Background: an optimization exercise with open tools, aiming at small area and a short achievable clock period. Do not read the settings as production practice.
Where RTL was checked, it was by simulation tests only, not by an equivalence proof against the original.
The series may have gaps, and a smaller design here may also do less where the tests do not look.
Function not checked in runs 6 to 10: the RTL went through the layout flow alone.
No activity file was given, so power comes from the tool's default toggle rates.

run_1/closeup.png
Region (112, 29) to (137, 54) um. Cells in grey, sequential cells in the stronger grey; small squares are vias.
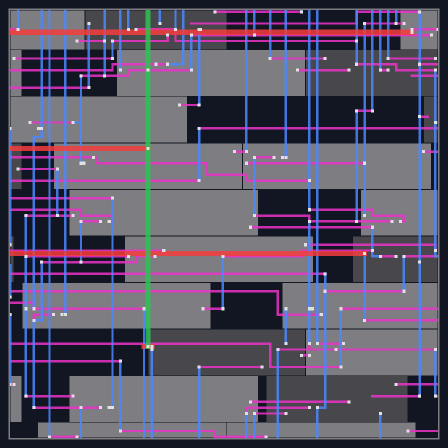
run_1/gates.png
(2 px per um)
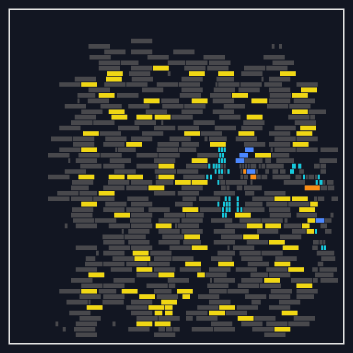
run_1/top_view.png
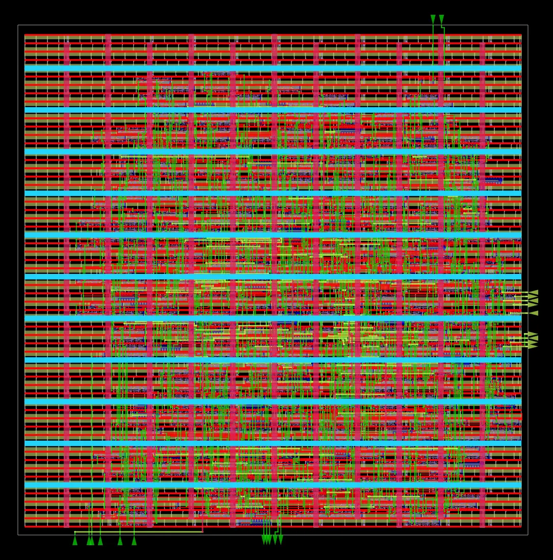
### design/flow/constraint.sdc
create_clock -name core_clock -period 5.0 [get_ports {clk}]
set_input_delay 1.0000 -clock core_clock [delete_from_list [all_inputs] [get_ports {clk}]]
set_output_delay 1.0000 -clock core_clock [all_outputs]
set_load 0.01 [all_outputs]
### design/flow/design.v
`timescale 1ns / 1ps
module FIFO(
    input  wire clk,
    input  wire rstn,
    input  wire wr_en,
    input  wire rd_en,
    input  wire [7:0] data_in,
    output wire full,
    output wire empty,
    output wire [7:0] data_out
 );
    reg [7:0] mem [0:31];
    reg [5:0] wr_pntr;
    reg [5:0] rd_pntr;
    always@(posedge clk or negedge rstn) begin
        if(!rstn) begin
            wr_pntr <= 5'd0;
        end else if(wr_en && !full)begin
            wr_pntr <= wr_pntr+1;
        end else begin
            wr_pntr <= wr_pntr; 
        end   
    end
    always@(posedge clk or negedge rstn) begin
        if(!rstn) begin
            rd_pntr <= 5'd0;
        end else if(rd_en && !empty)begin
            rd_pntr <= rd_pntr+1;
        end else begin
            rd_pntr <= rd_pntr; 
        end   
    end    
    always@(posedge clk) begin
        if(wr_en && !full)
            mem[wr_pntr[4:0]] <= data_in;
    end
    assign data_out = mem[rd_pntr[4:0]];
    assign empty = (wr_pntr == rd_pntr) ? 1'b1 : 1'b0;
    assign full  = (wr_pntr[5] == !rd_pntr[5]) &&(wr_pntr[4:0] == rd_pntr[4:0]); 
endmodule
### design/flow/run.sh
#!/bin/bash
# synth_recipe.tcl (not shown) runs the flow's synth.tcl, then flattens the netlist and writes it again
# the make line also repeats each setting of config.mk as NAME=value (left out here)
make -C /OpenROAD-flow-scripts/flow DESIGN_CONFIG=/design/flow/config.mk WORK_HOME=/design/flow/orfs CLKGATE_MAP_FILE= SYNTH_SCRIPT=/design/flow/synth_recipe.tcl finish
### design/flow/config.mk
export PLATFORM = sky130hd
export DESIGN_NAME = FIFO
export DESIGN_NICKNAME = FIFO
export VERILOG_FILES = /design/flow/design.v
export SDC_FILE = /design/flow/constraint.sdc
export NUM_CORES = 4
export LEC_CHECK = 0
export CAP_MARGIN = 20
export CORE_MARGIN = 2
export CORE_UTILIZATION = 40
export SLEW_MARGIN = 20
==> impl_metrics.json, run 1 <==
{
  "slowest_delay_ns": 0.95,
  "fmax_mhz": 218,
  "post-cts-setup-buffers": 0,
  "ioPinCount": 22,
  "synth-seq-cells": 268,
  "slew_headroom": 0.234,
  "synth.top_cell.area_share": 0.728,
  "synth_compound_area_frac": 0.00415,
  "cp-end-kind": "output port",
  "gp_congestion": 0.768,
  "synth-simple-area-share": 0.0267,
  "fill_cells": 2125,
  "ys.flop_type": "edfxtp_1",
  "post-route-drc-count": 0,
  "crit_top_cell": "mux4_2",
  "n_clock_buffer": 42,
  "inv_count": 6,
  "routedWlPerCell_um": 25.4,
  "path_clk_slew_ns": 0.06,
  "outcome": "no timing/DRC/antenna violations",
  "dr.pass1.iters": 5,
  "holdPathStages": 1,
  "yosys.area.top_type": "edfxtp_1",
  "synthAdderAreaFrac": 0.00593,
  "yosysWarnings": 1,
  "cts_buffer_depth": 3,
  "clock_latency_ns": 0.53,
  "cts_tree": "yes",
  "dp_cells": 811,
  "cp-start-kind": "register",
  "synthToLayoutAreaGrowth_pct": 13.8,
  "grt_pass1_vias": 5044,
  "n_antenna_cell": 0,
  "numCtsBuffers": 28,
  "async_flop_share": 0.0448,
  "crit_required_ns": 4.00,
  "path_class": "reg2out",
  "layout.nets": 523,
  "dominant-cell-class": "registers",
  "ys_top_cells_by_count": "256 x edfxtp_1, 80 x mux4_2, 40 x nor2_1",
  "multi_input_area_mm2": 0.00241,
  "sh_seq_area": 0.665,
  "crit_buf_inv": 2,
  "crit_fanout": 41,
  "clock-sinks": 268,
  "synth_area_mm2": 0.0106,
  "drive_above_1_share": 0.271,
  "dp_slack_ns": 0.900,
  "port_buffers": 21,
  "dp_hpwl_um": 13500,
  "crit_cells": 5,
  "taps": 335,
  "layout_setup_ws_ns": 0.413,
  "hp-class": "reg2reg",
  "rrSetupSlack_ns": 1.45,
  "grt_usage": 0.160,
  "clkCellAreaFrac": 0.0773,
  "cts_max_level": 1,
  "nNonClkBuffers": 25,
  "skew_ns": 0.0101,
  "yosysSeqAreaShare": 0.757,
  "leakage_nw": 3.77,
  "nFlopsAndLatches": 268,
  "nMultiInputCombCells": 177,
  "synthXorXnorAreaFrac": 0.0116,
  "cp-startpoint": "rd_pntr[1]",
  "hp-start": "wr_pntr[5]",
  "synth_area_leaders": "edfxtp_1 73%, mux4_2 17%, dfrtp_1 2.8%, nor2_1 1.4%, mux2_2 0.85%",
  "synth_edf_count": 256,
  "syn_area_per_cell_um2": 22.2,
  "power_density_mw_per_mm2": 574,
  "die_area_mm2": 0.0277,
  "arrival_ns": 3.59,
  "synth_top_family_by_area": "multiplexers",
  "fin_tns_setup_ns": 0,
  "cts-resized-gates": 0,
  "grt_setup_unrepaired": "no",
  "root_buffer": "clkbuf_16",
  "cp_slowest_cell": "dfrtp_4",
  "synthCells": 476,
  "finalCritPeriodShare": 0.917,
  "synthDistinctLibCells": 25,
  "fin_crit_ns": 4.59,
  "slew_viol_final": 0,
  "core-area_mm2": 0.0260,
  "cpLargestDelayFamily": "multiplexers",
  "ant_nets": 0,
  "grt_overflow": 0,
  "finalHoldViolCount": 0,
  "drv_cap": 0,
  "dr_total_vias": 4846,
  "synthMuxAreaShare": 0.180,
  "via_per_inst": 5.62,
  "grt_max_degree": 69
}
Notes on closeup.png above:
legend:
  M4:
    colour: green
  M2:
    colour: blue
  M3:
    colour: red
  M1:
    colour: magenta
sequential cells in the window: 10
most frequent: edfxtp_1 (10), mux4_2 (4), clkbuf_16 (1)
netlist names of flops here include: `mem` (10)
cells with their middle in the window: 15

Notes on gates.png above:
legend:
  fa/ha/maj cells:
    colour: blue
    cells: 5
    where: right middle
  mux cells:
    colour: yellow
    cells: 89
  aoi and oai cells:
    colour: orange
    cells: 3
  nor cells:
    colour: cyan
    cells: 44
post-route insts no fill: 863
fraction of area in multi-input gates: 0.201
most common cell after layout, fill and taps aside: edfxtp_1

Notes on top_view.png above:
DRT Wirelength: 22,000 um
die height: 166 um
design area: 0.0120 mm2
Die X: 166 um
Std-Cell Rows: 59

==> run 1: logic make-up (layout without fill, tap and decap cells) <==
family / count (synthesis) / after routing
buf+inv: 31 / 83
xor+xnor: 14 / 14
compound gates: 4 / 4
mux: 89 / 89
flops: 268 / 268
fa+ha+maj: 5 / 5
simple gates: 65 / 65
==> run 1: state kept, by name, summed over array words and instances, names as in the netlist <==
signal	cells
mem	256
rd_pntr	6
wr_pntr	6
==> run 1: report_power, final <==
part	internal (mW)	switching, mW	total, mW	leakage, nW
Combinational	1.05	0.880	1.93	0.867
Clock	1.26	0.806	2.07	0.450
Sequential	2.65	0.250	2.90	2.45
==> run 1: worst register-to-register path: stages, from the launching register on <==
cell,delay [ns]
dfrtp_1,1.10
nor2b_1,0.27
or4_1,0.20
o31a_1,0.40
nand2_1,0.29
nor2_1,0.90
==> run 1: through the flow <==
stage / hold slack, ns / cell area (um2) / total power [mW] / util
after floorplan: 0.462 / 10600 / 4.23 / -
after global placement: 0.478 / 11100 / 4.89 / 0.428
after detailed placement: 0.491 / 11100 / 4.92 / 0.428
after CTS: 0.499 / 12100 / 6.98 / 0.464
after global routing: 0.515 / 12000 / 7.18 / 0.462
final: 0.495 / 12000 / 6.89 / 0.462
==> run 1: layer usage <==
metal | track usage | wire [um]
met2 | 0.252 | 10500
met1 | 0.238 | 9710
met3 | 0.0278 | 1460
met4 | 0.0315 | 311
met5 | 0 | 0
==> run 1: cell usage in the layout (no fill, tap or decap) <==
cell type,count
bufinv_16,3
mux2_2,8
nand2_2,1
dfrtp_2,1
o31ai_4,1
nor2_1,40
clkinv_1,3
clkdlybuf4s50_1,13
nand4_1,3
ha_1,5
o21ai_1,1
xor2_1,6
nand2_1,9
inv_1,6
o31a_1,1
clkbuf_16,29
nand3b_1,3
clkbuf_8,3
clkinvlp_4,1
mux4_2,80
o221ai_1,1
xnor2_1,8
nor2b_1,2
clkinv_2,3
nand3_1,4
buf_12,3
clkbuf_1,10
dfrtp_4,1
buf_4,1
edfxtp_1,256
or4_1,1
nor3_1,2
buf_2,8
dfrtp_1,10
mux2_1,1
==> run 1: final timing paths <==
path / to
min: wr_pntr[5]
min in group asynchronous: wr_pntr[5]
min reg2reg: wr_pntr[5]
max reg2reg: mem[29][6]
max in group asynchronous: rd_pntr[1]
max: data_out[0]
run_1/m2.png
(4 px per um)
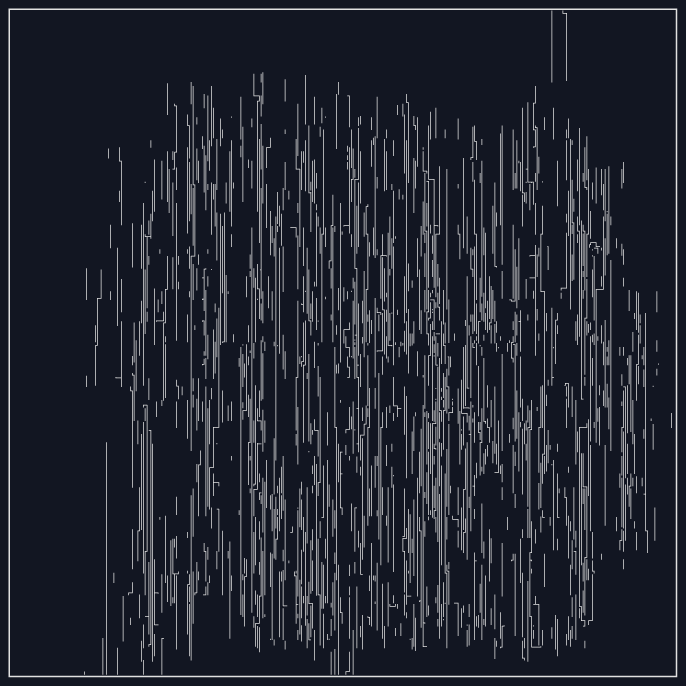

==> inputs of run 2 (changes only) <==
==> design/flow/design.v (replaced) <==
module FIFO(
    input  wire clk,
    input  wire rstn,
    input  wire wr_en,
    input  wire rd_en,
    input  wire [7:0] data_in,
    output wire full,
    output wire empty,
    output wire [7:0] data_out
 );
    reg [7:0] mem [0:31];
    reg [4:0] wp;        
    reg [4:0] np;        
    reg       empty_r;
    reg       full_r;
    reg [7:0] out_r;     
    wire w   = wr_en & ~full_r;
    wire r   = rd_en & ~empty_r;
    wire eq1  = (wp == np);              
    wire eq31 = (wp + 5'd2 == np);       
    always @(posedge clk or negedge rstn) begin
        if (!rstn) begin
            wp      <= 5'd0;
            np      <= 5'd1;
            empty_r <= 1'b1;
            full_r  <= 1'b0;
        end else begin
            if (w) wp <= wp + 5'd1;
            if (r) np <= np + 5'd1;
            if (w & ~r) begin
                empty_r <= 1'b0;
                full_r  <= eq31;
            end else if (r & ~w) begin
                empty_r <= eq1;
                full_r  <= 1'b0;
            end
        end
    end
    always @(posedge clk) begin
        if (w) mem[wp] <= data_in;
    end
    always @(posedge clk) begin
        if (empty_r ? wr_en : rd_en)
            out_r <= (empty_r | eq1) ? data_in : mem[np];
    end
    assign data_out = out_r;
    assign empty    = empty_r;
    assign full     = full_r;
endmodule
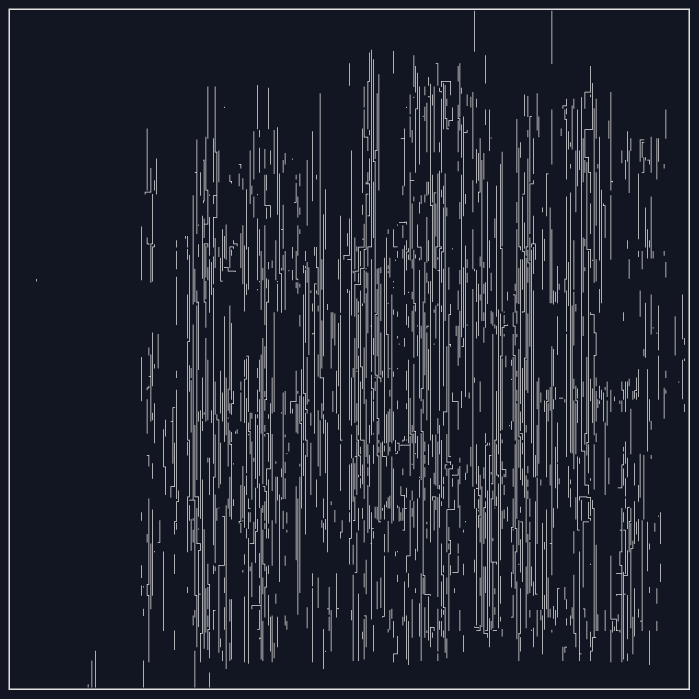
run_2/m2.png
(4 px per um)
longest straight run: 88.4 um
nets with wire on the layer: 525

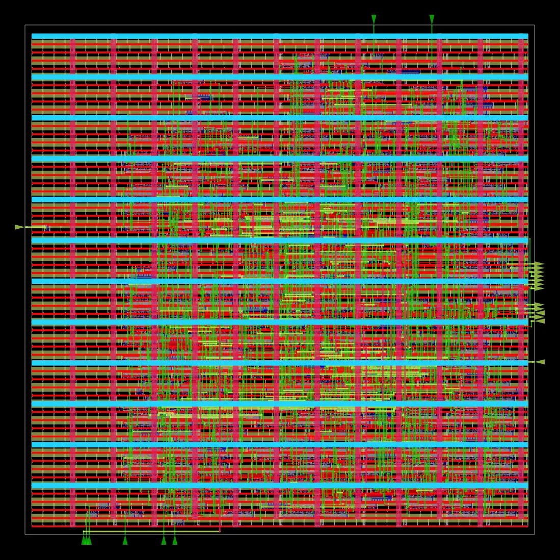
run_2/top_view.png
Std-Cell Rows: 60
design area: 0.0125 mm2
Die X: 170 um
Final Util: 0.464

==> impl_metrics.json, run 2 <==
{
  "dp_hpwl_um": 15400,
  "synth_area_mm2": 0.0110,
  "die_area_mm2": 0.0288,
  "post-route-drc-count": 0,
  "synth-seq-cells": 276,
  "finalCritPeriodShare": 0.644,
  "p_total_mw": 7.18,
  "hp-class": "reg2reg",
  "cp-start-kind": "input pin",
  "grt_max_degree": 42,
  "synth_area_leaders": "edfxtp_1 72%, mux4_2 12%, dfrtp_1 2.3%, mux4_1 1.9%, nor2_1 1.2%",
  "leakage_nw": 3.96,
  "dr.pass1.iters": 5,
  "hp-start": "full_r",
  "synthDistinctLibCells": 40,
  "grt_setup_unrepaired": "no",
  "mostFrequentLayoutCells": "264 x edfxtp_1, 59 x mux4_2, 36 x nor2_1",
  "n_antenna_cell": 0,
  "grt_pass1_vias": 5363,
  "routedWlPerCell_um": 26.1,
  "skew_ns": 0.0139,
  "arrival_ns": 3.39,
  "fin_crit_ns": 3.22,
  "cts_buffer_depth": 3,
  "async_flop_share": 0.0435,
  "routed_wl_um": 24000,
  "fmax_mhz": 310,
  "post-cts-setup-buffers": 0,
  "finalHoldViolCount": 0,
  "holdPathStages": 2,
  "yosysWarnings": 1,
  "yosysSeqAreaShare": 0.750,
  "root_buffer": "clkbuf_16",
  "ys.flop_type": "edfxtp_1",
  "dp_cells": 870,
  "holdWs_ns": 0.535,
  "outcome": "no timing/DRC/antenna violations",
  "synthMuxAreaShare": 0.150,
  "synth_top_family_by_area": "multiplexers",
  "rrSetupSlack_ns": 1.93,
  "path_class": "in2reg",
  "cts_tree": "yes",
  "fill_cells": 2169,
  "syn_area_per_cell_um2": 20.9,
  "ioPinCount": 22,
  "initial_utilization": 0.407,
  "synthCells": 525,
  "layout.nets": 578,
  "clock_latency_ns": 0.54,
  "numCtsBuffers": 27,
  "cts-resized-gates": 0,
  "r2r-end": "out_r[1]",
  "synth-simple-area-share": 0.0379,
  "grt_overflow": 0,
  "ant_nets": 0,
  "clock-sinks": 276,
  "cp-end-kind": "register",
  "crit_required_ns": 5.17,
  "fin_tns_setup_ns": 0,
  "holdPathEnd": "full_r",
  "path_clk_slew_ns": 0.06,
  "layout_commonest_cell": "edfxtp_1",
  "synth_edf_count": 264,
  "drv_cap": 0,
  "slew_headroom": 0.416,
  "yosys.area.top_type": "edfxtp_1",
  "dr_total_vias": 5346,
  "core-area_mm2": 0.0270,
  "power_density_mw_per_mm2": 574,
  "synthAdderAreaFrac": 0.00798,
  "synthToLayoutAreaGrowth_pct": 14.0,
  "cts_max_level": 1,
  "largest_reg_flops": 256,
  "fin_cells": 920,
  "drive_above_1_share": 0.216,
  "synth_compound_area_frac": 0.0258,
  "grt_usage": 0.170
}
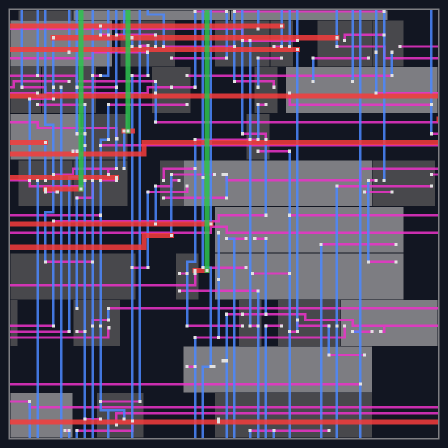
run_2/closeup.png
Region (115, 30) to (140, 55) um. Cells in grey, sequential cells in the stronger grey; small squares are vias.

-- run 2: how the worst max path moves through the flow --
stage,end,slack [ns],startpoint
detailed placement,mem[15][4],1.25,wr_en
finish,mem[5][5],1.78,wr_en
CTS,mem[3][3],1.80,wr_en
global placement,mem[6][0],1.37,wr_en
floorplan,mem[11][0],2.55,wr_en
global route,mem[17][6],1.61,wr_en
-- run 2: kinds of logic (layout without fill, tap and decap cells) --
logic type | count (synthesis) | count (layout)
DFF | 276 | 276
and+or+nand+nor | 82 | 82
AOI/OAI and AO/OA | 35 | 35
xor gates and xnor gates | 15 | 15
muxes | 77 | 77
adders and majority gates | 7 | 7
buffers and inverters | 33 | 87
-- run 2: cell type report --
| cell class | count | area [um2] | share of cell area |
|---|---|---|---|
| repair buffers | 35 | 330 | 0.0264 |
| well taps | 341 | 427 | 0.0341 |
| inverters | 3 | 11.3 | 0.000900 |
| multi-input cells | 216 | 2560 | 0.205 |
| clock buffers | 32 | 694 | 0.0555 |
| flip-flops and latches | 276 | 8240 | 0.658 |
| clock inverters | 17 | 251 | 0.0201 |
-- run 2: metrics by stage --
step                worst slack [ns]  cell area [um2]   util
floorplan                       2.55            11000      -
global placement                1.37            11500  0.429
detailed placement              1.25            11600  0.429
CTS                             1.80            12500  0.464
global route                    1.61            12500  0.464
finish                          1.78            12500  0.464
-- run 2: where the power goes --
group | total [mW] | leakage [nW] | switching (mW) | internal (mW)
Combinational | 1.93 | 0.971 | 0.970 | 0.959
Sequential | 3.10 | 2.53 | 0.309 | 2.79
Clock | 2.16 | 0.459 | 0.851 | 1.31
Total | 7.18 | 3.96 | 2.13 | 5.05
-- run 2: routing by layer --
layer	track usage	wire [um]	up-vias
met1	0.252	10400	2792
met4	0.0450	502	0
met2	0.264	11200	261
li1	-	-	2253
met5	0	0	-
met3	0.0303	1960	40
-- run 2: critical path, cell delays in order --
cell,delay [ns]
clkdlybuf4s50_1,0.47
nor2b_1,0.55
nand2_1,0.60
nor2_1,0.75
run_2/class_map.png
(3 px per um) Fill, decap, tap and diode cells in grey.
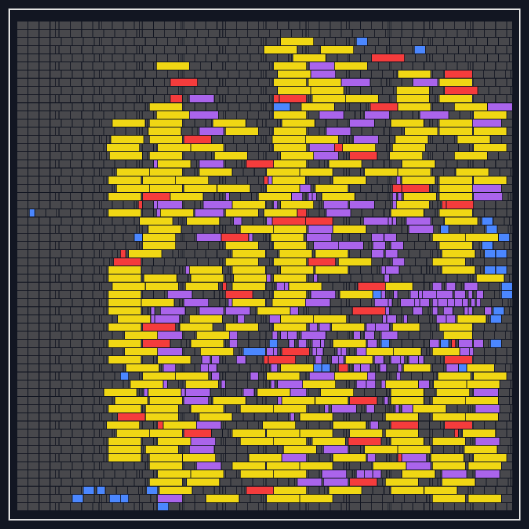

==> inputs of run 3 (changes only) <==
--- a/design/flow/config.mk
+++ b/design/flow/config.mk
@@ -10,2 +10,3 @@
 export CORE_UTILIZATION = 40
+export SETUP_SLACK_MARGIN = 3.0
 export SLEW_MARGIN = 20
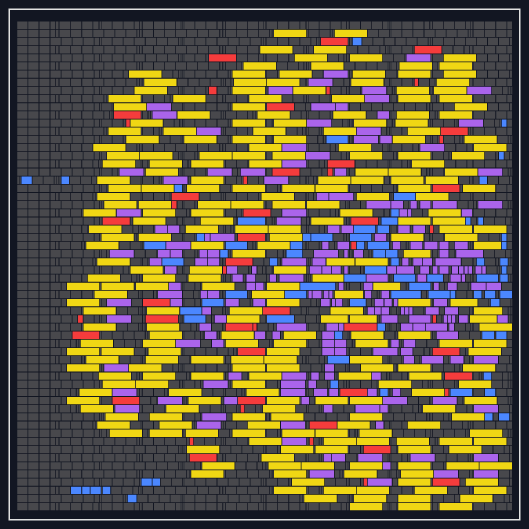
run_3/class_map.png
(3 px per um) Fill, decap, tap and diode cells in grey.
legend:
  registers:
    colour: yellow
    cells: 276
    share_of_their_area: 63%
  remaining logic cells:
    colour: purple
    cells: 220
    share_of_their_area: 23%
  remaining buffers and delay cells:
    colour: blue
    cells: 78
    share_of_their_area: 7.6%
  clock drivers and dummy loads:
    colour: red
    cells: 50
    share_of_their_area: 6.6%
core area: 0.0270 mm2
Final Util: 0.501

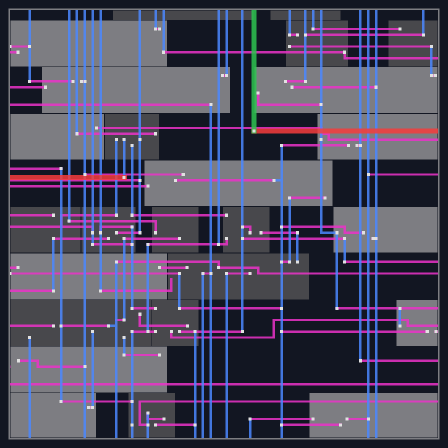
run_3/closeup.png
Region (115, 30) to (140, 55) um. Cells in grey, sequential cells in the stronger grey; small squares are vias.

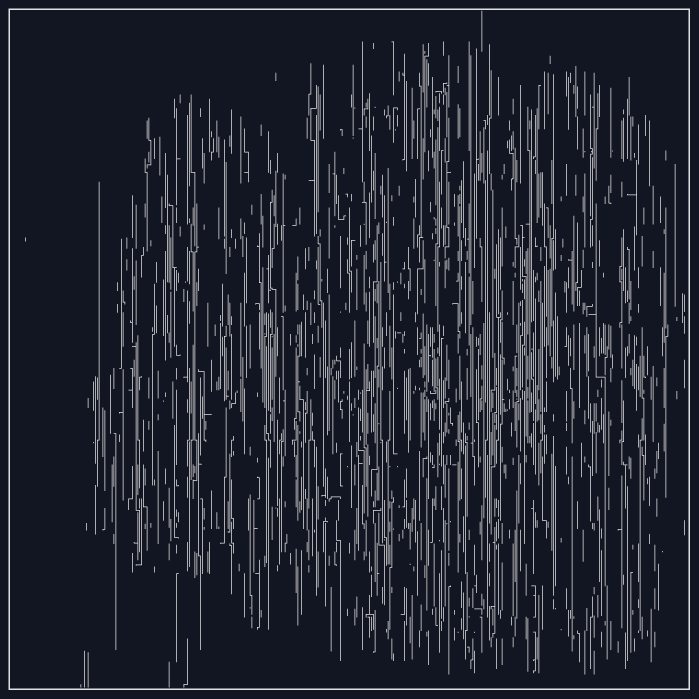
run_3/m2.png
(4 px per um)
routed via count: 5,412
DRT Wirelength: 25,000 um

==> impl_metrics.json, run 3 <==
{
  "holdPathStages": 3,
  "die_area_mm2": 0.0288,
  "arrival_ns": 2.77,
  "initial_utilization": 0.407,
  "yosys.area.top_type": "edfxtp_1",
  "ant_nets": 0,
  "ff2ff_path_depth": 5,
  "rrSetupSlack_ns": 2.52,
  "outcome": "no timing/DRC/antenna violations",
  "grt_max_degree": 34,
  "root_buffer": "clkbuf_16",
  "core.rowCount": 60,
  "grt_overflow": 0,
  "ys.flop_type": "edfxtp_1",
  "cp-end-kind": "register",
  "yosysWarnings": 1,
  "ys_top_cells_by_count": "264 x edfxtp_1, 59 x mux4_2, 36 x nor2_1",
  "synthCells": 525,
  "crit_required_ns": 5.29,
  "tightest_slew_ns": 1.01,
  "grt_usage": 0.176,
  "yosysSeqAreaShare": 0.750,
  "multi_input_area_mm2": 0.00296,
  "postCtsHoldBufs": 0,
  "dieWidth_um": 170,
  "layout.nets": 623,
  "fill_cells": 2109,
  "yosysMostFrequentCell": "edfxtp_1",
  "fin_crit_ns": 2.48,
  "ioPinCount": 22,
  "post-route-drc-count": 0,
  "mostFrequentLayoutCells": "264 x edfxtp_1, 67 x mux4_2, 32 x nor2_4",
  "clock-sinks": 276,
  "dr.pass1.iters": 5,
  "synthDistinctLibCells": 40,
  "timing.rr.start": "np[0]",
  "numCtsBuffers": 28,
  "synthToLayoutAreaGrowth_pct": 23.0,
  "hp-class": "reg2reg",
  "p_total_mw": 7.70,
  "grt_pass1_wl_um": 36900,
  "fin_tns_setup_ns": 0,
  "slew_headroom": 0.324,
  "dp_hpwl_um": 14500,
  "skew_ns": 0.0157,
  "power_density_mw_per_mm2": 571,
  "regArea_mm2": 0.00824,
  "slew_viol_final": 0,
  "fmax_mhz": 403,
  "setup_viol": 0,
  "port_buffers": 21,
  "path_clk_slew_ns": 0.06,
  "leakage_nw": 4.28,
  "finalHoldViolCount": 0,
  "path_class": "reg2reg",
  "layout_commonest_cell": "edfxtp_1",
  "holdPathEnd": "full_r",
  "drv_cap": 0,
  "grt_pass1_vias": 5631,
  "drt_iter0_markers": 445,
  "synth_area_mm2": 0.0110,
  "synth-seq-cells": 276,
  "finalCritPeriodShare": 0.496,
  "gp_congestion": 0.776,
  "grt_setup_unrepaired": "yes",
  "die_y_um": 170,
  "n_antenna_cell": 0,
  "antenna_found_initial": 0,
  "synth.top_cell.area_share": 0.722,
  "drive_above_1_share": 0.373,
  "via_per_inst": 5.61,
  "cts_buffer_depth": 3,
  "r2r-end": "out_r[5]",
  "cts_max_level": 1,
  "hp-start": "full_r",
  "largest_reg_flops": 256,
  "crit_fanout": 4,
  "synth_edf_count": 264,
  "synth_area_leaders": "edfxtp_1 72%, mux4_2 12%, dfrtp_1 2.3%, mux4_1 1.9%, nor2_1 1.2%",
  "irDropWorstVdd_mv": 0.252,
  "cp-start-kind": "register",
  "clock_latency_ns": 0.54,
  "cts_tree": "yes",
  "syn_area_per_cell_um2": 20.9,
  "routedWlPerCell_um": 25.9,
  "async_flop_share": 0.0435
}
[run 3: logic make-up after synthesis]
logic type | count (synthesis) | synth area share
flip-flops | 276 | 0.750
buffers and inverters | 33 | 0.0164
AND/OR/NAND/NOR | 82 | 0.0379
AO/OA/AOI/OAI | 35 | 0.0258
multiplexers | 77 | 0.150
XOR/XNOR | 15 | 0.0120
adder cells (fa/ha/maj) | 7 | 0.00798
[run 3: area by class of cell]
| class | instances | share of cell area |
|---|---|---|
| clock buffer | 33 | 0.0549 |
| clock inverter | 17 | 0.00927 |
| inverter | 3 | 0.000834 |
| multi-input combinational | 217 | 0.219 |
| sequential | 276 | 0.610 |
| tap | 341 | 0.0316 |
| timing repair buffer | 78 | 0.0739 |
[run 3: layer usage]
metal	GRT usage	share of wire	vias up
li1	-	-	2337
met1	0.256	0.45	2855
met2	0.277	0.47	180
met3	0.0285	0.063	40
met4	0.0535	0.025	0
met5	0	0	-
[run 3: repair_timing]
action | in CTS | in global routing
setup buffers | 36 | 5
cloned | 2 | 2
resized for setup | 69 | 14
pin swaps | 15 | 4
setup endpoints to repair | 333 | 20
[run 3: through the flow]
| step | worst slack (ns) | cell area (um2) | hold WS (ns) | instances |
|---|---|---|---|---|
| after floorplan | 2.79 | 11300 | 0.579 | 525 |
| after CTS | 2.55 | 13300 | 0.609 | 958 |
| final | 2.52 | 13500 | 0.625 | 965 |
| after detailed placement | 1.82 | 11800 | 0.568 | 870 |
| after global routing | 2.47 | 13500 | 0.674 | 965 |
| after global placement | 1.28 | 11800 | 0.552 | 870 |
[run 3: how the worst max path moves through the flow]
stage	end	from
2_1_floorplan	out_r[0]	np[0]
5_1_grt	out_r[6]	np[0]
3_5_place_dp	out_r[1]	np[0]
6_report	out_r[5]	np[0]
4_1_cts	out_r[1]	np[0]
3_3_place_gp	out_r[1]	np[0]
[run 3: worst max-delay path: stages (launching register included)]
cell and delay [ns]:
dfstp_4 0.65, buf_6 0.15, buf_6 0.13, mux4_2 0.56, mux4_2 0.53, o221a_1 0.22
[run 3: where the power goes]
group | switching, mW | internal [mW]
sequential | 0.223 | 2.79
clock | 0.818 | 1.15
combinational | 1.38 | 1.34
run_3/gates.png
(2 px per um)
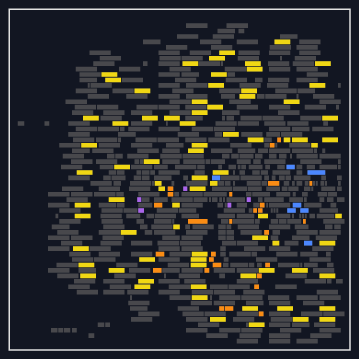

==> inputs of run 4 (changes only) <==
--- a/design/flow/config.mk
+++ b/design/flow/config.mk
@@ -7,2 +7,3 @@
 export LEC_CHECK = 0
+export ABC_CLOCK_PERIOD_IN_PS = 1500
 export CAP_MARGIN = 20
@@ -10,3 +11,3 @@
 export CORE_UTILIZATION = 40
-export SETUP_SLACK_MARGIN = 3.0
+export SETUP_SLACK_MARGIN = 3.3
 export SLEW_MARGIN = 20
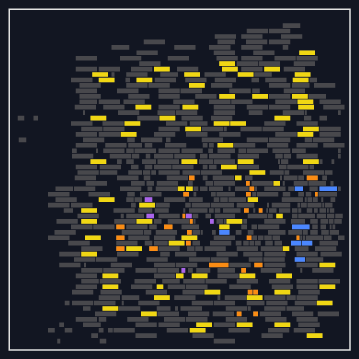
run_4/gates.png
(2 px per um)
fraction of area in multi-input gates: 0.221
post-route insts no fill: 973

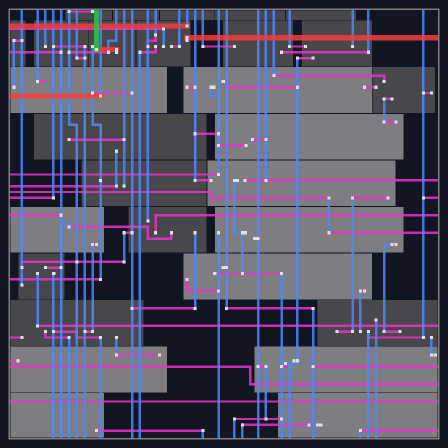
run_4/closeup.png
Region (115, 30) to (140, 55) um. Cells in grey, sequential cells in the stronger grey; small squares are vias.

==> impl_metrics.json, run 4 <==
{
  "largest_reg_flops": 256,
  "fmax_mhz": 399,
  "grt_pass1_vias": 5592,
  "numCtsBuffers": 29,
  "ys_top_cells_by_count": "264 x edfxtp_1, 59 x mux4_2, 36 x nor2_1",
  "synthToLayoutAreaGrowth_pct": 24.6,
  "p_total_mw": 7.85,
  "grt_overflow": 0,
  "crit_path_cell_trace": "buf_12 -> buf_16 -> mux4_2 -> mux4_2 -> o221a_1",
  "grt_max_degree": 34,
  "synthCells": 525,
  "drt_iter0_markers": 488,
  "ioPinCount": 22,
  "layout.nets": 629,
  "antenna_found_initial": 0,
  "dieWidth_um": 170,
  "syn_area_per_cell_um2": 20.9,
  "synthDistinctLibCells": 40,
  "cts_max_level": 1,
  "tightest_slew_ns": 0.733,
  "skew_ns": 0.0122,
  "power_density_mw_per_mm2": 574,
  "met1_usage": 0.255,
  "ant_nets": 0,
  "hp-class": "reg2reg",
  "p_sw_mw": 2.47,
  "grt_usage": 0.180,
  "cts_tree": "yes",
  "leakage_nw": 4.34,
  "n_antenna_cell": 0,
  "via_per_inst": 5.74,
  "setup_viol": 0,
  "yosys.area.top_type": "edfxtp_1",
  "yosysSeqAreaShare": 0.750,
  "cp-end-kind": "register",
  "die_area_mm2": 0.0288,
  "mostFrequentLayoutCells": "264 x edfxtp_1, 67 x mux4_2, 32 x nor2_4",
  "synth.top_cell.area_share": 0.722,
  "core-area_mm2": 0.0270,
  "crit_fanout": 11,
  "finalHoldViolCount": 0,
  "swShare": 0.315,
  "seqPwrFrac": 0.386,
  "gp_congestion": 0.764,
  "use_met3": 0.0336,
  "drv_cap": 0,
  "grt_most_used_layer": "met2",
  "outcome": "no timing/DRC/antenna violations",
  "root_buffer": "clkbuf_16",
  "clock-sinks": 276,
  "ys.flop_type": "edfxtp_1",
  "layout_commonest_cell": "edfxtp_1",
  "die_y_um": 170,
  "slew_headroom": 0.510,
  "slowest_delay_ns": 0.69,
  "port_buffers": 21,
  "multi_input_area_mm2": 0.00302,
  "crit_required_ns": 5.29,
  "power.internal_mw": 5.38,
  "initial_utilization": 0.407,
  "synth_area_mm2": 0.0110,
  "synth_edf_count": 264,
  "ff2ff_path_depth": 5,
  "dp_cells": 871,
  "synth-seq-cells": 276,
  "crit_top_cell": "mux4_2",
  "regArea_mm2": 0.00824,
  "grt_setup_unrepaired": "yes",
  "post-route-drc-count": 0,
  "yosysMostFrequentCell": "edfxtp_1",
  "cp_slowest_cell": "dfstp_4",
  "cp-endpoint": "out_r[7]",
  "cts_buffer_depth": 3,
  "path_clk_slew_ns": 0.06,
  "fin_tns_setup_ns": 0,
  "dr.pass1.iters": 5,
  "routedWlPerCell_um": 26.2,
  "core.rowCount": 60,
  "cp-start-kind": "register",
  "clock_latency_ns": 0.54,
  "r2r-end": "out_r[7]",
  "holdWs_ns": 0.653,
  "cp-startpoint": "np[0]",
  "fill_cells": 2087,
  "combPwrFrac": 0.343,
  "arrival_ns": 2.80,
  "path_class": "reg2reg",
  "timing.rr.start": "np[0]",
  "finalCritPeriodShare": 0.501,
  "synth_area_leaders": "edfxtp_1 72%, mux4_2 12%, dfrtp_1 2.3%, mux4_1 1.9%, nor2_1 1.2%",
  "rrSetupSlack_ns": 2.50,
  "fin_crit_ns": 2.50,
  "grt_pass1_wl_um": 37500
}
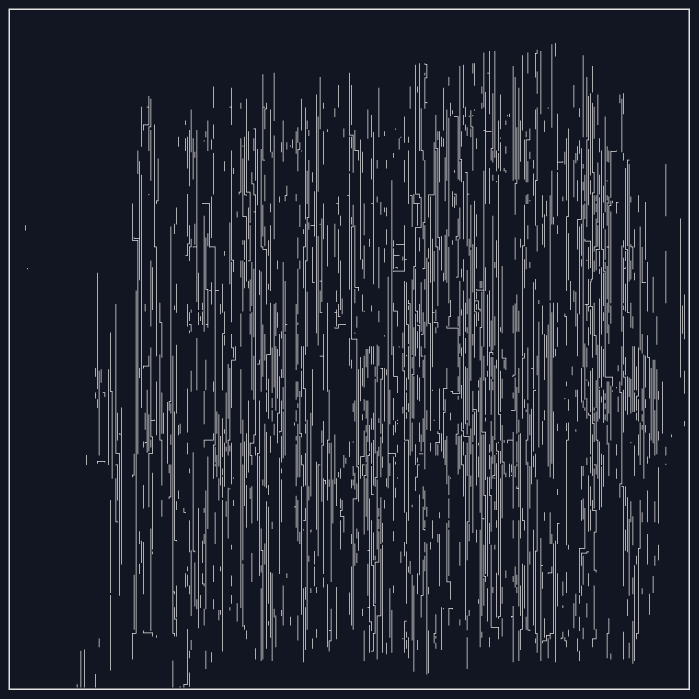
run_4/m2.png
(4 px per um)
nets with wire on the layer: 575
wire length on this layer: 12,300 um
main direction: vertical
longest straight run: 85.6 um
routed via count: 5,582
DRT Wirelength: 25,500 um
met2 Use GR: 0.287

-- run 4: power by group through the flow --
stage | combinational, mW | sequential [mW] | clock [mW]
global route | 2.86 | 3.05 | 2.26
global placement | 2.04 | 3.18 | 0
CTS | 2.55 | 3.03 | 2.16
finish | 2.70 | 3.03 | 2.12
floorplan | 1.74 | 2.91 | 0
detailed placement | 2.09 | 3.19 | 0
-- run 4: logic make-up after synthesis --
logic type / synth area share
compound gates: 0.0258
xor+xnor: 0.0120
fa+ha+maj: 0.00798
buf+inv: 0.0164
flops: 0.750
mux: 0.150
simple gates: 0.0379
-- run 4: how the worst min path moves through the flow --
stage                     startpoint      to  slack [ns]  depth (start not counted)
final                         full_r  full_r        0.65                          3
after global routing          full_r  full_r        0.70                          3
after CTS                     full_r  full_r        0.66                          3
after detailed placement      full_r  full_r        0.60                          2
after global placement        full_r  full_r        0.55                          2
after floorplan               full_r  full_r        0.58                          2
-- run 4: critical path: cells and delay by family, from the launching register on --
kind,cells,cell delay [ns]
DFF,1,0.69
AOI/OAI and AO/OA,1,0.21
muxes,2,1.03
buffers and inverters,2,0.33
-- run 4: area by class of cell --
type | instances | area share
Multi-Input combinational cell | 217 | 0.221
Clock buffer | 35 | 0.0569
Timing Repair Buffer | 83 | 0.0742
Sequential cell | 276 | 0.603
Clock inverter | 18 | 0.0127
Inverter | 3 | 0.000824
Tap cell | 341 | 0.0312
-- run 4: metal layers --
| layer | part of all wire | wire length (um) |
|---|---|---|
| met1 | 0.42 | 10800 |
| met2 | 0.48 | 12300 |
| met3 | 0.070 | 1790 |
| met4 | 0.024 | 611 |
| met5 | 0 | 0 |
-- run 4: repair_timing --
item | in CTS | in global routing
pin swaps | 12 | 23
cloned | 3 | 1
gates resized for setup | 86 | 25
endpoints found under the setup margin | 421 | 263
buffers inserted | 31 | 14
-- run 4: through the flow --
step                 util  worst slack (ns)  cell area, um2
floorplan               -              2.79           11300
global placement    0.440              1.24           11800
detailed placement  0.440              1.79           11900
CTS                 0.494              2.51           13300
global route        0.507              2.46           13700
finish              0.507              2.50           13700
run_4/class_map.png
(3 px per um) Fill, decap, tap and diode cells in grey.
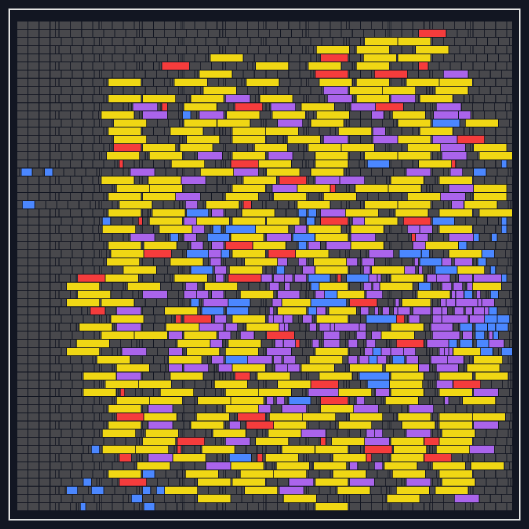

==> inputs of run 5 (changes only) <==
--- a/design/flow/design.v
+++ b/design/flow/design.v
@@ -16,6 +16,16 @@
     reg [7:0] out_r;     
-    wire w   = wr_en & ~full_r;
-    wire r   = rd_en & ~empty_r;
+    wire w    = wr_en & ~full_r;
+    wire r    = rd_en & ~empty_r;
     wire eq1  = (wp == np);              
     wire eq31 = (wp + 5'd2 == np);       
+    wire [31:0] wsel, rsel;
+    fifo_dec32 u_wdec (.a(wp), .y(wsel));
+    fifo_dec32 u_rdec (.a(np), .y(rsel));
+    wire [255:0] flat;
+    genvar g;
+    generate for (g = 0; g < 32; g = g + 1) begin : fl
+        assign flat[8*g +: 8] = mem[g];
+    end endgenerate
+    wire [7:0] rdata;
+    fifo_aomux u_rmux (.d(flat), .sel(rsel), .y(rdata));
     always @(posedge clk or negedge rstn) begin
@@ -38,4 +48,6 @@
     end
+    integer i;
     always @(posedge clk) begin
-        if (w) mem[wp] <= data_in;
+        for (i = 0; i < 32; i = i + 1)
+            if (w & wsel[i]) mem[i] <= data_in;
     end
@@ -43,3 +55,3 @@
         if (empty_r ? wr_en : rd_en)
-            out_r <= (empty_r | eq1) ? data_in : mem[np];
+            out_r <= (empty_r | eq1) ? data_in : rdata;
     end
@@ -49 +61,24 @@
 endmodule
+module fifo_dec32(
+    input  wire [4:0]  a,
+    output wire [31:0] y
+);
+    wire [3:0] lo = 4'd1 << a[1:0];
+    wire [7:0] hi = 8'd1 << a[4:2];
+    genvar g;
+    generate for (g = 0; g < 32; g = g + 1) begin : d
+        assign y[g] = lo[g % 4] & hi[g / 4];
+    end endgenerate
+endmodule
+module fifo_aomux(
+    input  wire [255:0] d,
+    input  wire [31:0]  sel,
+    output reg  [7:0]   y
+);
+    integer i;
+    always @(*) begin
+        y = 8'd0;
+        for (i = 0; i < 32; i = i + 1)
+            y = y | (d[8*i +: 8] & {8{sel[i]}});
+    end
+endmodule
--- a/design/flow/config.mk
+++ b/design/flow/config.mk
@@ -7,3 +7,2 @@
 export LEC_CHECK = 0
-export ABC_CLOCK_PERIOD_IN_PS = 1500
 export CAP_MARGIN = 20
@@ -11,3 +10,4 @@
 export CORE_UTILIZATION = 40
-export SETUP_SLACK_MARGIN = 3.3
+export SETUP_SLACK_MARGIN = 3.1
 export SLEW_MARGIN = 20
+export SYNTH_HIERARCHICAL = 1
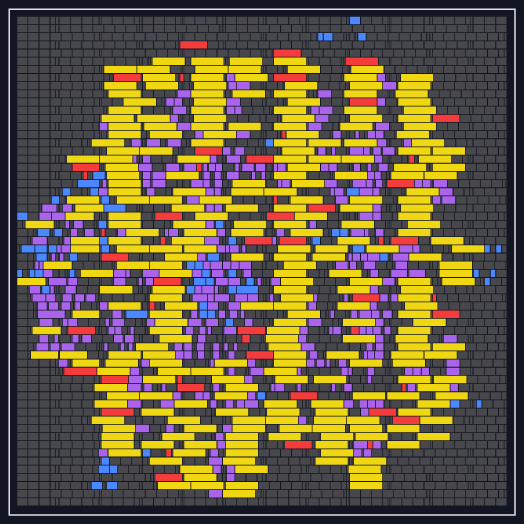
run_5/class_map.png
(3 px per um) Fill, decap, tap and diode cells in grey.
legend:
  clock drivers and dummy loads:
    colour: red
    cells: 50
    share_of_their_area: 7.4%
  remaining buffers and delay cells:
    colour: blue
    cells: 66
    share_of_their_area: 4.5%
  remaining logic cells:
    colour: purple
    cells: 340
    share_of_their_area: 22%
  registers:
    colour: yellow
    cells: 276
    share_of_their_area: 66%
core area: 0.0267 mm2
sequential share of cell area: 0.637
Final Util: 0.486
design area: 0.0129 mm2

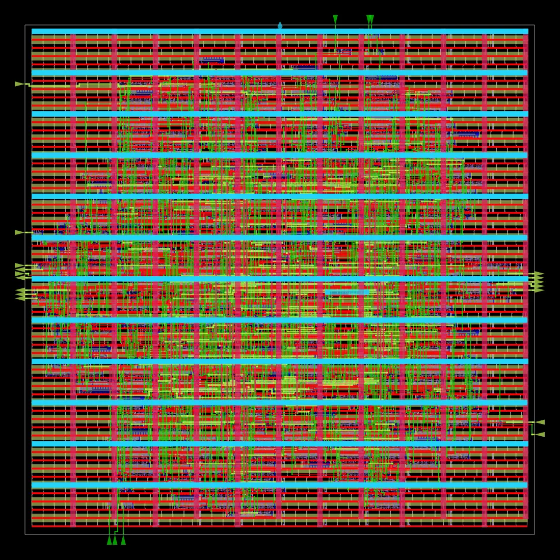
run_5/top_view.png
Die X: 168 um
post-route insts no fill: 1,073
I/O pins: 22

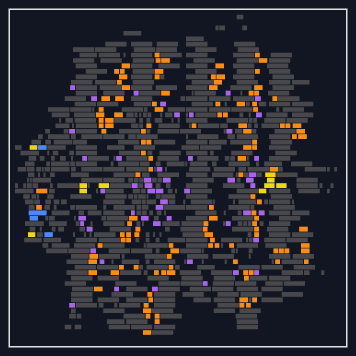
run_5/gates.png
(2 px per um)
legend:
  aoi and oai cells:
    colour: orange
    cells: 130
  mux cells:
    colour: yellow
    cells: 10
  and/or cells:
    colour: purple
    cells: 50
  fa/ha/maj cells:
    colour: blue
    cells: 4
    where: left middle

==> impl_metrics.json, run 5 <==
{
  "yosysSeqAreaShare": 0.765,
  "synth_top_family_by_area": "compound AO/OA/AOI/OAI gates",
  "synthCells": 659,
  "ant_nets": 0,
  "grt_pass1_vias": 6320,
  "synth.top_cell.area_share": 0.736,
  "numCtsBuffers": 29,
  "arrival_ns": 2.91,
  "tightest_slew_ns": 0.895,
  "async_flop_share": 0.0435,
  "finalHoldViolCount": 0,
  "drt_iter0_markers": 873,
  "path_clk_slew_ns": 0.06,
  "post-route-drc-count": 0,
  "routedWlPerCell_um": 26.4,
  "synth_compound_area_frac": 0.0926,
  "mostFrequentLayoutCells": "264 x edfxtp_1, 84 x a22oi_1, 48 x nor2_1",
  "die_area_mm2": 0.0282,
  "synthXorXnorAreaFrac": 0.0130,
  "grt_setup_unrepaired": "yes",
  "p_total_mw": 7.12,
  "synthAdderAreaFrac": 0.00465,
  "synth_edf_count": 264,
  "synth_area_mm2": 0.0108,
  "grt_usage": 0.199,
  "crit_required_ns": 5.29,
  "yosysWarnings": 9,
  "routed_wl_um": 28300,
  "initial_utilization": 0.404,
  "yosys.area.top_type": "edfxtp_1",
  "holdPathStages": 1,
  "n_antenna_cell": 0,
  "synth-simple-area-share": 0.0905,
  "finalCritPeriodShare": 0.525,
  "cp-start-kind": "register",
  "cp-end-kind": "register",
  "crit_fanout": 8,
  "ys.flop_type": "edfxtp_1",
  "power_density_mw_per_mm2": 550,
  "drive_above_1_share": 0.335,
  "yosysMostFrequentCell": "edfxtp_1",
  "slowest_delay_ns": 0.60,
  "synthToLayoutAreaGrowth_pct": 20.2,
  "port_buffers": 21,
  "clock-sinks": 276,
  "grt_overflow": 0,
  "skew_ns": 0.00725,
  "grt_pass1_wl_um": 40900,
  "layout.nets": 729,
  "synth-seq-cells": 276,
  "crit_buf_inv": 1,
  "grt_max_degree": 34,
  "timing.rr.start": "np[0]",
  "cts_buffer_depth": 3,
  "leakage_nw": 4.13,
  "cpLargestDelayFamily": "simple AND/OR/NAND/NOR gates",
  "gp_congestion": 0.889,
  "synth_area_leaders": "edfxtp_1 74%, a22oi_1 8.9%, dfrtp_1 2.3%, nor2_1 2.3%, nand4_1 2.0%",
  "ff2ff_path_depth": 7,
  "cts_max_level": 1,
  "ys_top_cells_by_count": "264 x edfxtp_1, 127 x a22oi_1, 66 x nor2_1",
  "outcome": "no timing/DRC/antenna violations",
  "dp_hpwl_um": 17600,
  "placed_area_mm2": 0.0113,
  "synthMuxAreaShare": 0.0112,
  "hp-class": "reg2reg",
  "hp-start": "wp[2]",
  "cts_tree": "yes",
  "rrSetupSlack_ns": 2.38,
  "dr_total_vias": 6362,
  "setup_viol": 0,
  "clock_latency_ns": 0.54,
  "syn_area_per_cell_um2": 16.3,
  "dr.pass1.iters": 5,
  "via_per_inst": 5.93,
  "root_buffer": "clkbuf_16",
  "slew_headroom": 0.403,
  "drv_cap": 0,
  "path_class": "reg2reg",
  "fin_tns_setup_ns": 0,
  "slew_viol_final": 0,
  "core.rowCount": 60,
  "fmax_mhz": 381,
  "holdPathEnd": "wp[2]",
  "cp_slowest_cell": "dfstp_2",
  "irDropWorstVdd_mv": 0.322,
  "layout_commonest_cell": "edfxtp_1",
  "r2r-end": "out_r[7]"
}
==> run 5: cell types whose count changed after synthesis, moves of 30 or more <==
| cell | previous run | this run |
|---|---|---|
| and2_1 | 1 | 32 |
| nor2_1 | 36 | 66 |
| mux4_2 | 59 | 0 |
| nand4_1 | 2 | 35 |
| a22oi_1 | 15 | 127 |
==> run 5: power breakdown <==
part | leakage (nW) | switching, mW | internal, mW | total (mW)
clock network | 0.456 | 0.840 | 1.25 | 2.09
logic | 1.15 | 1.17 | 0.869 | 2.04
registers | 2.52 | 0.177 | 2.81 | 2.99
total | 4.13 | 2.19 | 4.93 | 7.12
==> run 5: worst max-delay path by stage <==
stage / startpoint / endpoint / slack, ns / cells past startpoint
4_1_cts: np[0] / out_r[6] / 2.47 / 7
2_1_floorplan: np[0] / out_r[6] / 2.73 / 8
3_5_place_dp: wr_en / full_r / 1.75 / 6
3_3_place_gp: wr_en / full_r / 1.77 / 6
6_report: np[0] / out_r[7] / 2.38 / 7
5_1_grt: np[0] / out_r[7] / 2.34 / 7
==> run 5: logic make-up after synthesis <==
logic type | count (synthesis)
adder cells (fa/ha/maj) | 4
AO/OA/AOI/OAI | 131
multiplexers | 10
XOR/XNOR | 16
AND/OR/NAND/NOR | 177
flip-flops | 276
buffers and inverters | 45
==> run 5: repair_timing <==
item,4_1_cts,5_1_grt
setup endpoints to repair,355,103
pin swaps,32,30
cloned,1,0
resized for setup,107,58
setup buffers,29,9
hold buffers,0,0
==> run 5: layout make-up <==
cell class | count | area, um2 | share of cell area
sequential | 276 | 8240 | 0.637
multi-input combinational | 339 | 2780 | 0.215
clock buffer | 31 | 733 | 0.0567
timing repair buffer | 66 | 569 | 0.0440
tap | 341 | 427 | 0.0330
clock inverter | 19 | 194 | 0.0150
inverter | 1 | 3.75 | 0.000290
==> run 5: layer usage <==
layer | vias to the layer above | GRT usage | wire length [um]
met2 | 374 | 0.318 | 13200
met1 | 3182 | 0.265 | 11400
met4 | 2 | 0.0726 | 973
li1 | 2728 | - | -
met3 | 76 | 0.0501 | 2770
met5 | - | 0 | 12
==> run 5: through the flow <==
step	setup slack [ns]	cells	util
floorplan	2.73	659	-
global placement	1.77	984	0.423
detailed placement	1.75	984	0.423
CTS	2.47	1064	0.475
global route	2.34	1073	0.486
finish	2.38	1073	0.486
run_5/m2.png
(4 px per um)
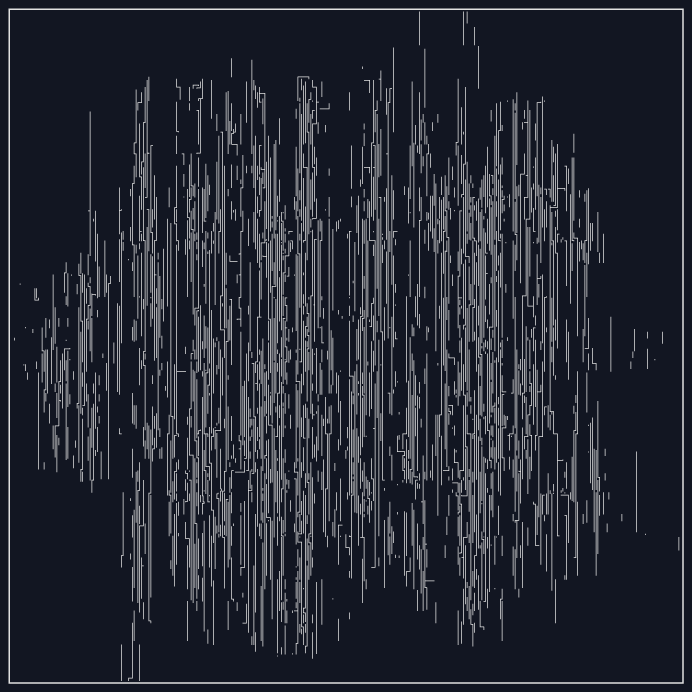

==> inputs of run 6 (changes only) <==
==> design/flow/design.v (replaced) <==
module FIFO(
    input  wire clk,
    input  wire rstn,
    input  wire wr_en,
    input  wire rd_en,
    input  wire [7:0] data_in,
    output wire full,
    output wire empty,
    output wire [7:0] data_out
 );
    reg [7:0] mem [0:30];
    reg [4:0] tp;        
    reg [4:0] hp;        
    reg       empty_r;
    reg       full_r;
    reg [7:0] out_r;     
    wire w    = wr_en & ~full_r;
    wire r    = rd_en & ~empty_r;
    wire [4:0] tp1 = (tp == 5'd30) ? 5'd0 : tp + 5'd1;
    wire [4:0] hp1 = (hp == 5'd30) ? 5'd0 : hp + 5'd1;
    wire one  = ~empty_r & ~full_r & (hp == tp);    
    wire n31  = (tp1 == hp);                         
    wire [31:0] wsel, rsel;
    fifo_dec32 u_wdec (.a(tp), .en(w),    .y(wsel));
    fifo_dec32 u_rdec (.a(hp), .en(1'b1), .y(rsel));
    wire [247:0] flat;
    genvar g;
    generate for (g = 0; g < 31; g = g + 1) begin : fl
        assign flat[8*g +: 8] = mem[g];
    end endgenerate
    wire [7:0] rdata;
    fifo_aomux u_rmux (.d(flat), .sel(rsel[30:0]), .y(rdata));
    always @(posedge clk or negedge rstn) begin
        if (!rstn) begin
            tp      <= 5'd0;
            hp      <= 5'd0;
            empty_r <= 1'b1;
            full_r  <= 1'b0;
        end else begin
            if (w) tp <= tp1;
            if (empty_r ? wr_en : (rd_en & (~one | wr_en))) hp <= hp1;
            if (w & ~r) begin
                empty_r <= 1'b0;
                full_r  <= n31;
            end else if (r & ~w) begin
                empty_r <= one;
                full_r  <= 1'b0;
            end
        end
    end
    integer i;
    always @(posedge clk) begin
        for (i = 0; i < 31; i = i + 1)
            if (wsel[i]) mem[i] <= data_in;
    end
    always @(posedge clk) begin
        if (empty_r ? wr_en : rd_en)
            out_r <= (empty_r | one) ? data_in : rdata;
    end
    assign data_out = out_r;
    assign empty    = empty_r;
    assign full     = full_r;
endmodule
module fifo_dec32(
    input  wire [4:0]  a,
    input  wire        en,
    output wire [31:0] y
);
    wire [3:0] lo = {3'd0, en} << a[1:0];
    wire [7:0] hi = 8'd1 << a[4:2];
    genvar g;
    generate for (g = 0; g < 32; g = g + 1) begin : d
        assign y[g] = lo[g % 4] & hi[g / 4];
    end endgenerate
endmodule
module fifo_aomux(
    input  wire [247:0] d,
    input  wire [30:0]  sel,
    output reg  [7:0]   y
);
    integer i;
    always @(*) begin
        y = 8'd0;
        for (i = 0; i < 31; i = i + 1)
            y = y | (d[8*i +: 8] & {8{sel[i]}});
    end
endmodule
--- a/design/flow/config.mk
+++ b/design/flow/config.mk
@@ -7,2 +7,3 @@
 export LEC_CHECK = 0
+export ABC_CLOCK_PERIOD_IN_PS = 1000
 export CAP_MARGIN = 20
@@ -10,3 +11,3 @@
 export CORE_UTILIZATION = 40
-export SETUP_SLACK_MARGIN = 3.1
+export SETUP_SLACK_MARGIN = 3.2
 export SLEW_MARGIN = 20
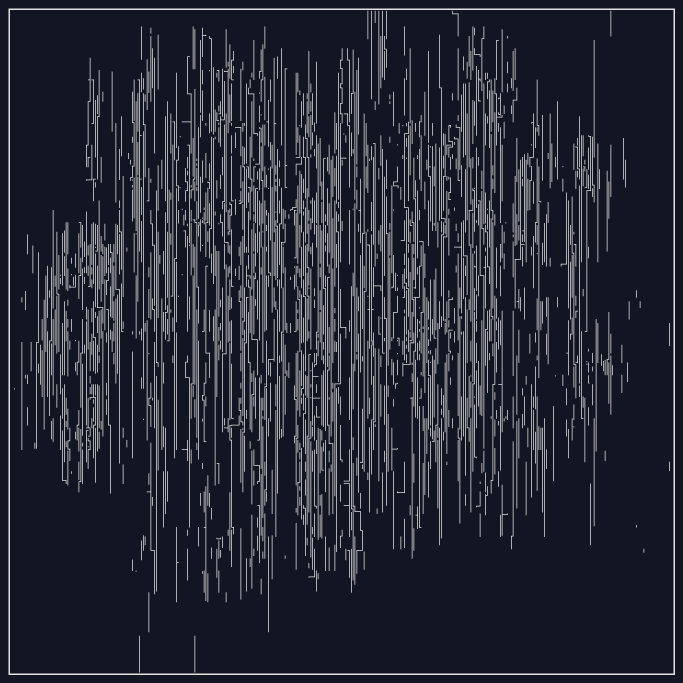
run_6/m2.png
(4 px per um)
nets with wire on the layer: 660
wire length on this layer: 13,900 um
longest straight run: 69.0 um
main direction: vertical
share of all routed wire: 50%
DRT Wirelength: 27,800 um
routed via count: 6,450
met2 Use GR: 0.341

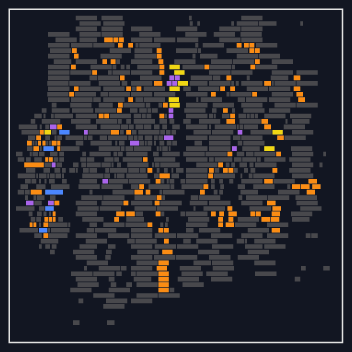
run_6/gates.png
(2 px per um)
post-route insts no fill: 1,080
fraction of area in multi-input gates: 0.227

==> impl_metrics.json, run 6 <==
{
  "outcome": "no timing/DRC/antenna violations",
  "r2r-end": "out_r[7]",
  "drt_iter0_markers": 795,
  "cts_buffer_depth": 3,
  "slowest_delay_ns": 0.50,
  "ant_nets": 0,
  "p_sw_mw": 1.98,
  "syn_area_per_cell_um2": 16.3,
  "leakage_nw": 4.14,
  "fmax_mhz": 386,
  "cts_tree": "yes",
  "die_y_um": 166,
  "path_clk_slew_ns": 0.06,
  "holdPathStages": 3,
  "die_area_mm2": 0.0275,
  "combPwrFrac": 0.267,
  "grt_overflow": 0,
  "irDropWorstVdd_mv": 0.338,
  "drv_cap": 0,
  "largest_reg_flops": 248,
  "cp_slowest_cell": "or4_1",
  "cp-end-kind": "register",
  "layout.nets": 745,
  "core.rowCount": 59,
  "arrival_ns": 2.86,
  "swShare": 0.303,
  "rrSetupSlack_ns": 2.41,
  "numCtsBuffers": 27,
  "synthToLayoutAreaGrowth_pct": 24.3,
  "synthCells": 644,
  "cp-start-kind": "register",
  "post-route-drc-count": 0,
  "setup_viol": 0,
  "finalHoldViolCount": 0,
  "root_buffer": "clkbuf_16",
  "dp_slack_ns": 1.68,
  "ff2ff_path_depth": 8,
  "grt_max_degree": 33,
  "slew_headroom": 0.454,
  "placed_area_mm2": 0.0111,
  "hp-start": "full_r",
  "mostFrequentLayoutCells": "256 x edfxtp_1, 75 x a22oi_1, 52 x buf_4",
  "fin_tns_setup_ns": 0
}
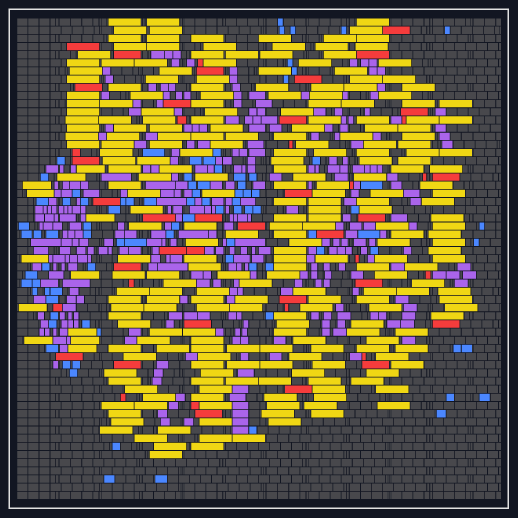
run_6/class_map.png
(3 px per um) Fill, decap, tap and diode cells in grey.
legend:
  registers:
    colour: yellow
    cells: 268
    share_of_their_area: 63%
  remaining logic cells:
    colour: purple
    cells: 340
    share_of_their_area: 24%
  clock drivers and dummy loads:
    colour: red
    cells: 46
    share_of_their_area: 6.8%
  remaining buffers and delay cells:
    colour: blue
    cells: 91
    share_of_their_area: 6.1%

==> run 6: per-stage QoR <==
stage / hold slack (ns) / power [mW]
after CTS: 0.608 / 6.44
after floorplan: 0.542 / 3.72
after global placement: 0.538 / 4.11
after detailed placement: 0.529 / 4.14
after global routing: 0.658 / 6.77
final: 0.637 / 6.55
==> run 6: critical path: cells and delay by family, from the launching register on <==
family,cells,cell delay [ns]
AND/OR/NAND/NOR,4,0.90
buffers and inverters,2,0.27
flip-flops,1,0.40
AO/OA/AOI/OAI,1,0.48
multiplexers,1,0.28
==> run 6: repair_timing <==
item	in CTS	in global routing
pin swaps	49	31
setup buffers	47	16
gates cloned	0	0
setup endpoints to repair	343	218
resized for setup	179	20
==> run 6: power by group through the flow <==
stage,combinational (mW),sequential [mW],clock [mW]
4_1_cts,1.63,2.83,1.98
5_1_grt,1.84,2.86,2.07
3_5_place_dp,1.20,2.93,0
3_3_place_gp,1.19,2.92,0
6_report,1.75,2.85,1.95
2_1_floorplan,0.875,2.85,0
==> run 6: final cells by class <==
cell class / instances / area, um2
flip-flops and latches: 268 / 8000
well taps: 335 / 419
multi-input cells: 336 / 2950
clock buffers: 31 / 691
clock inverters: 15 / 170
fillers: 2063 / 12900
inverters: 4 / 22.5
repair buffers: 91 / 766
==> run 6: per-layer routing <==
metal  vias to the layer above  track usage  part of all wire
met1                      3279        0.260              0.40
met3                        55       0.0305             0.073
met5                         -            0                 0
li1                       2779            -                 -
met4                         0       0.0507             0.024
met2                       337        0.341              0.50
==> run 6: how the worst max path moves through the flow <==
| stage | end | slack, ns | cells after the start |
|---|---|---|---|
| global placement | mem[19][2] | 1.71 | 5 |
| finish | out_r[7] | 2.41 | 8 |
| floorplan | mem[18][0] | 2.70 | 5 |
| global route | out_r[1] | 2.38 | 8 |
| detailed placement | mem[19][1] | 1.68 | 5 |
| CTS | out_r[7] | 2.49 | 8 |
run_6/top_view.png
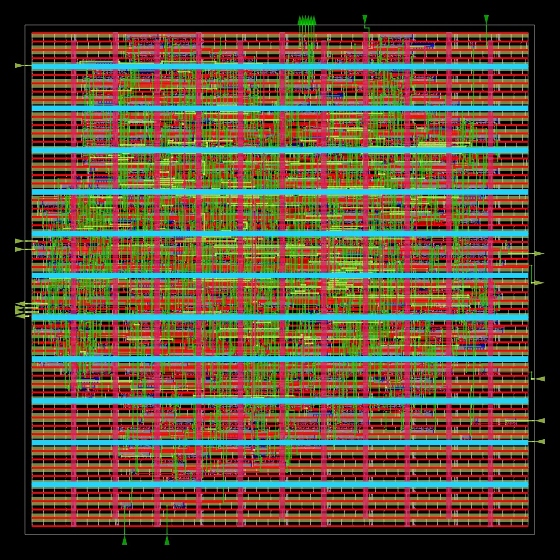

==> inputs of run 7 (changes only) <==
--- a/design/flow/config.mk
+++ b/design/flow/config.mk
@@ -11,2 +11,5 @@
 export CORE_UTILIZATION = 40
+export CTS_BUF_LIST = sky130_fd_sc_hd__clkbuf_8
+export CTS_CLUSTER_DIAMETER = 60
+export CTS_CLUSTER_SIZE = 30
 export SETUP_SLACK_MARGIN = 3.2
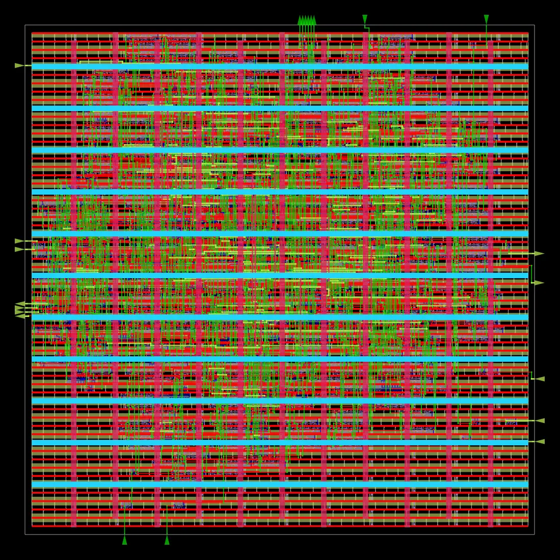
run_7/top_view.png
Die X: 166 um
DRT Wirelength: 27,100 um

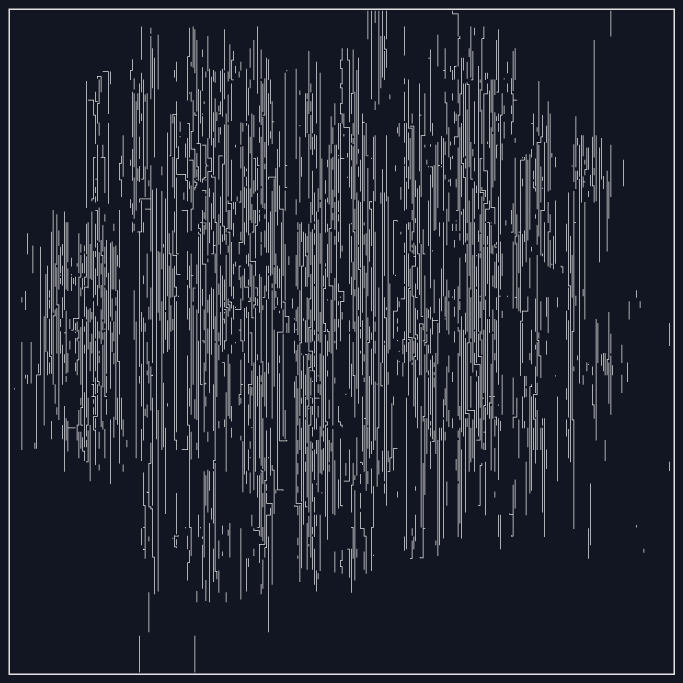
run_7/m2.png
(4 px per um)
share of all routed wire: 50%
longest straight run: 69.4 um
routed via count: 6,333
met2 Use GR: 0.336

==> impl_metrics.json, run 7 <==
{
  "fin_tns_setup_ns": 0,
  "wl_met2_um": 13500,
  "fmax_mhz": 388,
  "grt_overflow": 0,
  "synthCells": 644,
  "postCtsHoldBufs": 0,
  "finalCritPeriodShare": 0.516,
  "crit_required_ns": 5.31,
  "cp-start-kind": "register",
  "dp_hpwl_um": 17100,
  "die_area_mm2": 0.0275,
  "root_buffer": "clkbuf_8",
  "crit_fanout": 8,
  "cp_slowest_cell": "or4_1",
  "wl_met3_um": 1610,
  "via_per_inst": 5.98,
  "layout.nets": 728,
  "slew_viol_final": 0,
  "cts_tree": "yes",
  "cts_max_level": 1,
  "post-route-drc-count": 0,
  "layout_commonest_cell": "edfxtp_1",
  "leakage_nw": 3.96,
  "outcome": "no timing/DRC/antenna violations",
  "hp-class": "reg2reg",
  "mostFrequentLayoutCells": "256 x edfxtp_1, 84 x a22oi_1, 43 x buf_4",
  "setup_viol": 0,
  "grt_pass1_wl_um": 40600,
  "dr.pass1.iters": 7,
  "highest_layer": "met4",
  "crit_buf_inv": 2,
  "tightest_slew_ns": 0.911,
  "cts_buffer_depth": 3,
  "ant_nets": 0,
  "placed_area_mm2": 0.0111,
  "clock-sinks": 268,
  "syn_area_per_cell_um2": 16.3,
  "crit_path_cell_trace": "buf_6 -> nand4_1 -> buf_6 -> nor2_4 -> a222oi_1 -> nand3_1 -> or4_1 -> mux2_4",
  "yosysWarnings": 9,
  "arrival_ns": 2.89,
  "slowest_delay_ns": 0.50,
  "synth_area_mm2": 0.0105,
  "initial_utilization": 0.404,
  "rrSetupSlack_ns": 2.42,
  "fin_crit_ns": 2.58,
  "numCtsBuffers": 19,
  "drv_cap": 0,
  "power_density_mw_per_mm2": 475,
  "slew_headroom": 0.390,
  "ioPinCount": 22,
  "antenna_found_initial": 0,
  "irDropWorstVdd_mv": 0.321,
  "path_class": "reg2reg",
  "grt_usage": 0.194,
  "met1_length_um": 11400,
  "grt_max_degree": 33,
  "routedWlPerCell_um": 25.6,
  "finalHoldViolCount": 0,
  "gp_congestion": 0.852,
  "path_clk_slew_ns": 0.12,
  "grt_setup_unrepaired": "yes",
  "cp-end-kind": "register",
  "drive_above_1_share": 0.323,
  "drt_iter0_markers": 860,
  "cpLargestDelayFamily": "simple AND/OR/NAND/NOR gates",
  "holdWs_ns": 0.641,
  "synthToLayoutAreaGrowth_pct": 20.3,
  "skew_ns": 0.0259,
  "largest_reg_flops": 248,
  "clock_latency_ns": 0.54
}
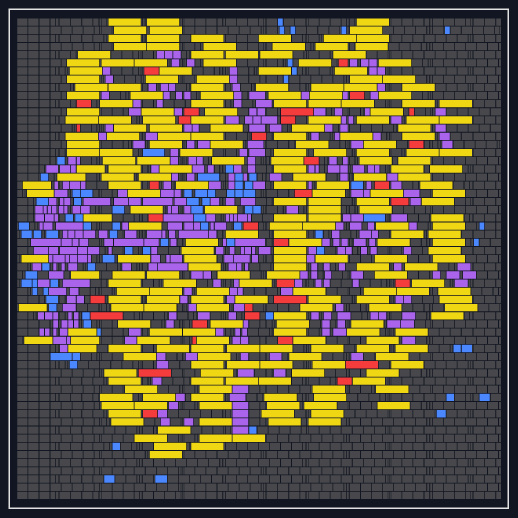
run_7/class_map.png
(3 px per um) Fill, decap, tap and diode cells in grey.
core area: 0.0259 mm2
Final Util: 0.487
Std-Cell Rows: 59
design area: 0.0126 mm2
sequential share of cell area: 0.635

==> run 7: per-layer routing <==
metal,vias to the layer above,GRT usage
met5,-,0
met4,0,0.0435
met3,42,0.0274
met2,283,0.336
met1,3276,0.263
li1,2732,-
==> run 7: final timing paths <==
check | startpoint | to | cells past startpoint
worst max-delay path | hp[0] | out_r[7] | 8
worst min register to register | full_r | full_r | 3
min in group asynchronous | rstn | tp[4] | 1
max in group asynchronous | rstn | hp[4] | 1
worst min-delay path | full_r | full_r | 3
worst max register to register | hp[0] | out_r[7] | 8
==> run 7: through the flow <==
stage          std cells  total power [mW]  setup slack [ns]  utilization
2_1_floorplan        651              3.72              2.70            -
3_3_place_gp         971              4.11              1.71        0.428
3_5_place_dp         971              4.14              1.68        0.428
4_1_cts             1052              5.90              2.49        0.481
5_1_grt             1059              6.20              2.36        0.487
6_report            1059              5.99              2.42        0.487
==> run 7: repair_timing <==
item                       CTS  global route
pin swaps                   42            19
gates resized for setup    176            20
buffers inserted            47             7
setup endpoints to repair  343           273
==> run 7: power by group <==
| part | internal [mW] | switching (mW) | total (mW) |
|---|---|---|---|
| clock | 0.651 | 0.730 | 1.38 |
| combinational | 0.745 | 1.02 | 1.77 |
| sequential | 2.68 | 0.161 | 2.84 |
| total | 4.08 | 1.91 | 5.99 |
==> run 7: cell type report <==
class / count / area, um2
sequential: 268 / 8000
timing repair buffer: 82 / 698
tap: 335 / 419
clock inverter: 15 / 248
inverter: 4 / 25.0
fill: 2111 / 13300
multi-input combinational: 336 / 2950
clock buffer: 19 / 262
==> run 7: tightest hold or removal path, delay by kind of cell, from the launching register on <==
family          cells  cell delay (ns)
compound gates      1             0.05
flops               1             0.39
simple gates        1             0.06
buf+inv             1             0.11
run_7/closeup.png
Region (112, 29) to (137, 54) um. Cells in grey, sequential cells in the stronger grey; small squares are vias.
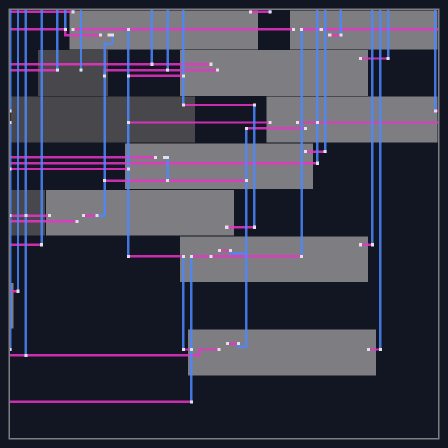

==> inputs of run 8 (changes only) <==
==> design/flow/design.v (replaced) <==
module FIFO(
    input  wire clk,
    input  wire rstn,
    input  wire wr_en,
    input  wire rd_en,
    input  wire [7:0] data_in,
    output wire full,
    output wire empty,
    output wire [7:0] data_out
 );
    reg [7:0] mem [0:30];
    reg [4:0] tp;        
    reg [4:0] hp;        
    reg       ne_r;      
    reg       full_r;
    reg       le1_r;     
    reg [3:0] rlo_r;     
    reg [7:0] rhi_r;     
    reg [7:0] out_r;     
    wire empty_r = ~ne_r;
    wire w    = wr_en & ~full_r;
    wire r    = rd_en & ne_r;
    wire [4:0] tp1 = (tp == 5'd30) ? 5'd0 : tp + 5'd1;
    wire [4:0] hp1 = (hp == 5'd30) ? 5'd0 : hp + 5'd1;
    wire one  = ne_r & ~full_r & (hp == tp);     
    wire two  = (tp == hp1);                      
    wire n31  = (tp1 == hp);                      
    wire       hp_inc = empty_r ? wr_en : (rd_en & (~one | wr_en));
    wire [4:0] hp_nx  = hp_inc ? hp1 : hp;
    wire       le1_nx = (w & ~r) ? empty_r : (r & ~w) ? (one | two) : le1_r;
    wire [31:0] wsel, rsel;
    fifo_dec32 u_wdec (.a(tp), .en(w), .y(wsel));
    fifo_and8x4 u_rdec (.lo(rlo_r), .hi(rhi_r), .y(rsel));
    wire [7:0] nhead;
    genvar g, b;
    generate for (b = 0; b < 8; b = b + 1) begin : bit_
        wire [31:0] d;
        wire [31:0] s;
        for (g = 0; g < 31; g = g + 1) begin : sl
            assign d[g] = mem[g][b];
            assign s[g] = rsel[g];
        end
        assign d[31] = data_in[b];
        assign s[31] = le1_r;
        fifo_ao32 u_ao (.d(d), .s(s), .y(nhead[b]));
    end endgenerate
    wire [7:0] out_nx;
    fifo_mux2x8 u_omux (.s(empty_r ? wr_en : rd_en), .a(out_r), .b(nhead), .y(out_nx));
    always @(posedge clk or negedge rstn) begin
        if (!rstn) begin
            tp     <= 5'd0;
            hp     <= 5'd0;
            ne_r   <= 1'b0;
            full_r <= 1'b0;
            le1_r  <= 1'b1;
            rlo_r  <= 4'd0;
        end else begin
            if (w) tp <= tp1;
            hp    <= hp_nx;
            le1_r <= le1_nx;
            rlo_r <= le1_nx ? 4'd0 : (4'd1 << hp_nx[1:0]);
            if (w & ~r) begin
                ne_r   <= 1'b1;
                full_r <= n31;
            end else if (r & ~w) begin
                ne_r   <= ~one;
                full_r <= 1'b0;
            end
        end
    end
    always @(posedge clk) begin
        rhi_r <= 8'd1 << hp_nx[4:2];
        out_r <= out_nx;
    end
    integer i;
    always @(posedge clk) begin
        for (i = 0; i < 31; i = i + 1)
            if (wsel[i]) mem[i] <= data_in;
    end
    assign data_out = out_r;
    assign empty    = empty_r;
    assign full     = full_r;
endmodule
module fifo_dec32(
    input  wire [4:0]  a,
    input  wire        en,
    output wire [31:0] y
);
    wire [3:0] lo = {3'd0, en} << a[1:0];
    wire [7:0] hi = 8'd1 << a[4:2];
    genvar g;
    generate for (g = 0; g < 32; g = g + 1) begin : d
        assign y[g] = lo[g % 4] & hi[g / 4];
    end endgenerate
endmodule
module fifo_and8x4(
    input  wire [3:0]  lo,
    input  wire [7:0]  hi,
    output wire [31:0] y
);
    genvar g;
    generate for (g = 0; g < 32; g = g + 1) begin : d
        assign y[g] = lo[g % 4] & hi[g / 4];
    end endgenerate
endmodule
module fifo_mux2x8(
    input  wire       s,
    input  wire [7:0] a,
    input  wire [7:0] b,
    output wire [7:0] y
);
    assign y = s ? b : a;
endmodule
module fifo_ao32(
    input  wire [31:0] d,
    input  wire [31:0] s,
    output wire        y
);
    wire [3:0] l2;
    wire [1:0] l3;
    genvar g;
    generate
        for (g = 0; g < 4; g = g + 1) begin : n
            fifo_ao8 u (.d(d[8*g +: 8]), .s(s[8*g +: 8]), .y(l2[g]));
        end
        for (g = 0; g < 2; g = g + 1) begin : o
            fifo_nor2 u (.a(l2[2*g]), .b(l2[2*g+1]), .y(l3[g]));
        end
    endgenerate
    fifo_nand2 u_y (.a(l3[0]), .b(l3[1]), .y(y));
endmodule
module fifo_ao8(
    input  wire [7:0] d,
    input  wire [7:0] s,
    output wire       y
);
    assign y = |(d & s);
endmodule
module fifo_nor2(input wire a, b, output wire y);
    assign y = ~(a | b);
endmodule
module fifo_nand2(input wire a, b, output wire y);
    assign y = ~(a & b);
endmodule
--- a/design/flow/config.mk
+++ b/design/flow/config.mk
@@ -7,3 +7,2 @@
 export LEC_CHECK = 0
-export ABC_CLOCK_PERIOD_IN_PS = 1000
 export CAP_MARGIN = 20
@@ -12,5 +11,5 @@
 export CTS_BUF_LIST = sky130_fd_sc_hd__clkbuf_8
-export CTS_CLUSTER_DIAMETER = 60
-export CTS_CLUSTER_SIZE = 30
-export SETUP_SLACK_MARGIN = 3.2
+export CTS_CLUSTER_DIAMETER = 50
+export CTS_CLUSTER_SIZE = 20
+export SETUP_SLACK_MARGIN = 3.3
 export SLEW_MARGIN = 20
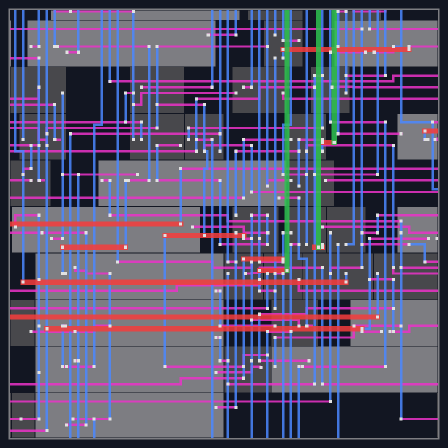
run_8/closeup.png
Region (114, 30) to (139, 55) um. Cells in grey, sequential cells in the stronger grey; small squares are vias.
legend:
  M2:
    colour: blue
  M4:
    colour: green
  M1:
    colour: magenta
  M3:
    colour: red
cells with their middle in the window: 30
most frequent: edfxtp_1 (9), nand4_1 (8), a22oi_1 (6)
sequential cells in the window: 9
netlist names of flops here include: `mem` (9)

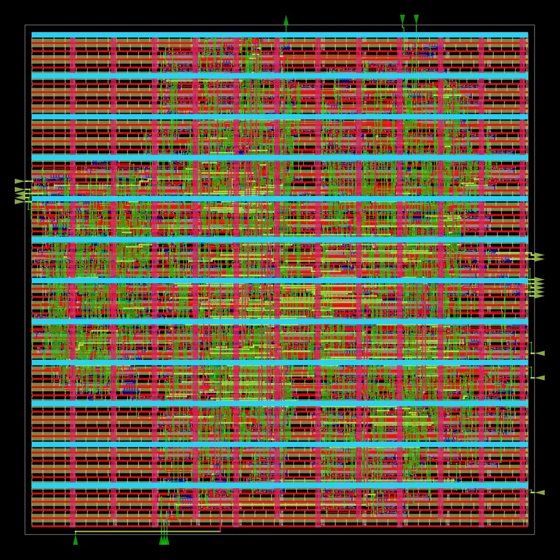
run_8/top_view.png
Final Util: 0.531
Std-Cell Rows: 60
die area: 0.0286 mm2
DRT Wirelength: 30,900 um
Die X: 169 um

==> impl_metrics.json, run 8 <==
{
  "setup_viol": 0,
  "core-area_mm2": 0.0269,
  "clock-sinks": 281,
  "root_buffer": "clkbuf_8",
  "crit_cells": 9,
  "synth_area_mm2": 0.0109,
  "clkPwrFrac": 0.217,
  "synthCells": 696,
  "clock_latency_ns": 0.60,
  "gp_congestion": 0.855,
  "cp-end-kind": "register",
  "ff2ff_path_depth": 9,
  "cp_slowest_cell": "dfrtp_2",
  "crit_path_cell_trace": "inv_2 -> ha_4 -> o211ai_1 -> a21boi_2 -> xor2_1 -> a41oi_2 -> a211oi_2 -> buf_4 -> nor4_4",
  "grt_pass1_wl_um": 45300,
  "timing.rr.start": "hp[0]",
  "skew_ns": 0.0436,
  "tightest_slew_ns": 0.823,
  "syn_area_per_cell_um2": 15.7,
  "cts_buffer_depth": 3,
  "outcome": "no timing/DRC/antenna violations",
  "slowest_delay_ns": 0.50,
  "antenna_found_initial": 0,
  "via_per_inst": 5.97,
  "path_class": "reg2reg",
  "arrival_ns": 2.66,
  "drive_above_1_share": 0.467,
  "crit_required_ns": 5.46,
  "drv_cap": 0,
  "ioPinCount": 22,
  "fin_crit_ns": 2.19,
  "dp_hpwl_um": 17900,
  "fin_tns_setup_ns": 0,
  "finalCritPeriodShare": 0.439,
  "dr.pass1.iters": 6,
  "grt_pass1_vias": 7321,
  "layout.nets": 837,
  "holdPathEnd": "out_r[2]",
  "drt_iter0_markers": 690,
  "n_antenna_cell": 0,
  "ant_nets": 0,
  "cts_tree": "yes",
  "crit_fanout": 6,
  "numCtsBuffers": 28,
  "path_clk_slew_ns": 0.11,
  "layout_setup_ws_ns": 2.81,
  "cts_max_level": 1,
  "grt_setup_unrepaired": "yes",
  "port_buffers": 21,
  "combPwrFrac": 0.341,
  "grt_usage": 0.215,
  "largest_reg_flops": 248,
  "dp_slack_ns": 1.58,
  "swShare": 0.363,
  "hp-start": "out_r[2]",
  "layout_commonest_cell": "edfxtp_1",
  "synthToLayoutAreaGrowth_pct": 30.8,
  "cpLargestDelayFamily": "compound AO/OA/AOI/OAI gates",
  "slew_headroom": 0.450,
  "grt_max_degree": 32,
  "dr_total_vias": 7057,
  "p_sw_mw": 2.61,
  "seqPwrFrac": 0.443,
  "mostFrequentLayoutCells": "248 x edfxtp_1, 73 x a22oi_2, 57 x a22oi_1",
  "cp-start-kind": "register",
  "yosysWarnings": 8,
  "finalHoldViolCount": 0,
  "routedWlPerCell_um": 26.1,
  "postCtsHoldBufs": 0,
  "hp-class": "reg2reg",
  "holdPathStages": 1,
  "power.internal_mw": 4.57,
  "initial_utilization": 0.406,
  "fmax_mhz": 456,
  "leakage_nw": 4.61,
  "rrSetupSlack_ns": 2.81,
  "irDropWorstVdd_mv": 0.387,
  "r2r-end": "rlo_r[0]",
  "post-route-drc-count": 0
}
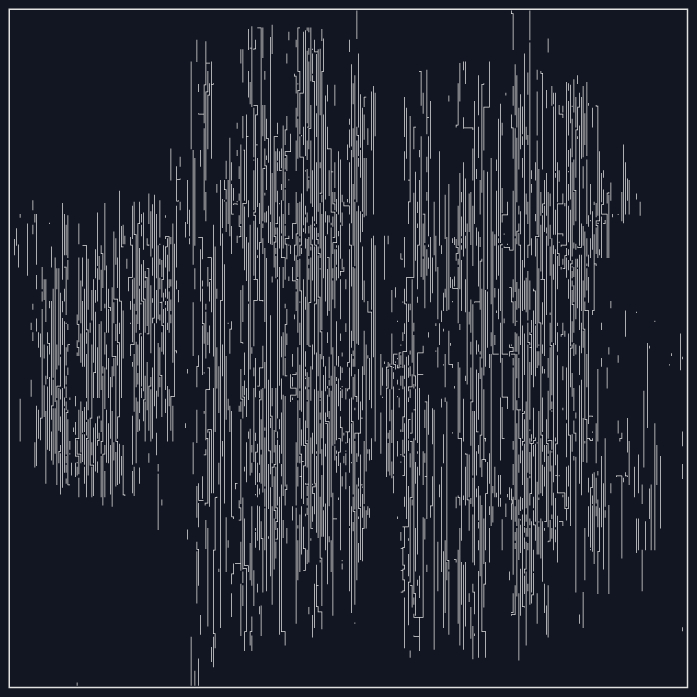
run_8/m2.png
(4 px per um)
longest straight run: 83.1 um
nets with wire on the layer: 757
share of all routed wire: 50%
wire length on this layer: 15,300 um

==> run 8: cell type report <==
class	instances	area (um2)
fillers	2094	12600
inverters	10	60.1
repair buffers	105	1180
clock inverters	24	251
well taps	341	427
flip-flops and latches	281	8230
multi-input cells	393	3750
clock buffers	28	385
==> run 8: what timing repair did <==
item / 4_1_cts / 5_1_grt
gates resized for setup: 354 / 60
setup endpoints to repair: 321 / 286
pin swaps: 66 / 49
setup buffers: 53 / 16
gates cloned: 7 / 0
==> run 8: layer usage <==
layer  routed length, um  track usage
met1               11800        0.268
met2               15300        0.373
met3                2400       0.0401
met4                1420       0.0858
met5                   0            0
==> run 8: how the worst max path moves through the flow <==
stage | end | slack [ns] | startpoint
final | rlo_r[0] | 2.81 | hp[0]
after global routing | rlo_r[0] | 2.71 | hp[0]
after CTS | empty | 2.81 | ne_r
after detailed placement | mem[28][3] | 1.58 | wr_en
after global placement | mem[7][1] | 1.65 | wr_en
after floorplan | mem[16][0] | 2.78 | wr_en
==> run 8: power groups by stage <==
stage / logic, mW / registers (mW) / clock network (mW)
after detailed placement: 1.55 / 3.18 / 0
after CTS: 2.21 / 3.15 / 1.58
after floorplan: 1.17 / 2.98 / 0
after global routing: 2.60 / 3.20 / 1.68
final: 2.44 / 3.18 / 1.55
after global placement: 1.50 / 3.17 / 0
==> run 8: metrics by stage <==
| step | power (mW) | hold slack, ns | instance area, um2 | cells |
|---|---|---|---|---|
| 6_report | 7.17 | 0.557 | 14300 | 1182 |
| 5_1_grt | 7.48 | 0.563 | 14300 | 1182 |
| 4_1_cts | 6.93 | 0.551 | 13900 | 1166 |
| 3_5_place_dp | 4.72 | 0.487 | 11700 | 1054 |
| 3_3_place_gp | 4.67 | 0.500 | 11700 | 1054 |
| 2_1_floorplan | 4.15 | 0.533 | 11100 | 696 |
run_8/class_map.png
(3 px per um) Fill, decap, tap and diode cells in grey.
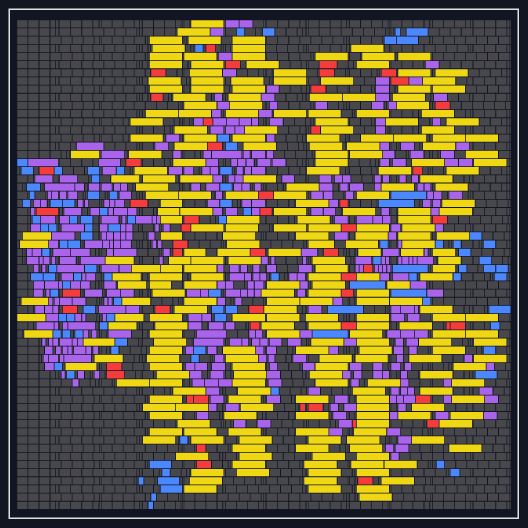

==> inputs of run 9 (changes only) <==
--- a/design/flow/design.v
+++ b/design/flow/design.v
@@ -10,3 +10,3 @@
  );
-    reg [7:0] mem [0:30];
+    reg [7:0] mem [1:31];
     reg [4:0] tp;        
@@ -22,4 +22,4 @@
     wire r    = rd_en & ne_r;
-    wire [4:0] tp1 = (tp == 5'd30) ? 5'd0 : tp + 5'd1;
-    wire [4:0] hp1 = (hp == 5'd30) ? 5'd0 : hp + 5'd1;
+    wire [4:0] tp1 = {tp[3:0], tp[4] ^ tp[2]};
+    wire [4:0] hp1 = {hp[3:0], hp[4] ^ hp[2]};
     wire one  = ne_r & ~full_r & (hp == tp);     
@@ -38,3 +38,3 @@
         wire [31:0] s;
-        for (g = 0; g < 31; g = g + 1) begin : sl
+        for (g = 1; g < 32; g = g + 1) begin : sl
             assign d[g] = mem[g][b];
@@ -42,4 +42,4 @@
         end
-        assign d[31] = data_in[b];
-        assign s[31] = le1_r;
+        assign d[0] = data_in[b];
+        assign s[0] = le1_r;
         fifo_ao32 u_ao (.d(d), .s(s), .y(nhead[b]));
@@ -50,4 +50,4 @@
         if (!rstn) begin
-            tp     <= 5'd0;
-            hp     <= 5'd0;
+            tp     <= 5'd1;
+            hp     <= 5'd1;
             ne_r   <= 1'b0;
@@ -76,3 +76,3 @@
     always @(posedge clk) begin
-        for (i = 0; i < 31; i = i + 1)
+        for (i = 1; i < 32; i = i + 1)
             if (wsel[i]) mem[i] <= data_in;
--- a/design/flow/config.mk
+++ b/design/flow/config.mk
@@ -13,3 +13,3 @@
 export CTS_CLUSTER_SIZE = 20
-export SETUP_SLACK_MARGIN = 3.3
+export SETUP_SLACK_MARGIN = 2.95
 export SLEW_MARGIN = 20
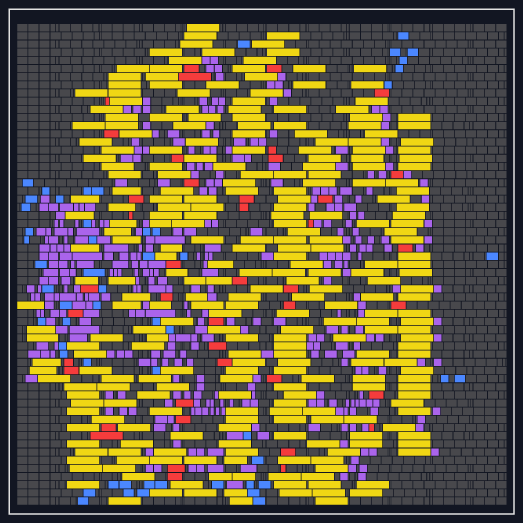
run_9/class_map.png
(3 px per um) Fill, decap, tap and diode cells in grey.
legend:
  remaining logic cells:
    colour: purple
    cells: 365
    share_of_their_area: 24%
  registers:
    colour: yellow
    cells: 281
    share_of_their_area: 68%
  remaining buffers and delay cells:
    colour: blue
    cells: 54
    share_of_their_area: 4.1%
  clock drivers and dummy loads:
    colour: red
    cells: 42
    share_of_their_area: 4.5%
core area: 0.0262 mm2
Final Util: 0.479
design area: 0.0126 mm2
sequential share of cell area: 0.655
Std-Cell Rows: 59

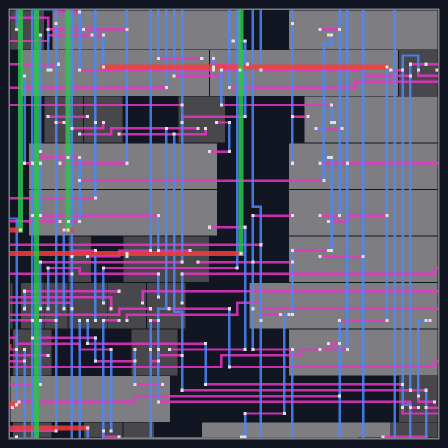
run_9/closeup.png
Region (113, 29) to (138, 54) um. Cells in grey, sequential cells in the stronger grey; small squares are vias.

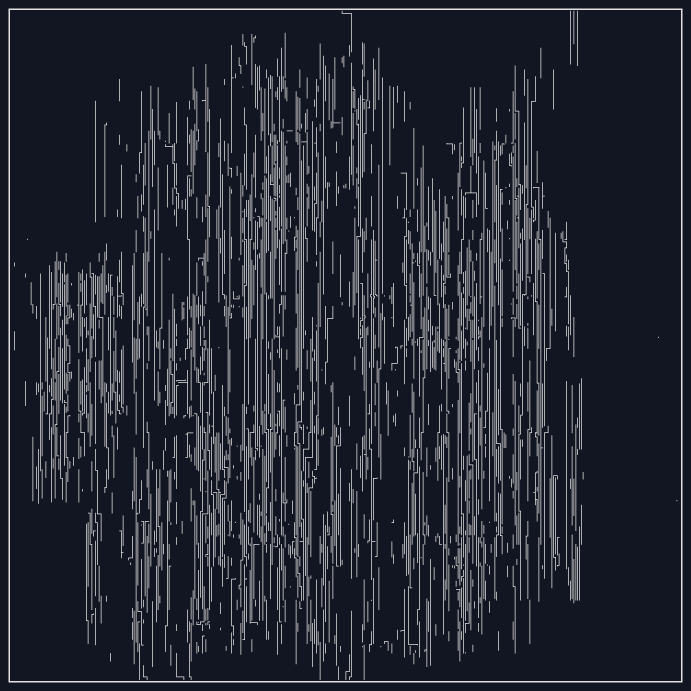
run_9/m2.png
(4 px per um)
wire length on this layer: 13,100 um
main direction: vertical
longest straight run: 76.2 um
share of all routed wire: 48%
nets with wire on the layer: 654

==> impl_metrics.json, run 9 <==
{
  "arrival_ns": 2.63,
  "layout_commonest_cell": "edfxtp_1",
  "grt_usage": 0.194,
  "fmax_mhz": 461,
  "cts_tree": "yes",
  "routedWlPerCell_um": 25.4,
  "drt_iter0_markers": 792,
  "cts_max_level": 1,
  "initial_utilization": 0.409,
  "gp_congestion": 0.928,
  "power.internal_mw": 4.08,
  "holdWs_ns": 0.504,
  "fin_tns_setup_ns": 0,
  "syn_area_per_cell_um2": 16.3,
  "port_buffers": 21,
  "outcome": "no timing/DRC/antenna violations",
  "hp-class": "reg2reg",
  "path_class": "in2reg",
  "yosysWarnings": 8,
  "ant_nets": 0,
  "die_y_um": 168,
  "grt_setup_unrepaired": "yes",
  "drv_cap": 0,
  "clock_latency_ns": 0.58,
  "routed_wl_um": 27300,
  "root_buffer": "clkbuf_8",
  "post-route-drc-count": 0,
  "crit_fanout": 6,
  "irDropWorstVdd_mv": 0.349,
  "path_clk_slew_ns": 0.10,
  "numCtsBuffers": 24,
  "finalHoldViolCount": 0,
  "dieWidth_um": 168,
  "combPwrFrac": 0.262,
  "n_antenna_cell": 0,
  "crit_required_ns": 5.46,
  "power_density_mw_per_mm2": 486,
  "via_per_inst": 5.87,
  "die_area_mm2": 0.0281,
  "dp_hpwl_um": 17600,
  "tightest_slew_ns": 0.855,
  "slew_headroom": 0.421,
  "leakage_nw": 3.98,
  "clock-sinks": 281,
  "drive_above_1_share": 0.240,
  "dr.pass1.iters": 5,
  "dr_total_vias": 6317,
  "clkPwrFrac": 0.235,
  "synthCells": 660,
  "rrSetupSlack_ns": 2.85,
  "grt_pass1_vias": 6372,
  "synth_area_mm2": 0.0107,
  "slew_viol_final": 0,
  "antenna_found_initial": 0,
  "swShare": 0.333,
  "p_sw_mw": 2.03,
  "grt_overflow": 0,
  "placed_area_mm2": 0.0116,
  "fin_crit_ns": 2.17,
  "ioPinCount": 22,
  "synthToLayoutAreaGrowth_pct": 17.1
}
## run 9: cell types whose count changed in the layout (fill, tap and decap cells not counted), moves of 7 or more
| cell | delta |
|---|---|
| nor2_2 | -10 |
| buf_6 | -15 |
| and2_1 | +31 |
| clkdlybuf4s50_1 | +8 |
| a22oi_1 | +71 |
| a22oi_2 | -72 |
| o21ai_1 | -9 |
| buf_4 | -23 |
| and2_4 | -30 |
| bufbuf_16 | -7 |
## run 9: worst max-delay path, stage by stage
cell and delay (ns):
buf_4 0.14, or3b_1 0.34, or4_4 0.46, o21a_4 0.25, mux2i_4 0.21, inv_2 0.09, nor4_4 0.14
## run 9: cell type report
cell class              instances  area [um2]
clock inverters                18         218
well taps                     335         419
multi-input cells             359        2830
fillers                      2140       13600
repair buffers                 54         503
clock buffers                  24         330
inverters                       6        35.0
flip-flops and latches        281        8230
## run 9: power by group through the flow
stage                     registers, mW  logic [mW]  clock network (mW)
after floorplan                    2.96        1.01                   0
after global routing               3.10        1.71                1.55
after CTS                          3.07        1.55                1.46
final                              3.08        1.60                1.43
after global placement             3.13        1.31                   0
after detailed placement           3.13        1.34                   0
## run 9: routing by layer
metal / track usage / wire, um / up-vias
met5: 0 / 0 / -
met4: 0.0798 / 1060 / 0
met3: 0.0234 / 1540 / 56
met2: 0.319 / 13100 / 244
met1: 0.263 / 11600 / 3220
li1: - / - / 2797
## run 9: final timing paths
path | from | to | cells past startpoint
worst max-delay path | wr_en | rlo_r[2] | 7
worst min-delay path | out_r[0] | out_r[0] | 1
worst max register to register | full_r | rlo_r[2] | 7
worst min register to register | out_r[0] | out_r[0] | 1
max in group asynchronous | rstn | tp[2] | 1
min in group asynchronous | rstn | hp[4] | 1
## run 9: what timing repair did
| item | 4_1_cts | 5_1_grt |
|---|---|---|
| hold buffers | 0 | 0 |
| resized for setup | 97 | 10 |
| buffers inserted | 18 | 7 |
| endpoints found under the setup margin | 286 | 55 |
| pin swaps | 9 | 4 |
## run 9: metrics by stage
step	setup WS [ns]	instances	power, mW	util
detailed placement	1.58	1010	4.48	0.444
floorplan	2.40	660	3.97	-
global route	2.78	1077	6.36	0.479
global placement	1.63	1010	4.44	0.444
CTS	2.82	1070	6.08	0.475
finish	2.83	1077	6.11	0.479
run_9/gates.png
(2 px per um)
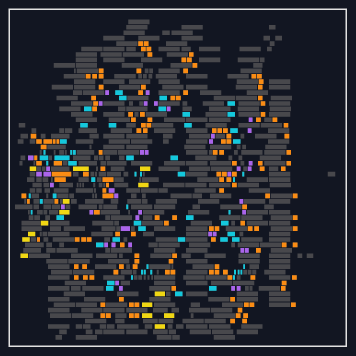

==> inputs of run 10 (changes only) <==
--- a/design/flow/config.mk
+++ b/design/flow/config.mk
@@ -10,5 +10,2 @@
 export CORE_UTILIZATION = 40
-export CTS_BUF_LIST = sky130_fd_sc_hd__clkbuf_8
-export CTS_CLUSTER_DIAMETER = 50
-export CTS_CLUSTER_SIZE = 20
 export SETUP_SLACK_MARGIN = 2.95
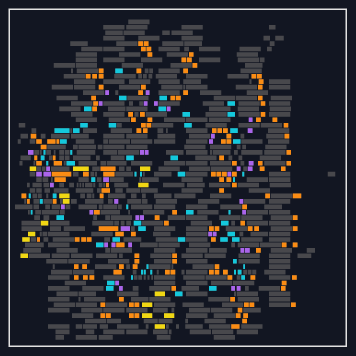
run_10/gates.png
(2 px per um)
fraction of area in multi-input gates: 0.222
post-route insts no fill: 1,090

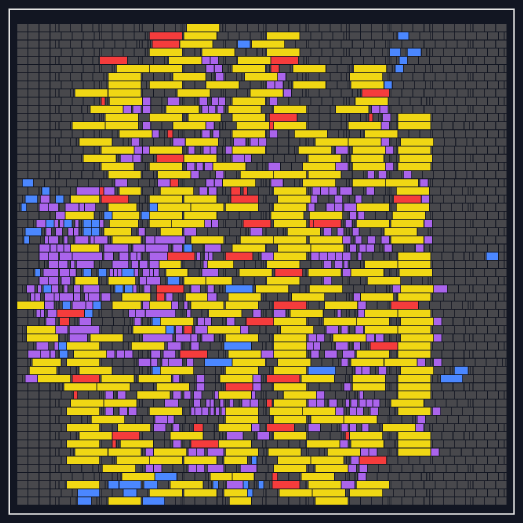
run_10/class_map.png
(3 px per um) Fill, decap, tap and diode cells in grey.
legend:
  remaining logic cells:
    colour: purple
    cells: 365
    share_of_their_area: 23%
  registers:
    colour: yellow
    cells: 281
    share_of_their_area: 65%
  remaining buffers and delay cells:
    colour: blue
    cells: 60
    share_of_their_area: 4.9%
  clock drivers and dummy loads:
    colour: red
    cells: 49
    share_of_their_area: 6.9%
sequential share of cell area: 0.629
design area: 0.0131 mm2
Final Util: 0.499

==> impl_metrics.json, run 10 <==
{
  "routedWlPerCell_um": 26.4,
  "cts_buffer_depth": 3,
  "core-area_mm2": 0.0262,
  "irDropWorstVdd_mv": 0.349,
  "gp_congestion": 0.928,
  "skew_ns": 0.0301,
  "initial_utilization": 0.409,
  "finalCritPeriodShare": 0.448,
  "p_total_mw": 6.74,
  "outcome": "no timing/DRC/antenna violations",
  "arrival_ns": 2.67,
  "placed_area_mm2": 0.0116,
  "holdPathStages": 1,
  "rrSetupSlack_ns": 2.78,
  "port_buffers": 21,
  "mostFrequentLayoutCells": "248 x edfxtp_1, 123 x a22oi_1, 34 x nand4_1",
  "slew_headroom": 0.425,
  "dp_slack_ns": 1.58,
  "postCtsHoldBufs": 0,
  "leakage_nw": 4.23,
  "dp_hpwl_um": 17600,
  "hp-start": "out_r[3]",
  "via_per_inst": 5.96,
  "cts_max_level": 1,
  "grt_setup_unrepaired": "yes",
  "holdPathEnd": "out_r[3]",
  "cts_tree": "yes",
  "tightest_slew_ns": 0.850,
  "use_met3": 0.0236,
  "path_class": "in2reg",
  "grt_usage": 0.195,
  "met1_usage": 0.260,
  "layout_setup_ws_ns": 2.76,
  "root_buffer": "clkbuf_16",
  "cp-end-kind": "register",
  "grt_pass1_vias": 6427,
  "crit_fanout": 3,
  "n_antenna_cell": 0,
  "layout.nets": 749,
  "crit_required_ns": 5.43,
  "power_density_mw_per_mm2": 515,
  "path_clk_slew_ns": 0.06,
  "core.rowCount": 59,
  "ff2ff_path_depth": 6,
  "fmax_mhz": 446,
  "r2r-end": "rlo_r[2]",
  "ant_nets": 0,
  "timing.rr.start": "hp[4]",
  "hp-class": "reg2reg",
  "synth_area_mm2": 0.0107,
  "dr_total_vias": 6498,
  "largest_reg_flops": 248,
  "grt_max_degree": 33,
  "synthCells": 660,
  "dr.pass1.iters": 5,
  "clock_latency_ns": 0.55,
  "drive_above_1_share": 0.264,
  "fin_crit_ns": 2.24,
  "post-route-drc-count": 0,
  "slew_viol_final": 0,
  "grtUsageMet2": 0.322,
  "antenna_found_initial": 0,
  "drv_cap": 0,
  "fin_tns_setup_ns": 0,
  "setup_viol": 0,
  "grt_pass1_wl_um": 40900,
  "grt_overflow": 0,
  "clock-sinks": 281,
  "cp-start-kind": "input pin",
  "ioPinCount": 22,
  "grt_most_used_layer": "met2",
  "synthToLayoutAreaGrowth_pct": 22.0,
  "drt_iter0_markers": 792,
  "finalHoldViolCount": 0,
  "syn_area_per_cell_um2": 16.3,
  "numCtsBuffers": 27,
  "yosysWarnings": 8
}
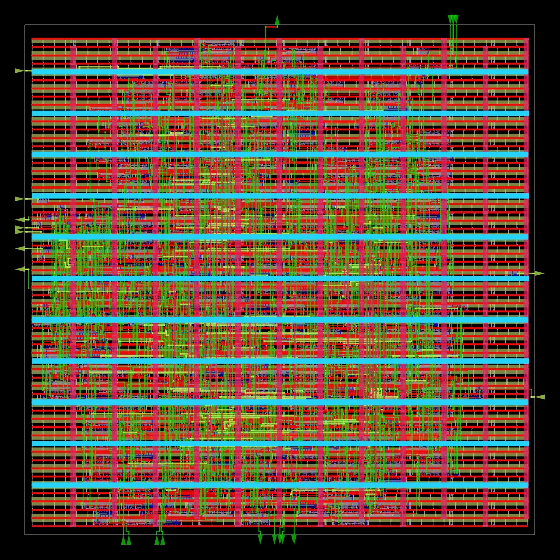
run_10/top_view.png
die area: 0.0281 mm2
Die X: 168 um
DRT Wirelength: 28,800 um

## run 10: routing by layer
layer  share of wire  wire length [um]
met2            0.49             14000
met1            0.41             11900
met5               0                 0
met4           0.047              1350
met3           0.056              1600
## run 10: worst max path at each step
stage	startpoint	end	cells after the start
after floorplan	wr_en	rlo_r[2]	7
after global placement	wr_en	mem[14][0]	5
after detailed placement	wr_en	mem[28][0]	5
after CTS	wr_en	rlo_r[2]	7
after global routing	wr_en	rlo_r[2]	7
final	wr_en	rlo_r[2]	7
## run 10: where the power goes
group / switching, mW / total, mW / leakage, nW / internal [mW]
clock: 0.857 / 2.01 / 0.413 / 1.15
combinational: 0.974 / 1.65 / 1.25 / 0.678
sequential: 0.282 / 3.08 / 2.57 / 2.80
total: 2.11 / 6.74 / 4.23 / 4.63
## run 10: what timing repair did
action,in CTS,in global routing
pin swaps,9,7
cloned,0,4
buffers inserted,17,10
setup endpoints to repair,286,42
resized for setup,90,51
## run 10: critical path: stages
cell	delay, ns
buf_8	0.09
or3b_1	0.35
or4_4	0.47
o21a_4	0.24
mux2i_4	0.18
inv_2	0.08
nor4_4	0.26
## run 10: area by class of cell
cell class / instances / area, um2
Clock buffer: 31 / 691
Clock inverter: 18 / 180
Fill cell: 2119 / 13100
Inverter: 6 / 35.0
Multi-Input combinational cell: 359 / 2910
Sequential cell: 281 / 8230
Tap cell: 335 / 419
Timing Repair Buffer: 60 / 624
## run 10: stage by stage
stage               instances  hold slack (ns)
finish                   1090            0.484
global route             1090            0.493
CTS                      1076            0.487
detailed placement       1010            0.472
global placement         1010            0.481
floorplan                 660            0.533
run_10/m2.png
(4 px per um)
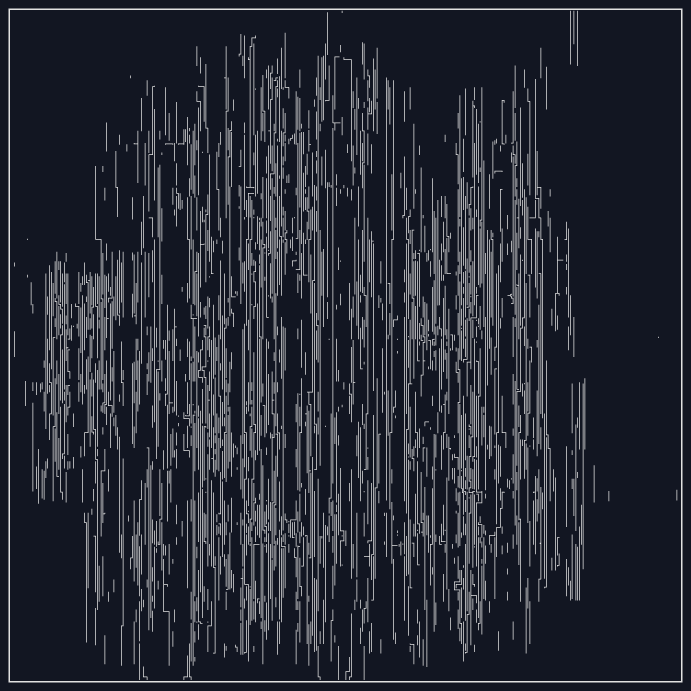

==> inputs of run 11 (changes only) <==
--- a/design/flow/design.v
+++ b/design/flow/design.v
@@ -27,5 +27,8 @@
     wire n31  = (tp1 == hp);                      
-    wire       hp_inc = empty_r ? wr_en : (rd_en & (~one | wr_en));
+    wire       hp_inc, le1_nx;
+    fifo_ctl u_ctl (.wr(wr_en), .rd(rd_en), .e(empty_r), .f(full_r), .one(one),
+                    .le1(le1_r), .le1_rd(one | two), .hp_inc(hp_inc), .le1_nx(le1_nx));
     wire [4:0] hp_nx  = hp_inc ? hp1 : hp;
-    wire       le1_nx = (w & ~r) ? empty_r : (r & ~w) ? (one | two) : le1_r;
+    wire [3:0] rlo_nx = {4{~le1_nx}} & (hp_inc ? (4'd1 << hp1[1:0]) : (4'd1 << hp[1:0]));
+    wire [7:0] rhi_nx = hp_inc ? (8'd1 << hp1[4:2]) : (8'd1 << hp[4:2]);
     wire [31:0] wsel, rsel;
@@ -60,3 +63,3 @@
             le1_r <= le1_nx;
-            rlo_r <= le1_nx ? 4'd0 : (4'd1 << hp_nx[1:0]);
+            rlo_r <= rlo_nx;
             if (w & ~r) begin
@@ -71,3 +74,3 @@
     always @(posedge clk) begin
-        rhi_r <= 8'd1 << hp_nx[4:2];
+        rhi_r <= rhi_nx;
         out_r <= out_nx;
@@ -82,2 +85,18 @@
     assign full     = full_r;
+endmodule
+module fifo_ctl(
+    input  wire wr,
+    input  wire rd,
+    input  wire e,        
+    input  wire f,        
+    input  wire one,      
+    input  wire le1,      
+    input  wire le1_rd,   
+    output wire hp_inc,
+    output wire le1_nx
+);
+    assign hp_inc = (wr & rd) | (wr & e) | (rd & ~e & ~one);
+    wire wo = wr & ~rd & ~f;
+    wire ro = rd & ~wr & ~e;
+    assign le1_nx = wo ? e : ro ? le1_rd : le1;
 endmodule
--- a/design/flow/config.mk
+++ b/design/flow/config.mk
@@ -10,2 +10,5 @@
 export CORE_UTILIZATION = 40
+export CTS_BUF_LIST = sky130_fd_sc_hd__clkbuf_8
+export CTS_CLUSTER_DIAMETER = 50
+export CTS_CLUSTER_SIZE = 20
 export SETUP_SLACK_MARGIN = 2.95
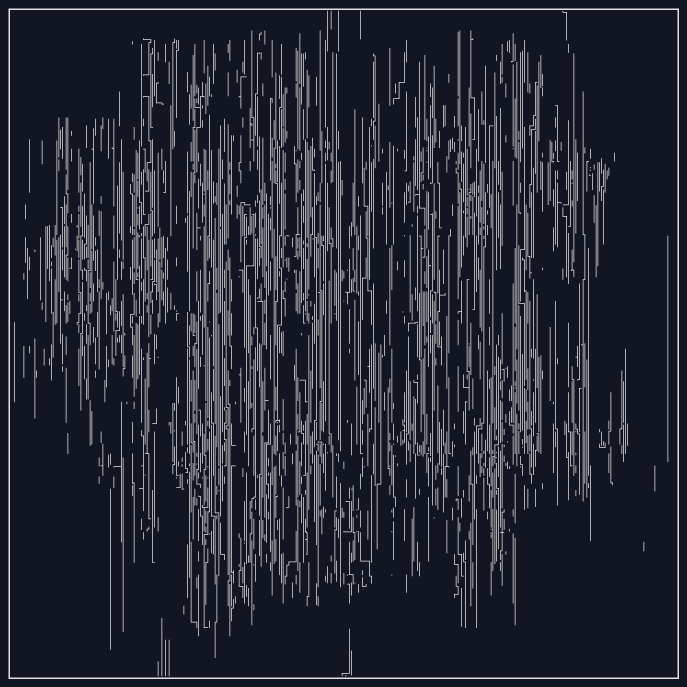
run_11/m2.png
(4 px per um)
share of all routed wire: 50%
longest straight run: 72.4 um
wire length on this layer: 13,900 um
main direction: vertical
DRT Wirelength: 27,700 um
routed via count: 6,346

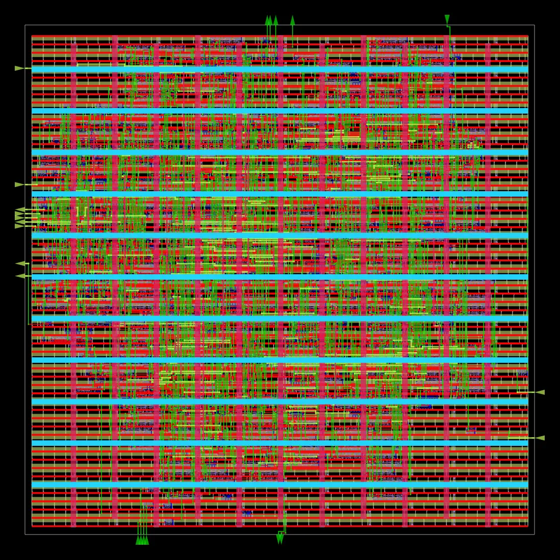
run_11/top_view.png
Final Util: 0.488
post-route insts no fill: 1,093

==> impl_metrics.json, run 11 <==
{
  "ant_nets": 0,
  "layout.nets": 752,
  "grt_max_degree": 33,
  "grt_usage": 0.193,
  "slew_headroom": 0.286,
  "hp-start": "out_r[3]",
  "grt_most_used_layer": "met2",
  "setup_viol": 0,
  "numCtsBuffers": 26,
  "rrSetupSlack_ns": 2.95,
  "cts_max_level": 1,
  "crit_fanout": 2,
  "grt_pass1_vias": 6225,
  "antenna_found_initial": 0,
  "tightest_slew_ns": 1.07,
  "drv_cap": 0,
  "crit_required_ns": 4.00,
  "ff2ff_path_depth": 6,
  "cts_buffer_depth": 3,
  "drive_above_1_share": 0.297,
  "post-route-drc-count": 0,
  "dp_slack_ns": 1.80,
  "initial_utilization": 0.407,
  "layout_setup_ws_ns": 2.86,
  "dp_hpwl_um": 17600,
  "cts_tree": "yes",
  "largest_reg_flops": 248,
  "cp-startpoint": "ne_r",
  "holdPathStages": 1,
  "routedWlPerCell_um": 25.4,
  "die_area_mm2": 0.0278,
  "dp_cells": 995,
  "core.rowCount": 59,
  "fill_cells": 2137,
  "skew_ns": 0.0232,
  "outcome": "no timing/DRC/antenna violations",
  "via_per_inst": 5.81,
  "port_buffers": 21,
  "regArea_mm2": 0.00823,
  "irDropWorstVdd_mv": 0.369,
  "cp-start-kind": "register",
  "timing.rr.start": "rlo_r[2]"
}
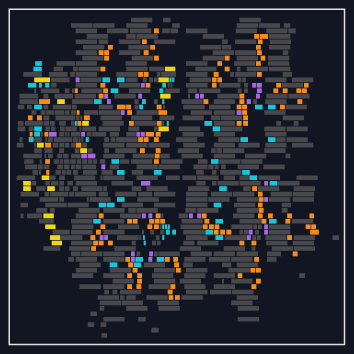
run_11/gates.png
(2 px per um)
fraction of area in multi-input gates: 0.217

-- run 11: routing by layer --
layer,wire length (um),part of all wire
met3,1820,0.065
met5,0,0
met1,11300,0.41
met4,735,0.026
met2,13900,0.50
-- run 11: worst max-delay path by stage --
stage	end
2_1_floorplan	mem[18][0]
3_3_place_gp	mem[9][3]
3_5_place_dp	mem[20][1]
4_1_cts	empty
5_1_grt	empty
6_report	empty
-- run 11: per-stage QoR --
stage                     utilization  instance area [um2]
after floorplan                     -                10700
after global placement          0.434                11300
after detailed placement        0.434                11300
after CTS                       0.471                12300
after global routing            0.488                12700
final                           0.488                12700
-- run 11: worst max-delay path, delay by kind of cell (launching register included) --
kind	cells	cell delay [ns]
flip-flops	1	0.41
buffers and inverters	2	0.17
-- run 11: report_power, final --
part	leakage, nW	internal, mW	switching [mW]
Combinational	1.19	0.825	1.05
Clock	0.289	0.577	0.874
Sequential	2.56	2.82	0.251
Total	4.03	4.22	2.18
-- run 11: cell type report --
class	count	area share
Sequential cell	281	0.648
Multi-Input combinational cell	345	0.217
Timing Repair Buffer	80	0.0536
Tap cell	335	0.0330
Clock buffer	27	0.0292
Clock inverter	20	0.0174
Inverter	5	0.00207
-- run 11: repair_timing --
| action | in CTS | in global routing |
|---|---|---|
| hold buffers | 0 | 0 |
| setup endpoints to repair | 301 | 86 |
| resized for setup | 134 | 40 |
| pin swaps | 2 | 5 |
| setup buffers | 13 | 37 |
| cloned | 1 | 0 |
run_11/class_map.png
(3 px per um) Fill, decap, tap and diode cells in grey.
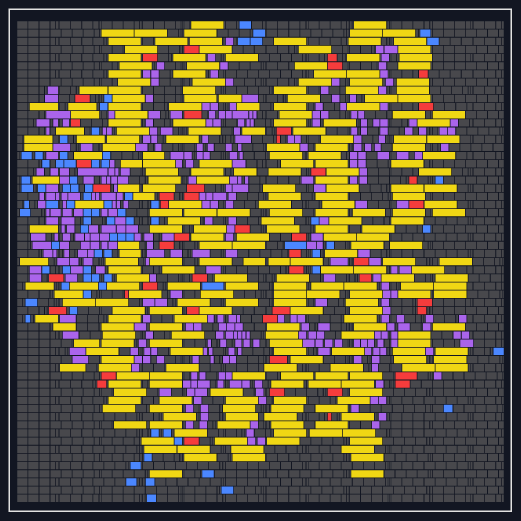

==> inputs of run 12 (changes only) <==
--- a/design/flow/config.mk
+++ b/design/flow/config.mk
@@ -9,6 +9,7 @@
 export CORE_MARGIN = 2
-export CORE_UTILIZATION = 40
-export CTS_BUF_LIST = sky130_fd_sc_hd__clkbuf_8
-export CTS_CLUSTER_DIAMETER = 50
-export CTS_CLUSTER_SIZE = 20
+export CORE_UTILIZATION = 60
+export CTS_BUF_LIST = sky130_fd_sc_hd__clkbuf_16
+export CTS_CLUSTER_DIAMETER = 45
+export CTS_CLUSTER_SIZE = 25
+export PLACE_DENSITY = 0.7
 export SETUP_SLACK_MARGIN = 2.95
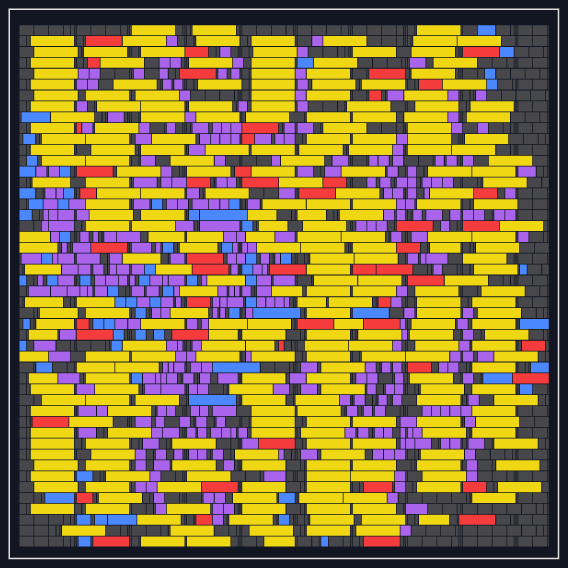
run_12/class_map.png
(4 px per um) Fill, decap, tap and diode cells in grey.
legend:
  remaining logic cells:
    colour: purple
    cells: 350
    share_of_their_area: 22%
  clock drivers and dummy loads:
    colour: red
    cells: 50
    share_of_their_area: 7.7%
  remaining buffers and delay cells:
    colour: blue
    cells: 70
    share_of_their_area: 5.8%
  registers:
    colour: yellow
    cells: 281
    share_of_their_area: 65%
design area: 0.0130 mm2
sequential share of cell area: 0.634
Std-Cell Rows: 48
Final Util: 0.749
core area: 0.0173 mm2

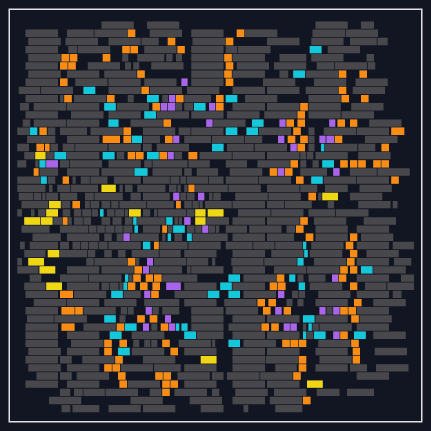
run_12/gates.png
(3 px per um)
fraction of area in multi-input gates: 0.210
post-route insts no fill: 976

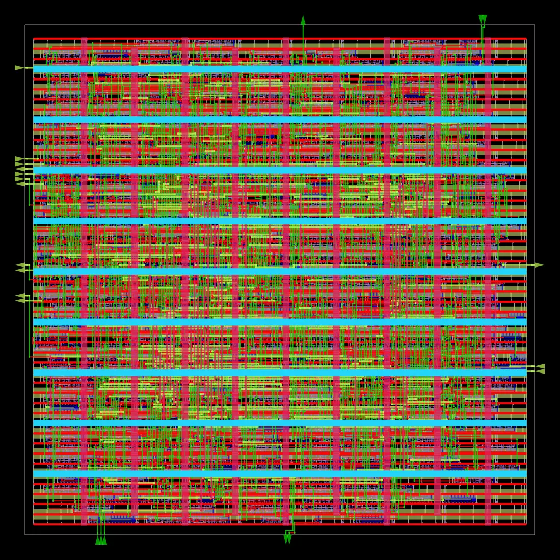
run_12/top_view.png
die area: 0.0188 mm2
die height: 137 um
Die X: 137 um
DRT Wirelength: 28,000 um

==> impl_metrics.json, run 12 <==
{
  "outcome": "no timing/DRC/antenna violations",
  "grt_pass1_wl_um": 39400,
  "power.internal_mw": 4.66,
  "grt_setup_unrepaired": "yes",
  "port_buffers": 21,
  "grt_usage": 0.299,
  "post-route-drc-count": 0,
  "ant_nets": 0,
  "ff2ff_path_depth": 6,
  "cts_max_level": 1,
  "dr_total_vias": 6666,
  "tightest_slew_ns": 1.06,
  "hp-class": "reg2reg",
  "wl_met2_um": 12400,
  "synth_area_mm2": 0.0106,
  "finalHoldViolCount": 0,
  "yosysWarnings": 8,
  "clock_latency_ns": 0.55,
  "dr.pass1.iters": 9,
  "drv_cap": 0,
  "rrSetupSlack_ns": 2.85,
  "slew_headroom": 0.291,
  "swShare": 0.335,
  "met1_length_um": 10900,
  "slew_viol_final": 0,
  "timing.rr.start": "rlo_r[0]",
  "gp_congestion": 0.971,
  "numCtsBuffers": 27,
  "multi_input_area_mm2": 0.00272,
  "regArea_mm2": 0.00822,
  "path_clk_slew_ns": 0.07,
  "placed_area_mm2": 0.0112,
  "layout_commonest_cell": "edfxtp_1",
  "fill_cells": 1007,
  "fin_crit_ns": 2.15,
  "initial_utilization": 0.613,
  "cp-end-kind": "register",
  "wl_met3_um": 3170,
  "dp_hpwl_um": 16000,
  "drt_iter0_markers": 1197,
  "clock-sinks": 281,
  "n_antenna_cell": 0,
  "p_sw_mw": 2.35,
  "grt_pass1_vias": 6243,
  "path_class": "reg2reg",
  "antenna_found_initial": 0,
  "arrival_ns": 2.58,
  "via_per_inst": 6.83,
  "mostFrequentLayoutCells": "248 x edfxtp_1, 124 x a22oi_1, 38 x buf_4",
  "seqPwrFrac": 0.435,
  "skew_ns": 0.0222,
  "synthToLayoutAreaGrowth_pct": 22.1,
  "grt_max_degree": 33,
  "drive_above_1_share": 0.270,
  "cts_tree": "yes",
  "cp-start-kind": "register",
  "cp-endpoint": "out_r[5]",
  "fmax_mhz": 465,
  "cp-startpoint": "rlo_r[0]",
  "dp_slack_ns": 1.65,
  "routedWlPerCell_um": 28.7,
  "synthCells": 642,
  "setup_viol": 0,
  "r2r-end": "out_r[5]",
  "grt_overflow": 0,
  "irDropWorstVdd_mv": 0.411,
  "holdPathStages": 1,
  "crit_required_ns": 5.43,
  "layout.nets": 743,
  "largest_reg_flops": 248,
  "combPwrFrac": 0.260,
  "ioPinCount": 22,
  "power_density_mw_per_mm2": 541,
  "clkPwrFrac": 0.305,
  "cts_buffer_depth": 3,
  "fin_tns_setup_ns": 0,
  "crit_fanout": 8,
  "dp_cells": 885,
  "leakage_nw": 4.26,
  "root_buffer": "clkbuf_16",
  "syn_area_per_cell_um2": 16.5,
  "layout_setup_ws_ns": 2.85,
  "highest_layer": "met4",
  "finalCritPeriodShare": 0.430
}
## run 12: how the worst min path moves through the flow
stage               startpoint       end  slack (ns)
floorplan             out_r[0]  out_r[0]        0.53
global placement      out_r[1]  out_r[1]        0.47
detailed placement    out_r[2]  out_r[2]        0.48
CTS                   out_r[2]  out_r[2]        0.49
global route          out_r[7]  out_r[7]        0.51
finish                out_r[7]  out_r[7]        0.49
## run 12: layer usage
metal | up-vias | global-route usage
met5 | - | 0
met2 | 515 | 0.443
met3 | 120 | 0.0611
li1 | 2778 | -
met4 | 0 | 0.124
met1 | 3253 | 0.438
## run 12: what timing repair did
action	in CTS	in global routing
buffers inserted	16	19
setup endpoints to repair	285	172
resized for setup	134	35
pin swaps	6	7
gates cloned	5	1
hold buffers	0	0
## run 12: metrics by stage
stage               total power, mW  hold WS, ns
floorplan                      3.92        0.533
global route                   7.21        0.506
global placement               4.41        0.474
finish                         7.01        0.491
CTS                            6.73        0.493
detailed placement             4.44        0.477
## run 12: power by group through the flow
stage | Clock [mW] | Combinational (mW) | Sequential (mW)
global placement | 0 | 1.30 | 3.11
global route | 2.25 | 1.90 | 3.06
finish | 2.14 | 1.82 | 3.05
floorplan | 0 | 0.945 | 2.97
CTS | 2.16 | 1.52 | 3.06
detailed placement | 0 | 1.32 | 3.12
## run 12: layout make-up
class | instances | share of cell area
Inverter | 5 | 0.00241
Sequential cell | 281 | 0.634
Clock inverter | 23 | 0.0228
Multi-Input combinational cell | 345 | 0.210
Clock buffer | 27 | 0.0522
Tap cell | 225 | 0.0217
Timing Repair Buffer | 70 | 0.0571
## run 12: worst max-delay path: stages (launching register included)
cell and delay, ns:
dfrtp_1 0.55, and2_1 0.33, a22oi_1 0.28, nand4_1 0.22
nor2_2 0.27, nand2_1 0.12, mux2_4 0.27

==> gallery <==
Finished layout with every layer on.
image #1
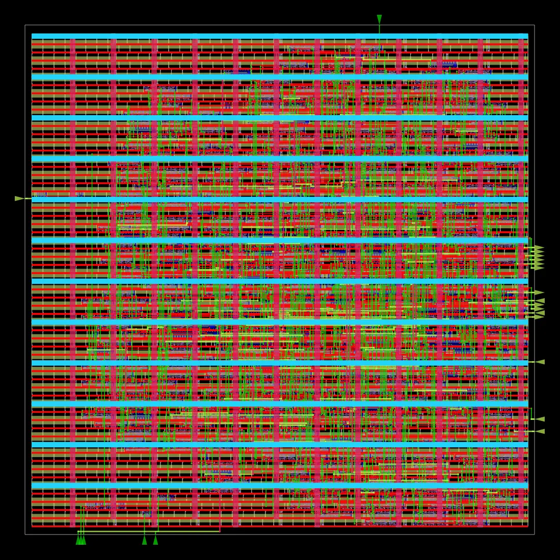
image #2
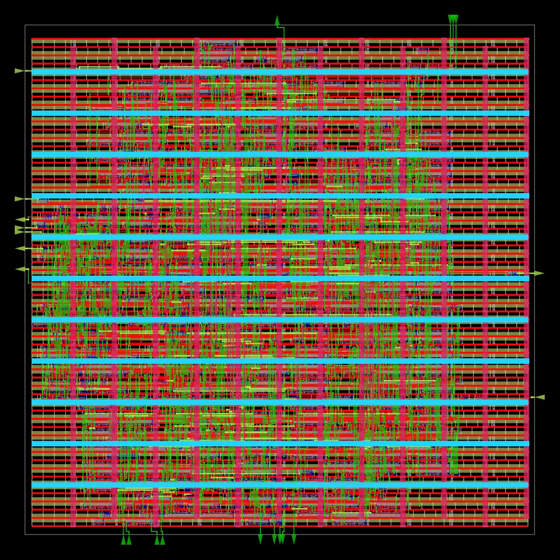
Run 9 is image #2.
Run 3 is image #1.

==> afterwards: timing with drivers on the ports <==
The flow's constraints put no driver on any port. The routed layouts listed below were extracted and timed again, unchanged, in two steps.
Step 1, drivers: a clkbuf_16 drives clk and a buf_2 each remaining input, both assumed.
Step 2 times the ports against the registers' clock, not the clock port: input delays grow and output delays shrink by t, the midpoint of the rising clock arrivals with the driver on.
a / b / c = ideal ports / drivers / drivers and shift; a / b = the first two.
run | t, ns | setup slack, ns | worst data-port slew with drivers (ns) | pins driven straight from the clock port
run 1 | 0.575 | 0.413 / 0.368 / 0.943 | 0.06 | 1
run 2 | 0.584 | 1.778 / 1.802 / 1.218 | 0.03 | 1
run 3 | 0.575 | 2.518 / 2.518 / 2.518 | 0.03 | 1
run 4 | 0.581 | 2.495 / 2.495 / 2.495 | 0.04 | 1
run 5 | 0.581 | 2.376 / 2.376 / 2.376 | 0.03 | 1
run 6 | 0.568 | 2.409 / 2.409 / 2.409 | 0.03 | 1
run 7 | 0.575 | 2.421 / 2.421 / 2.421 | 0.03 | 1
run 8 | 0.623 | 2.807 / 2.807 / 2.506 | 0.03 | 1
run 9 | 0.604 | 2.828 / 2.809 / 2.245 | 0.04 | 1
run 10 | 0.581 | 2.758 / 2.765 / 2.184 | 0.05 | 1
run 11 | 0.601 | 2.865 / 2.822 / 2.378 | 0.03 | 1
run 12 | 0.585 | 2.851 / 2.838 / 2.415 | 0.03 | 1
After both steps every run listed still meets setup and hold. The setup slack of run 9, which loses most, moves by -0.019 ns with the drivers and by -0.583 ns with both steps.
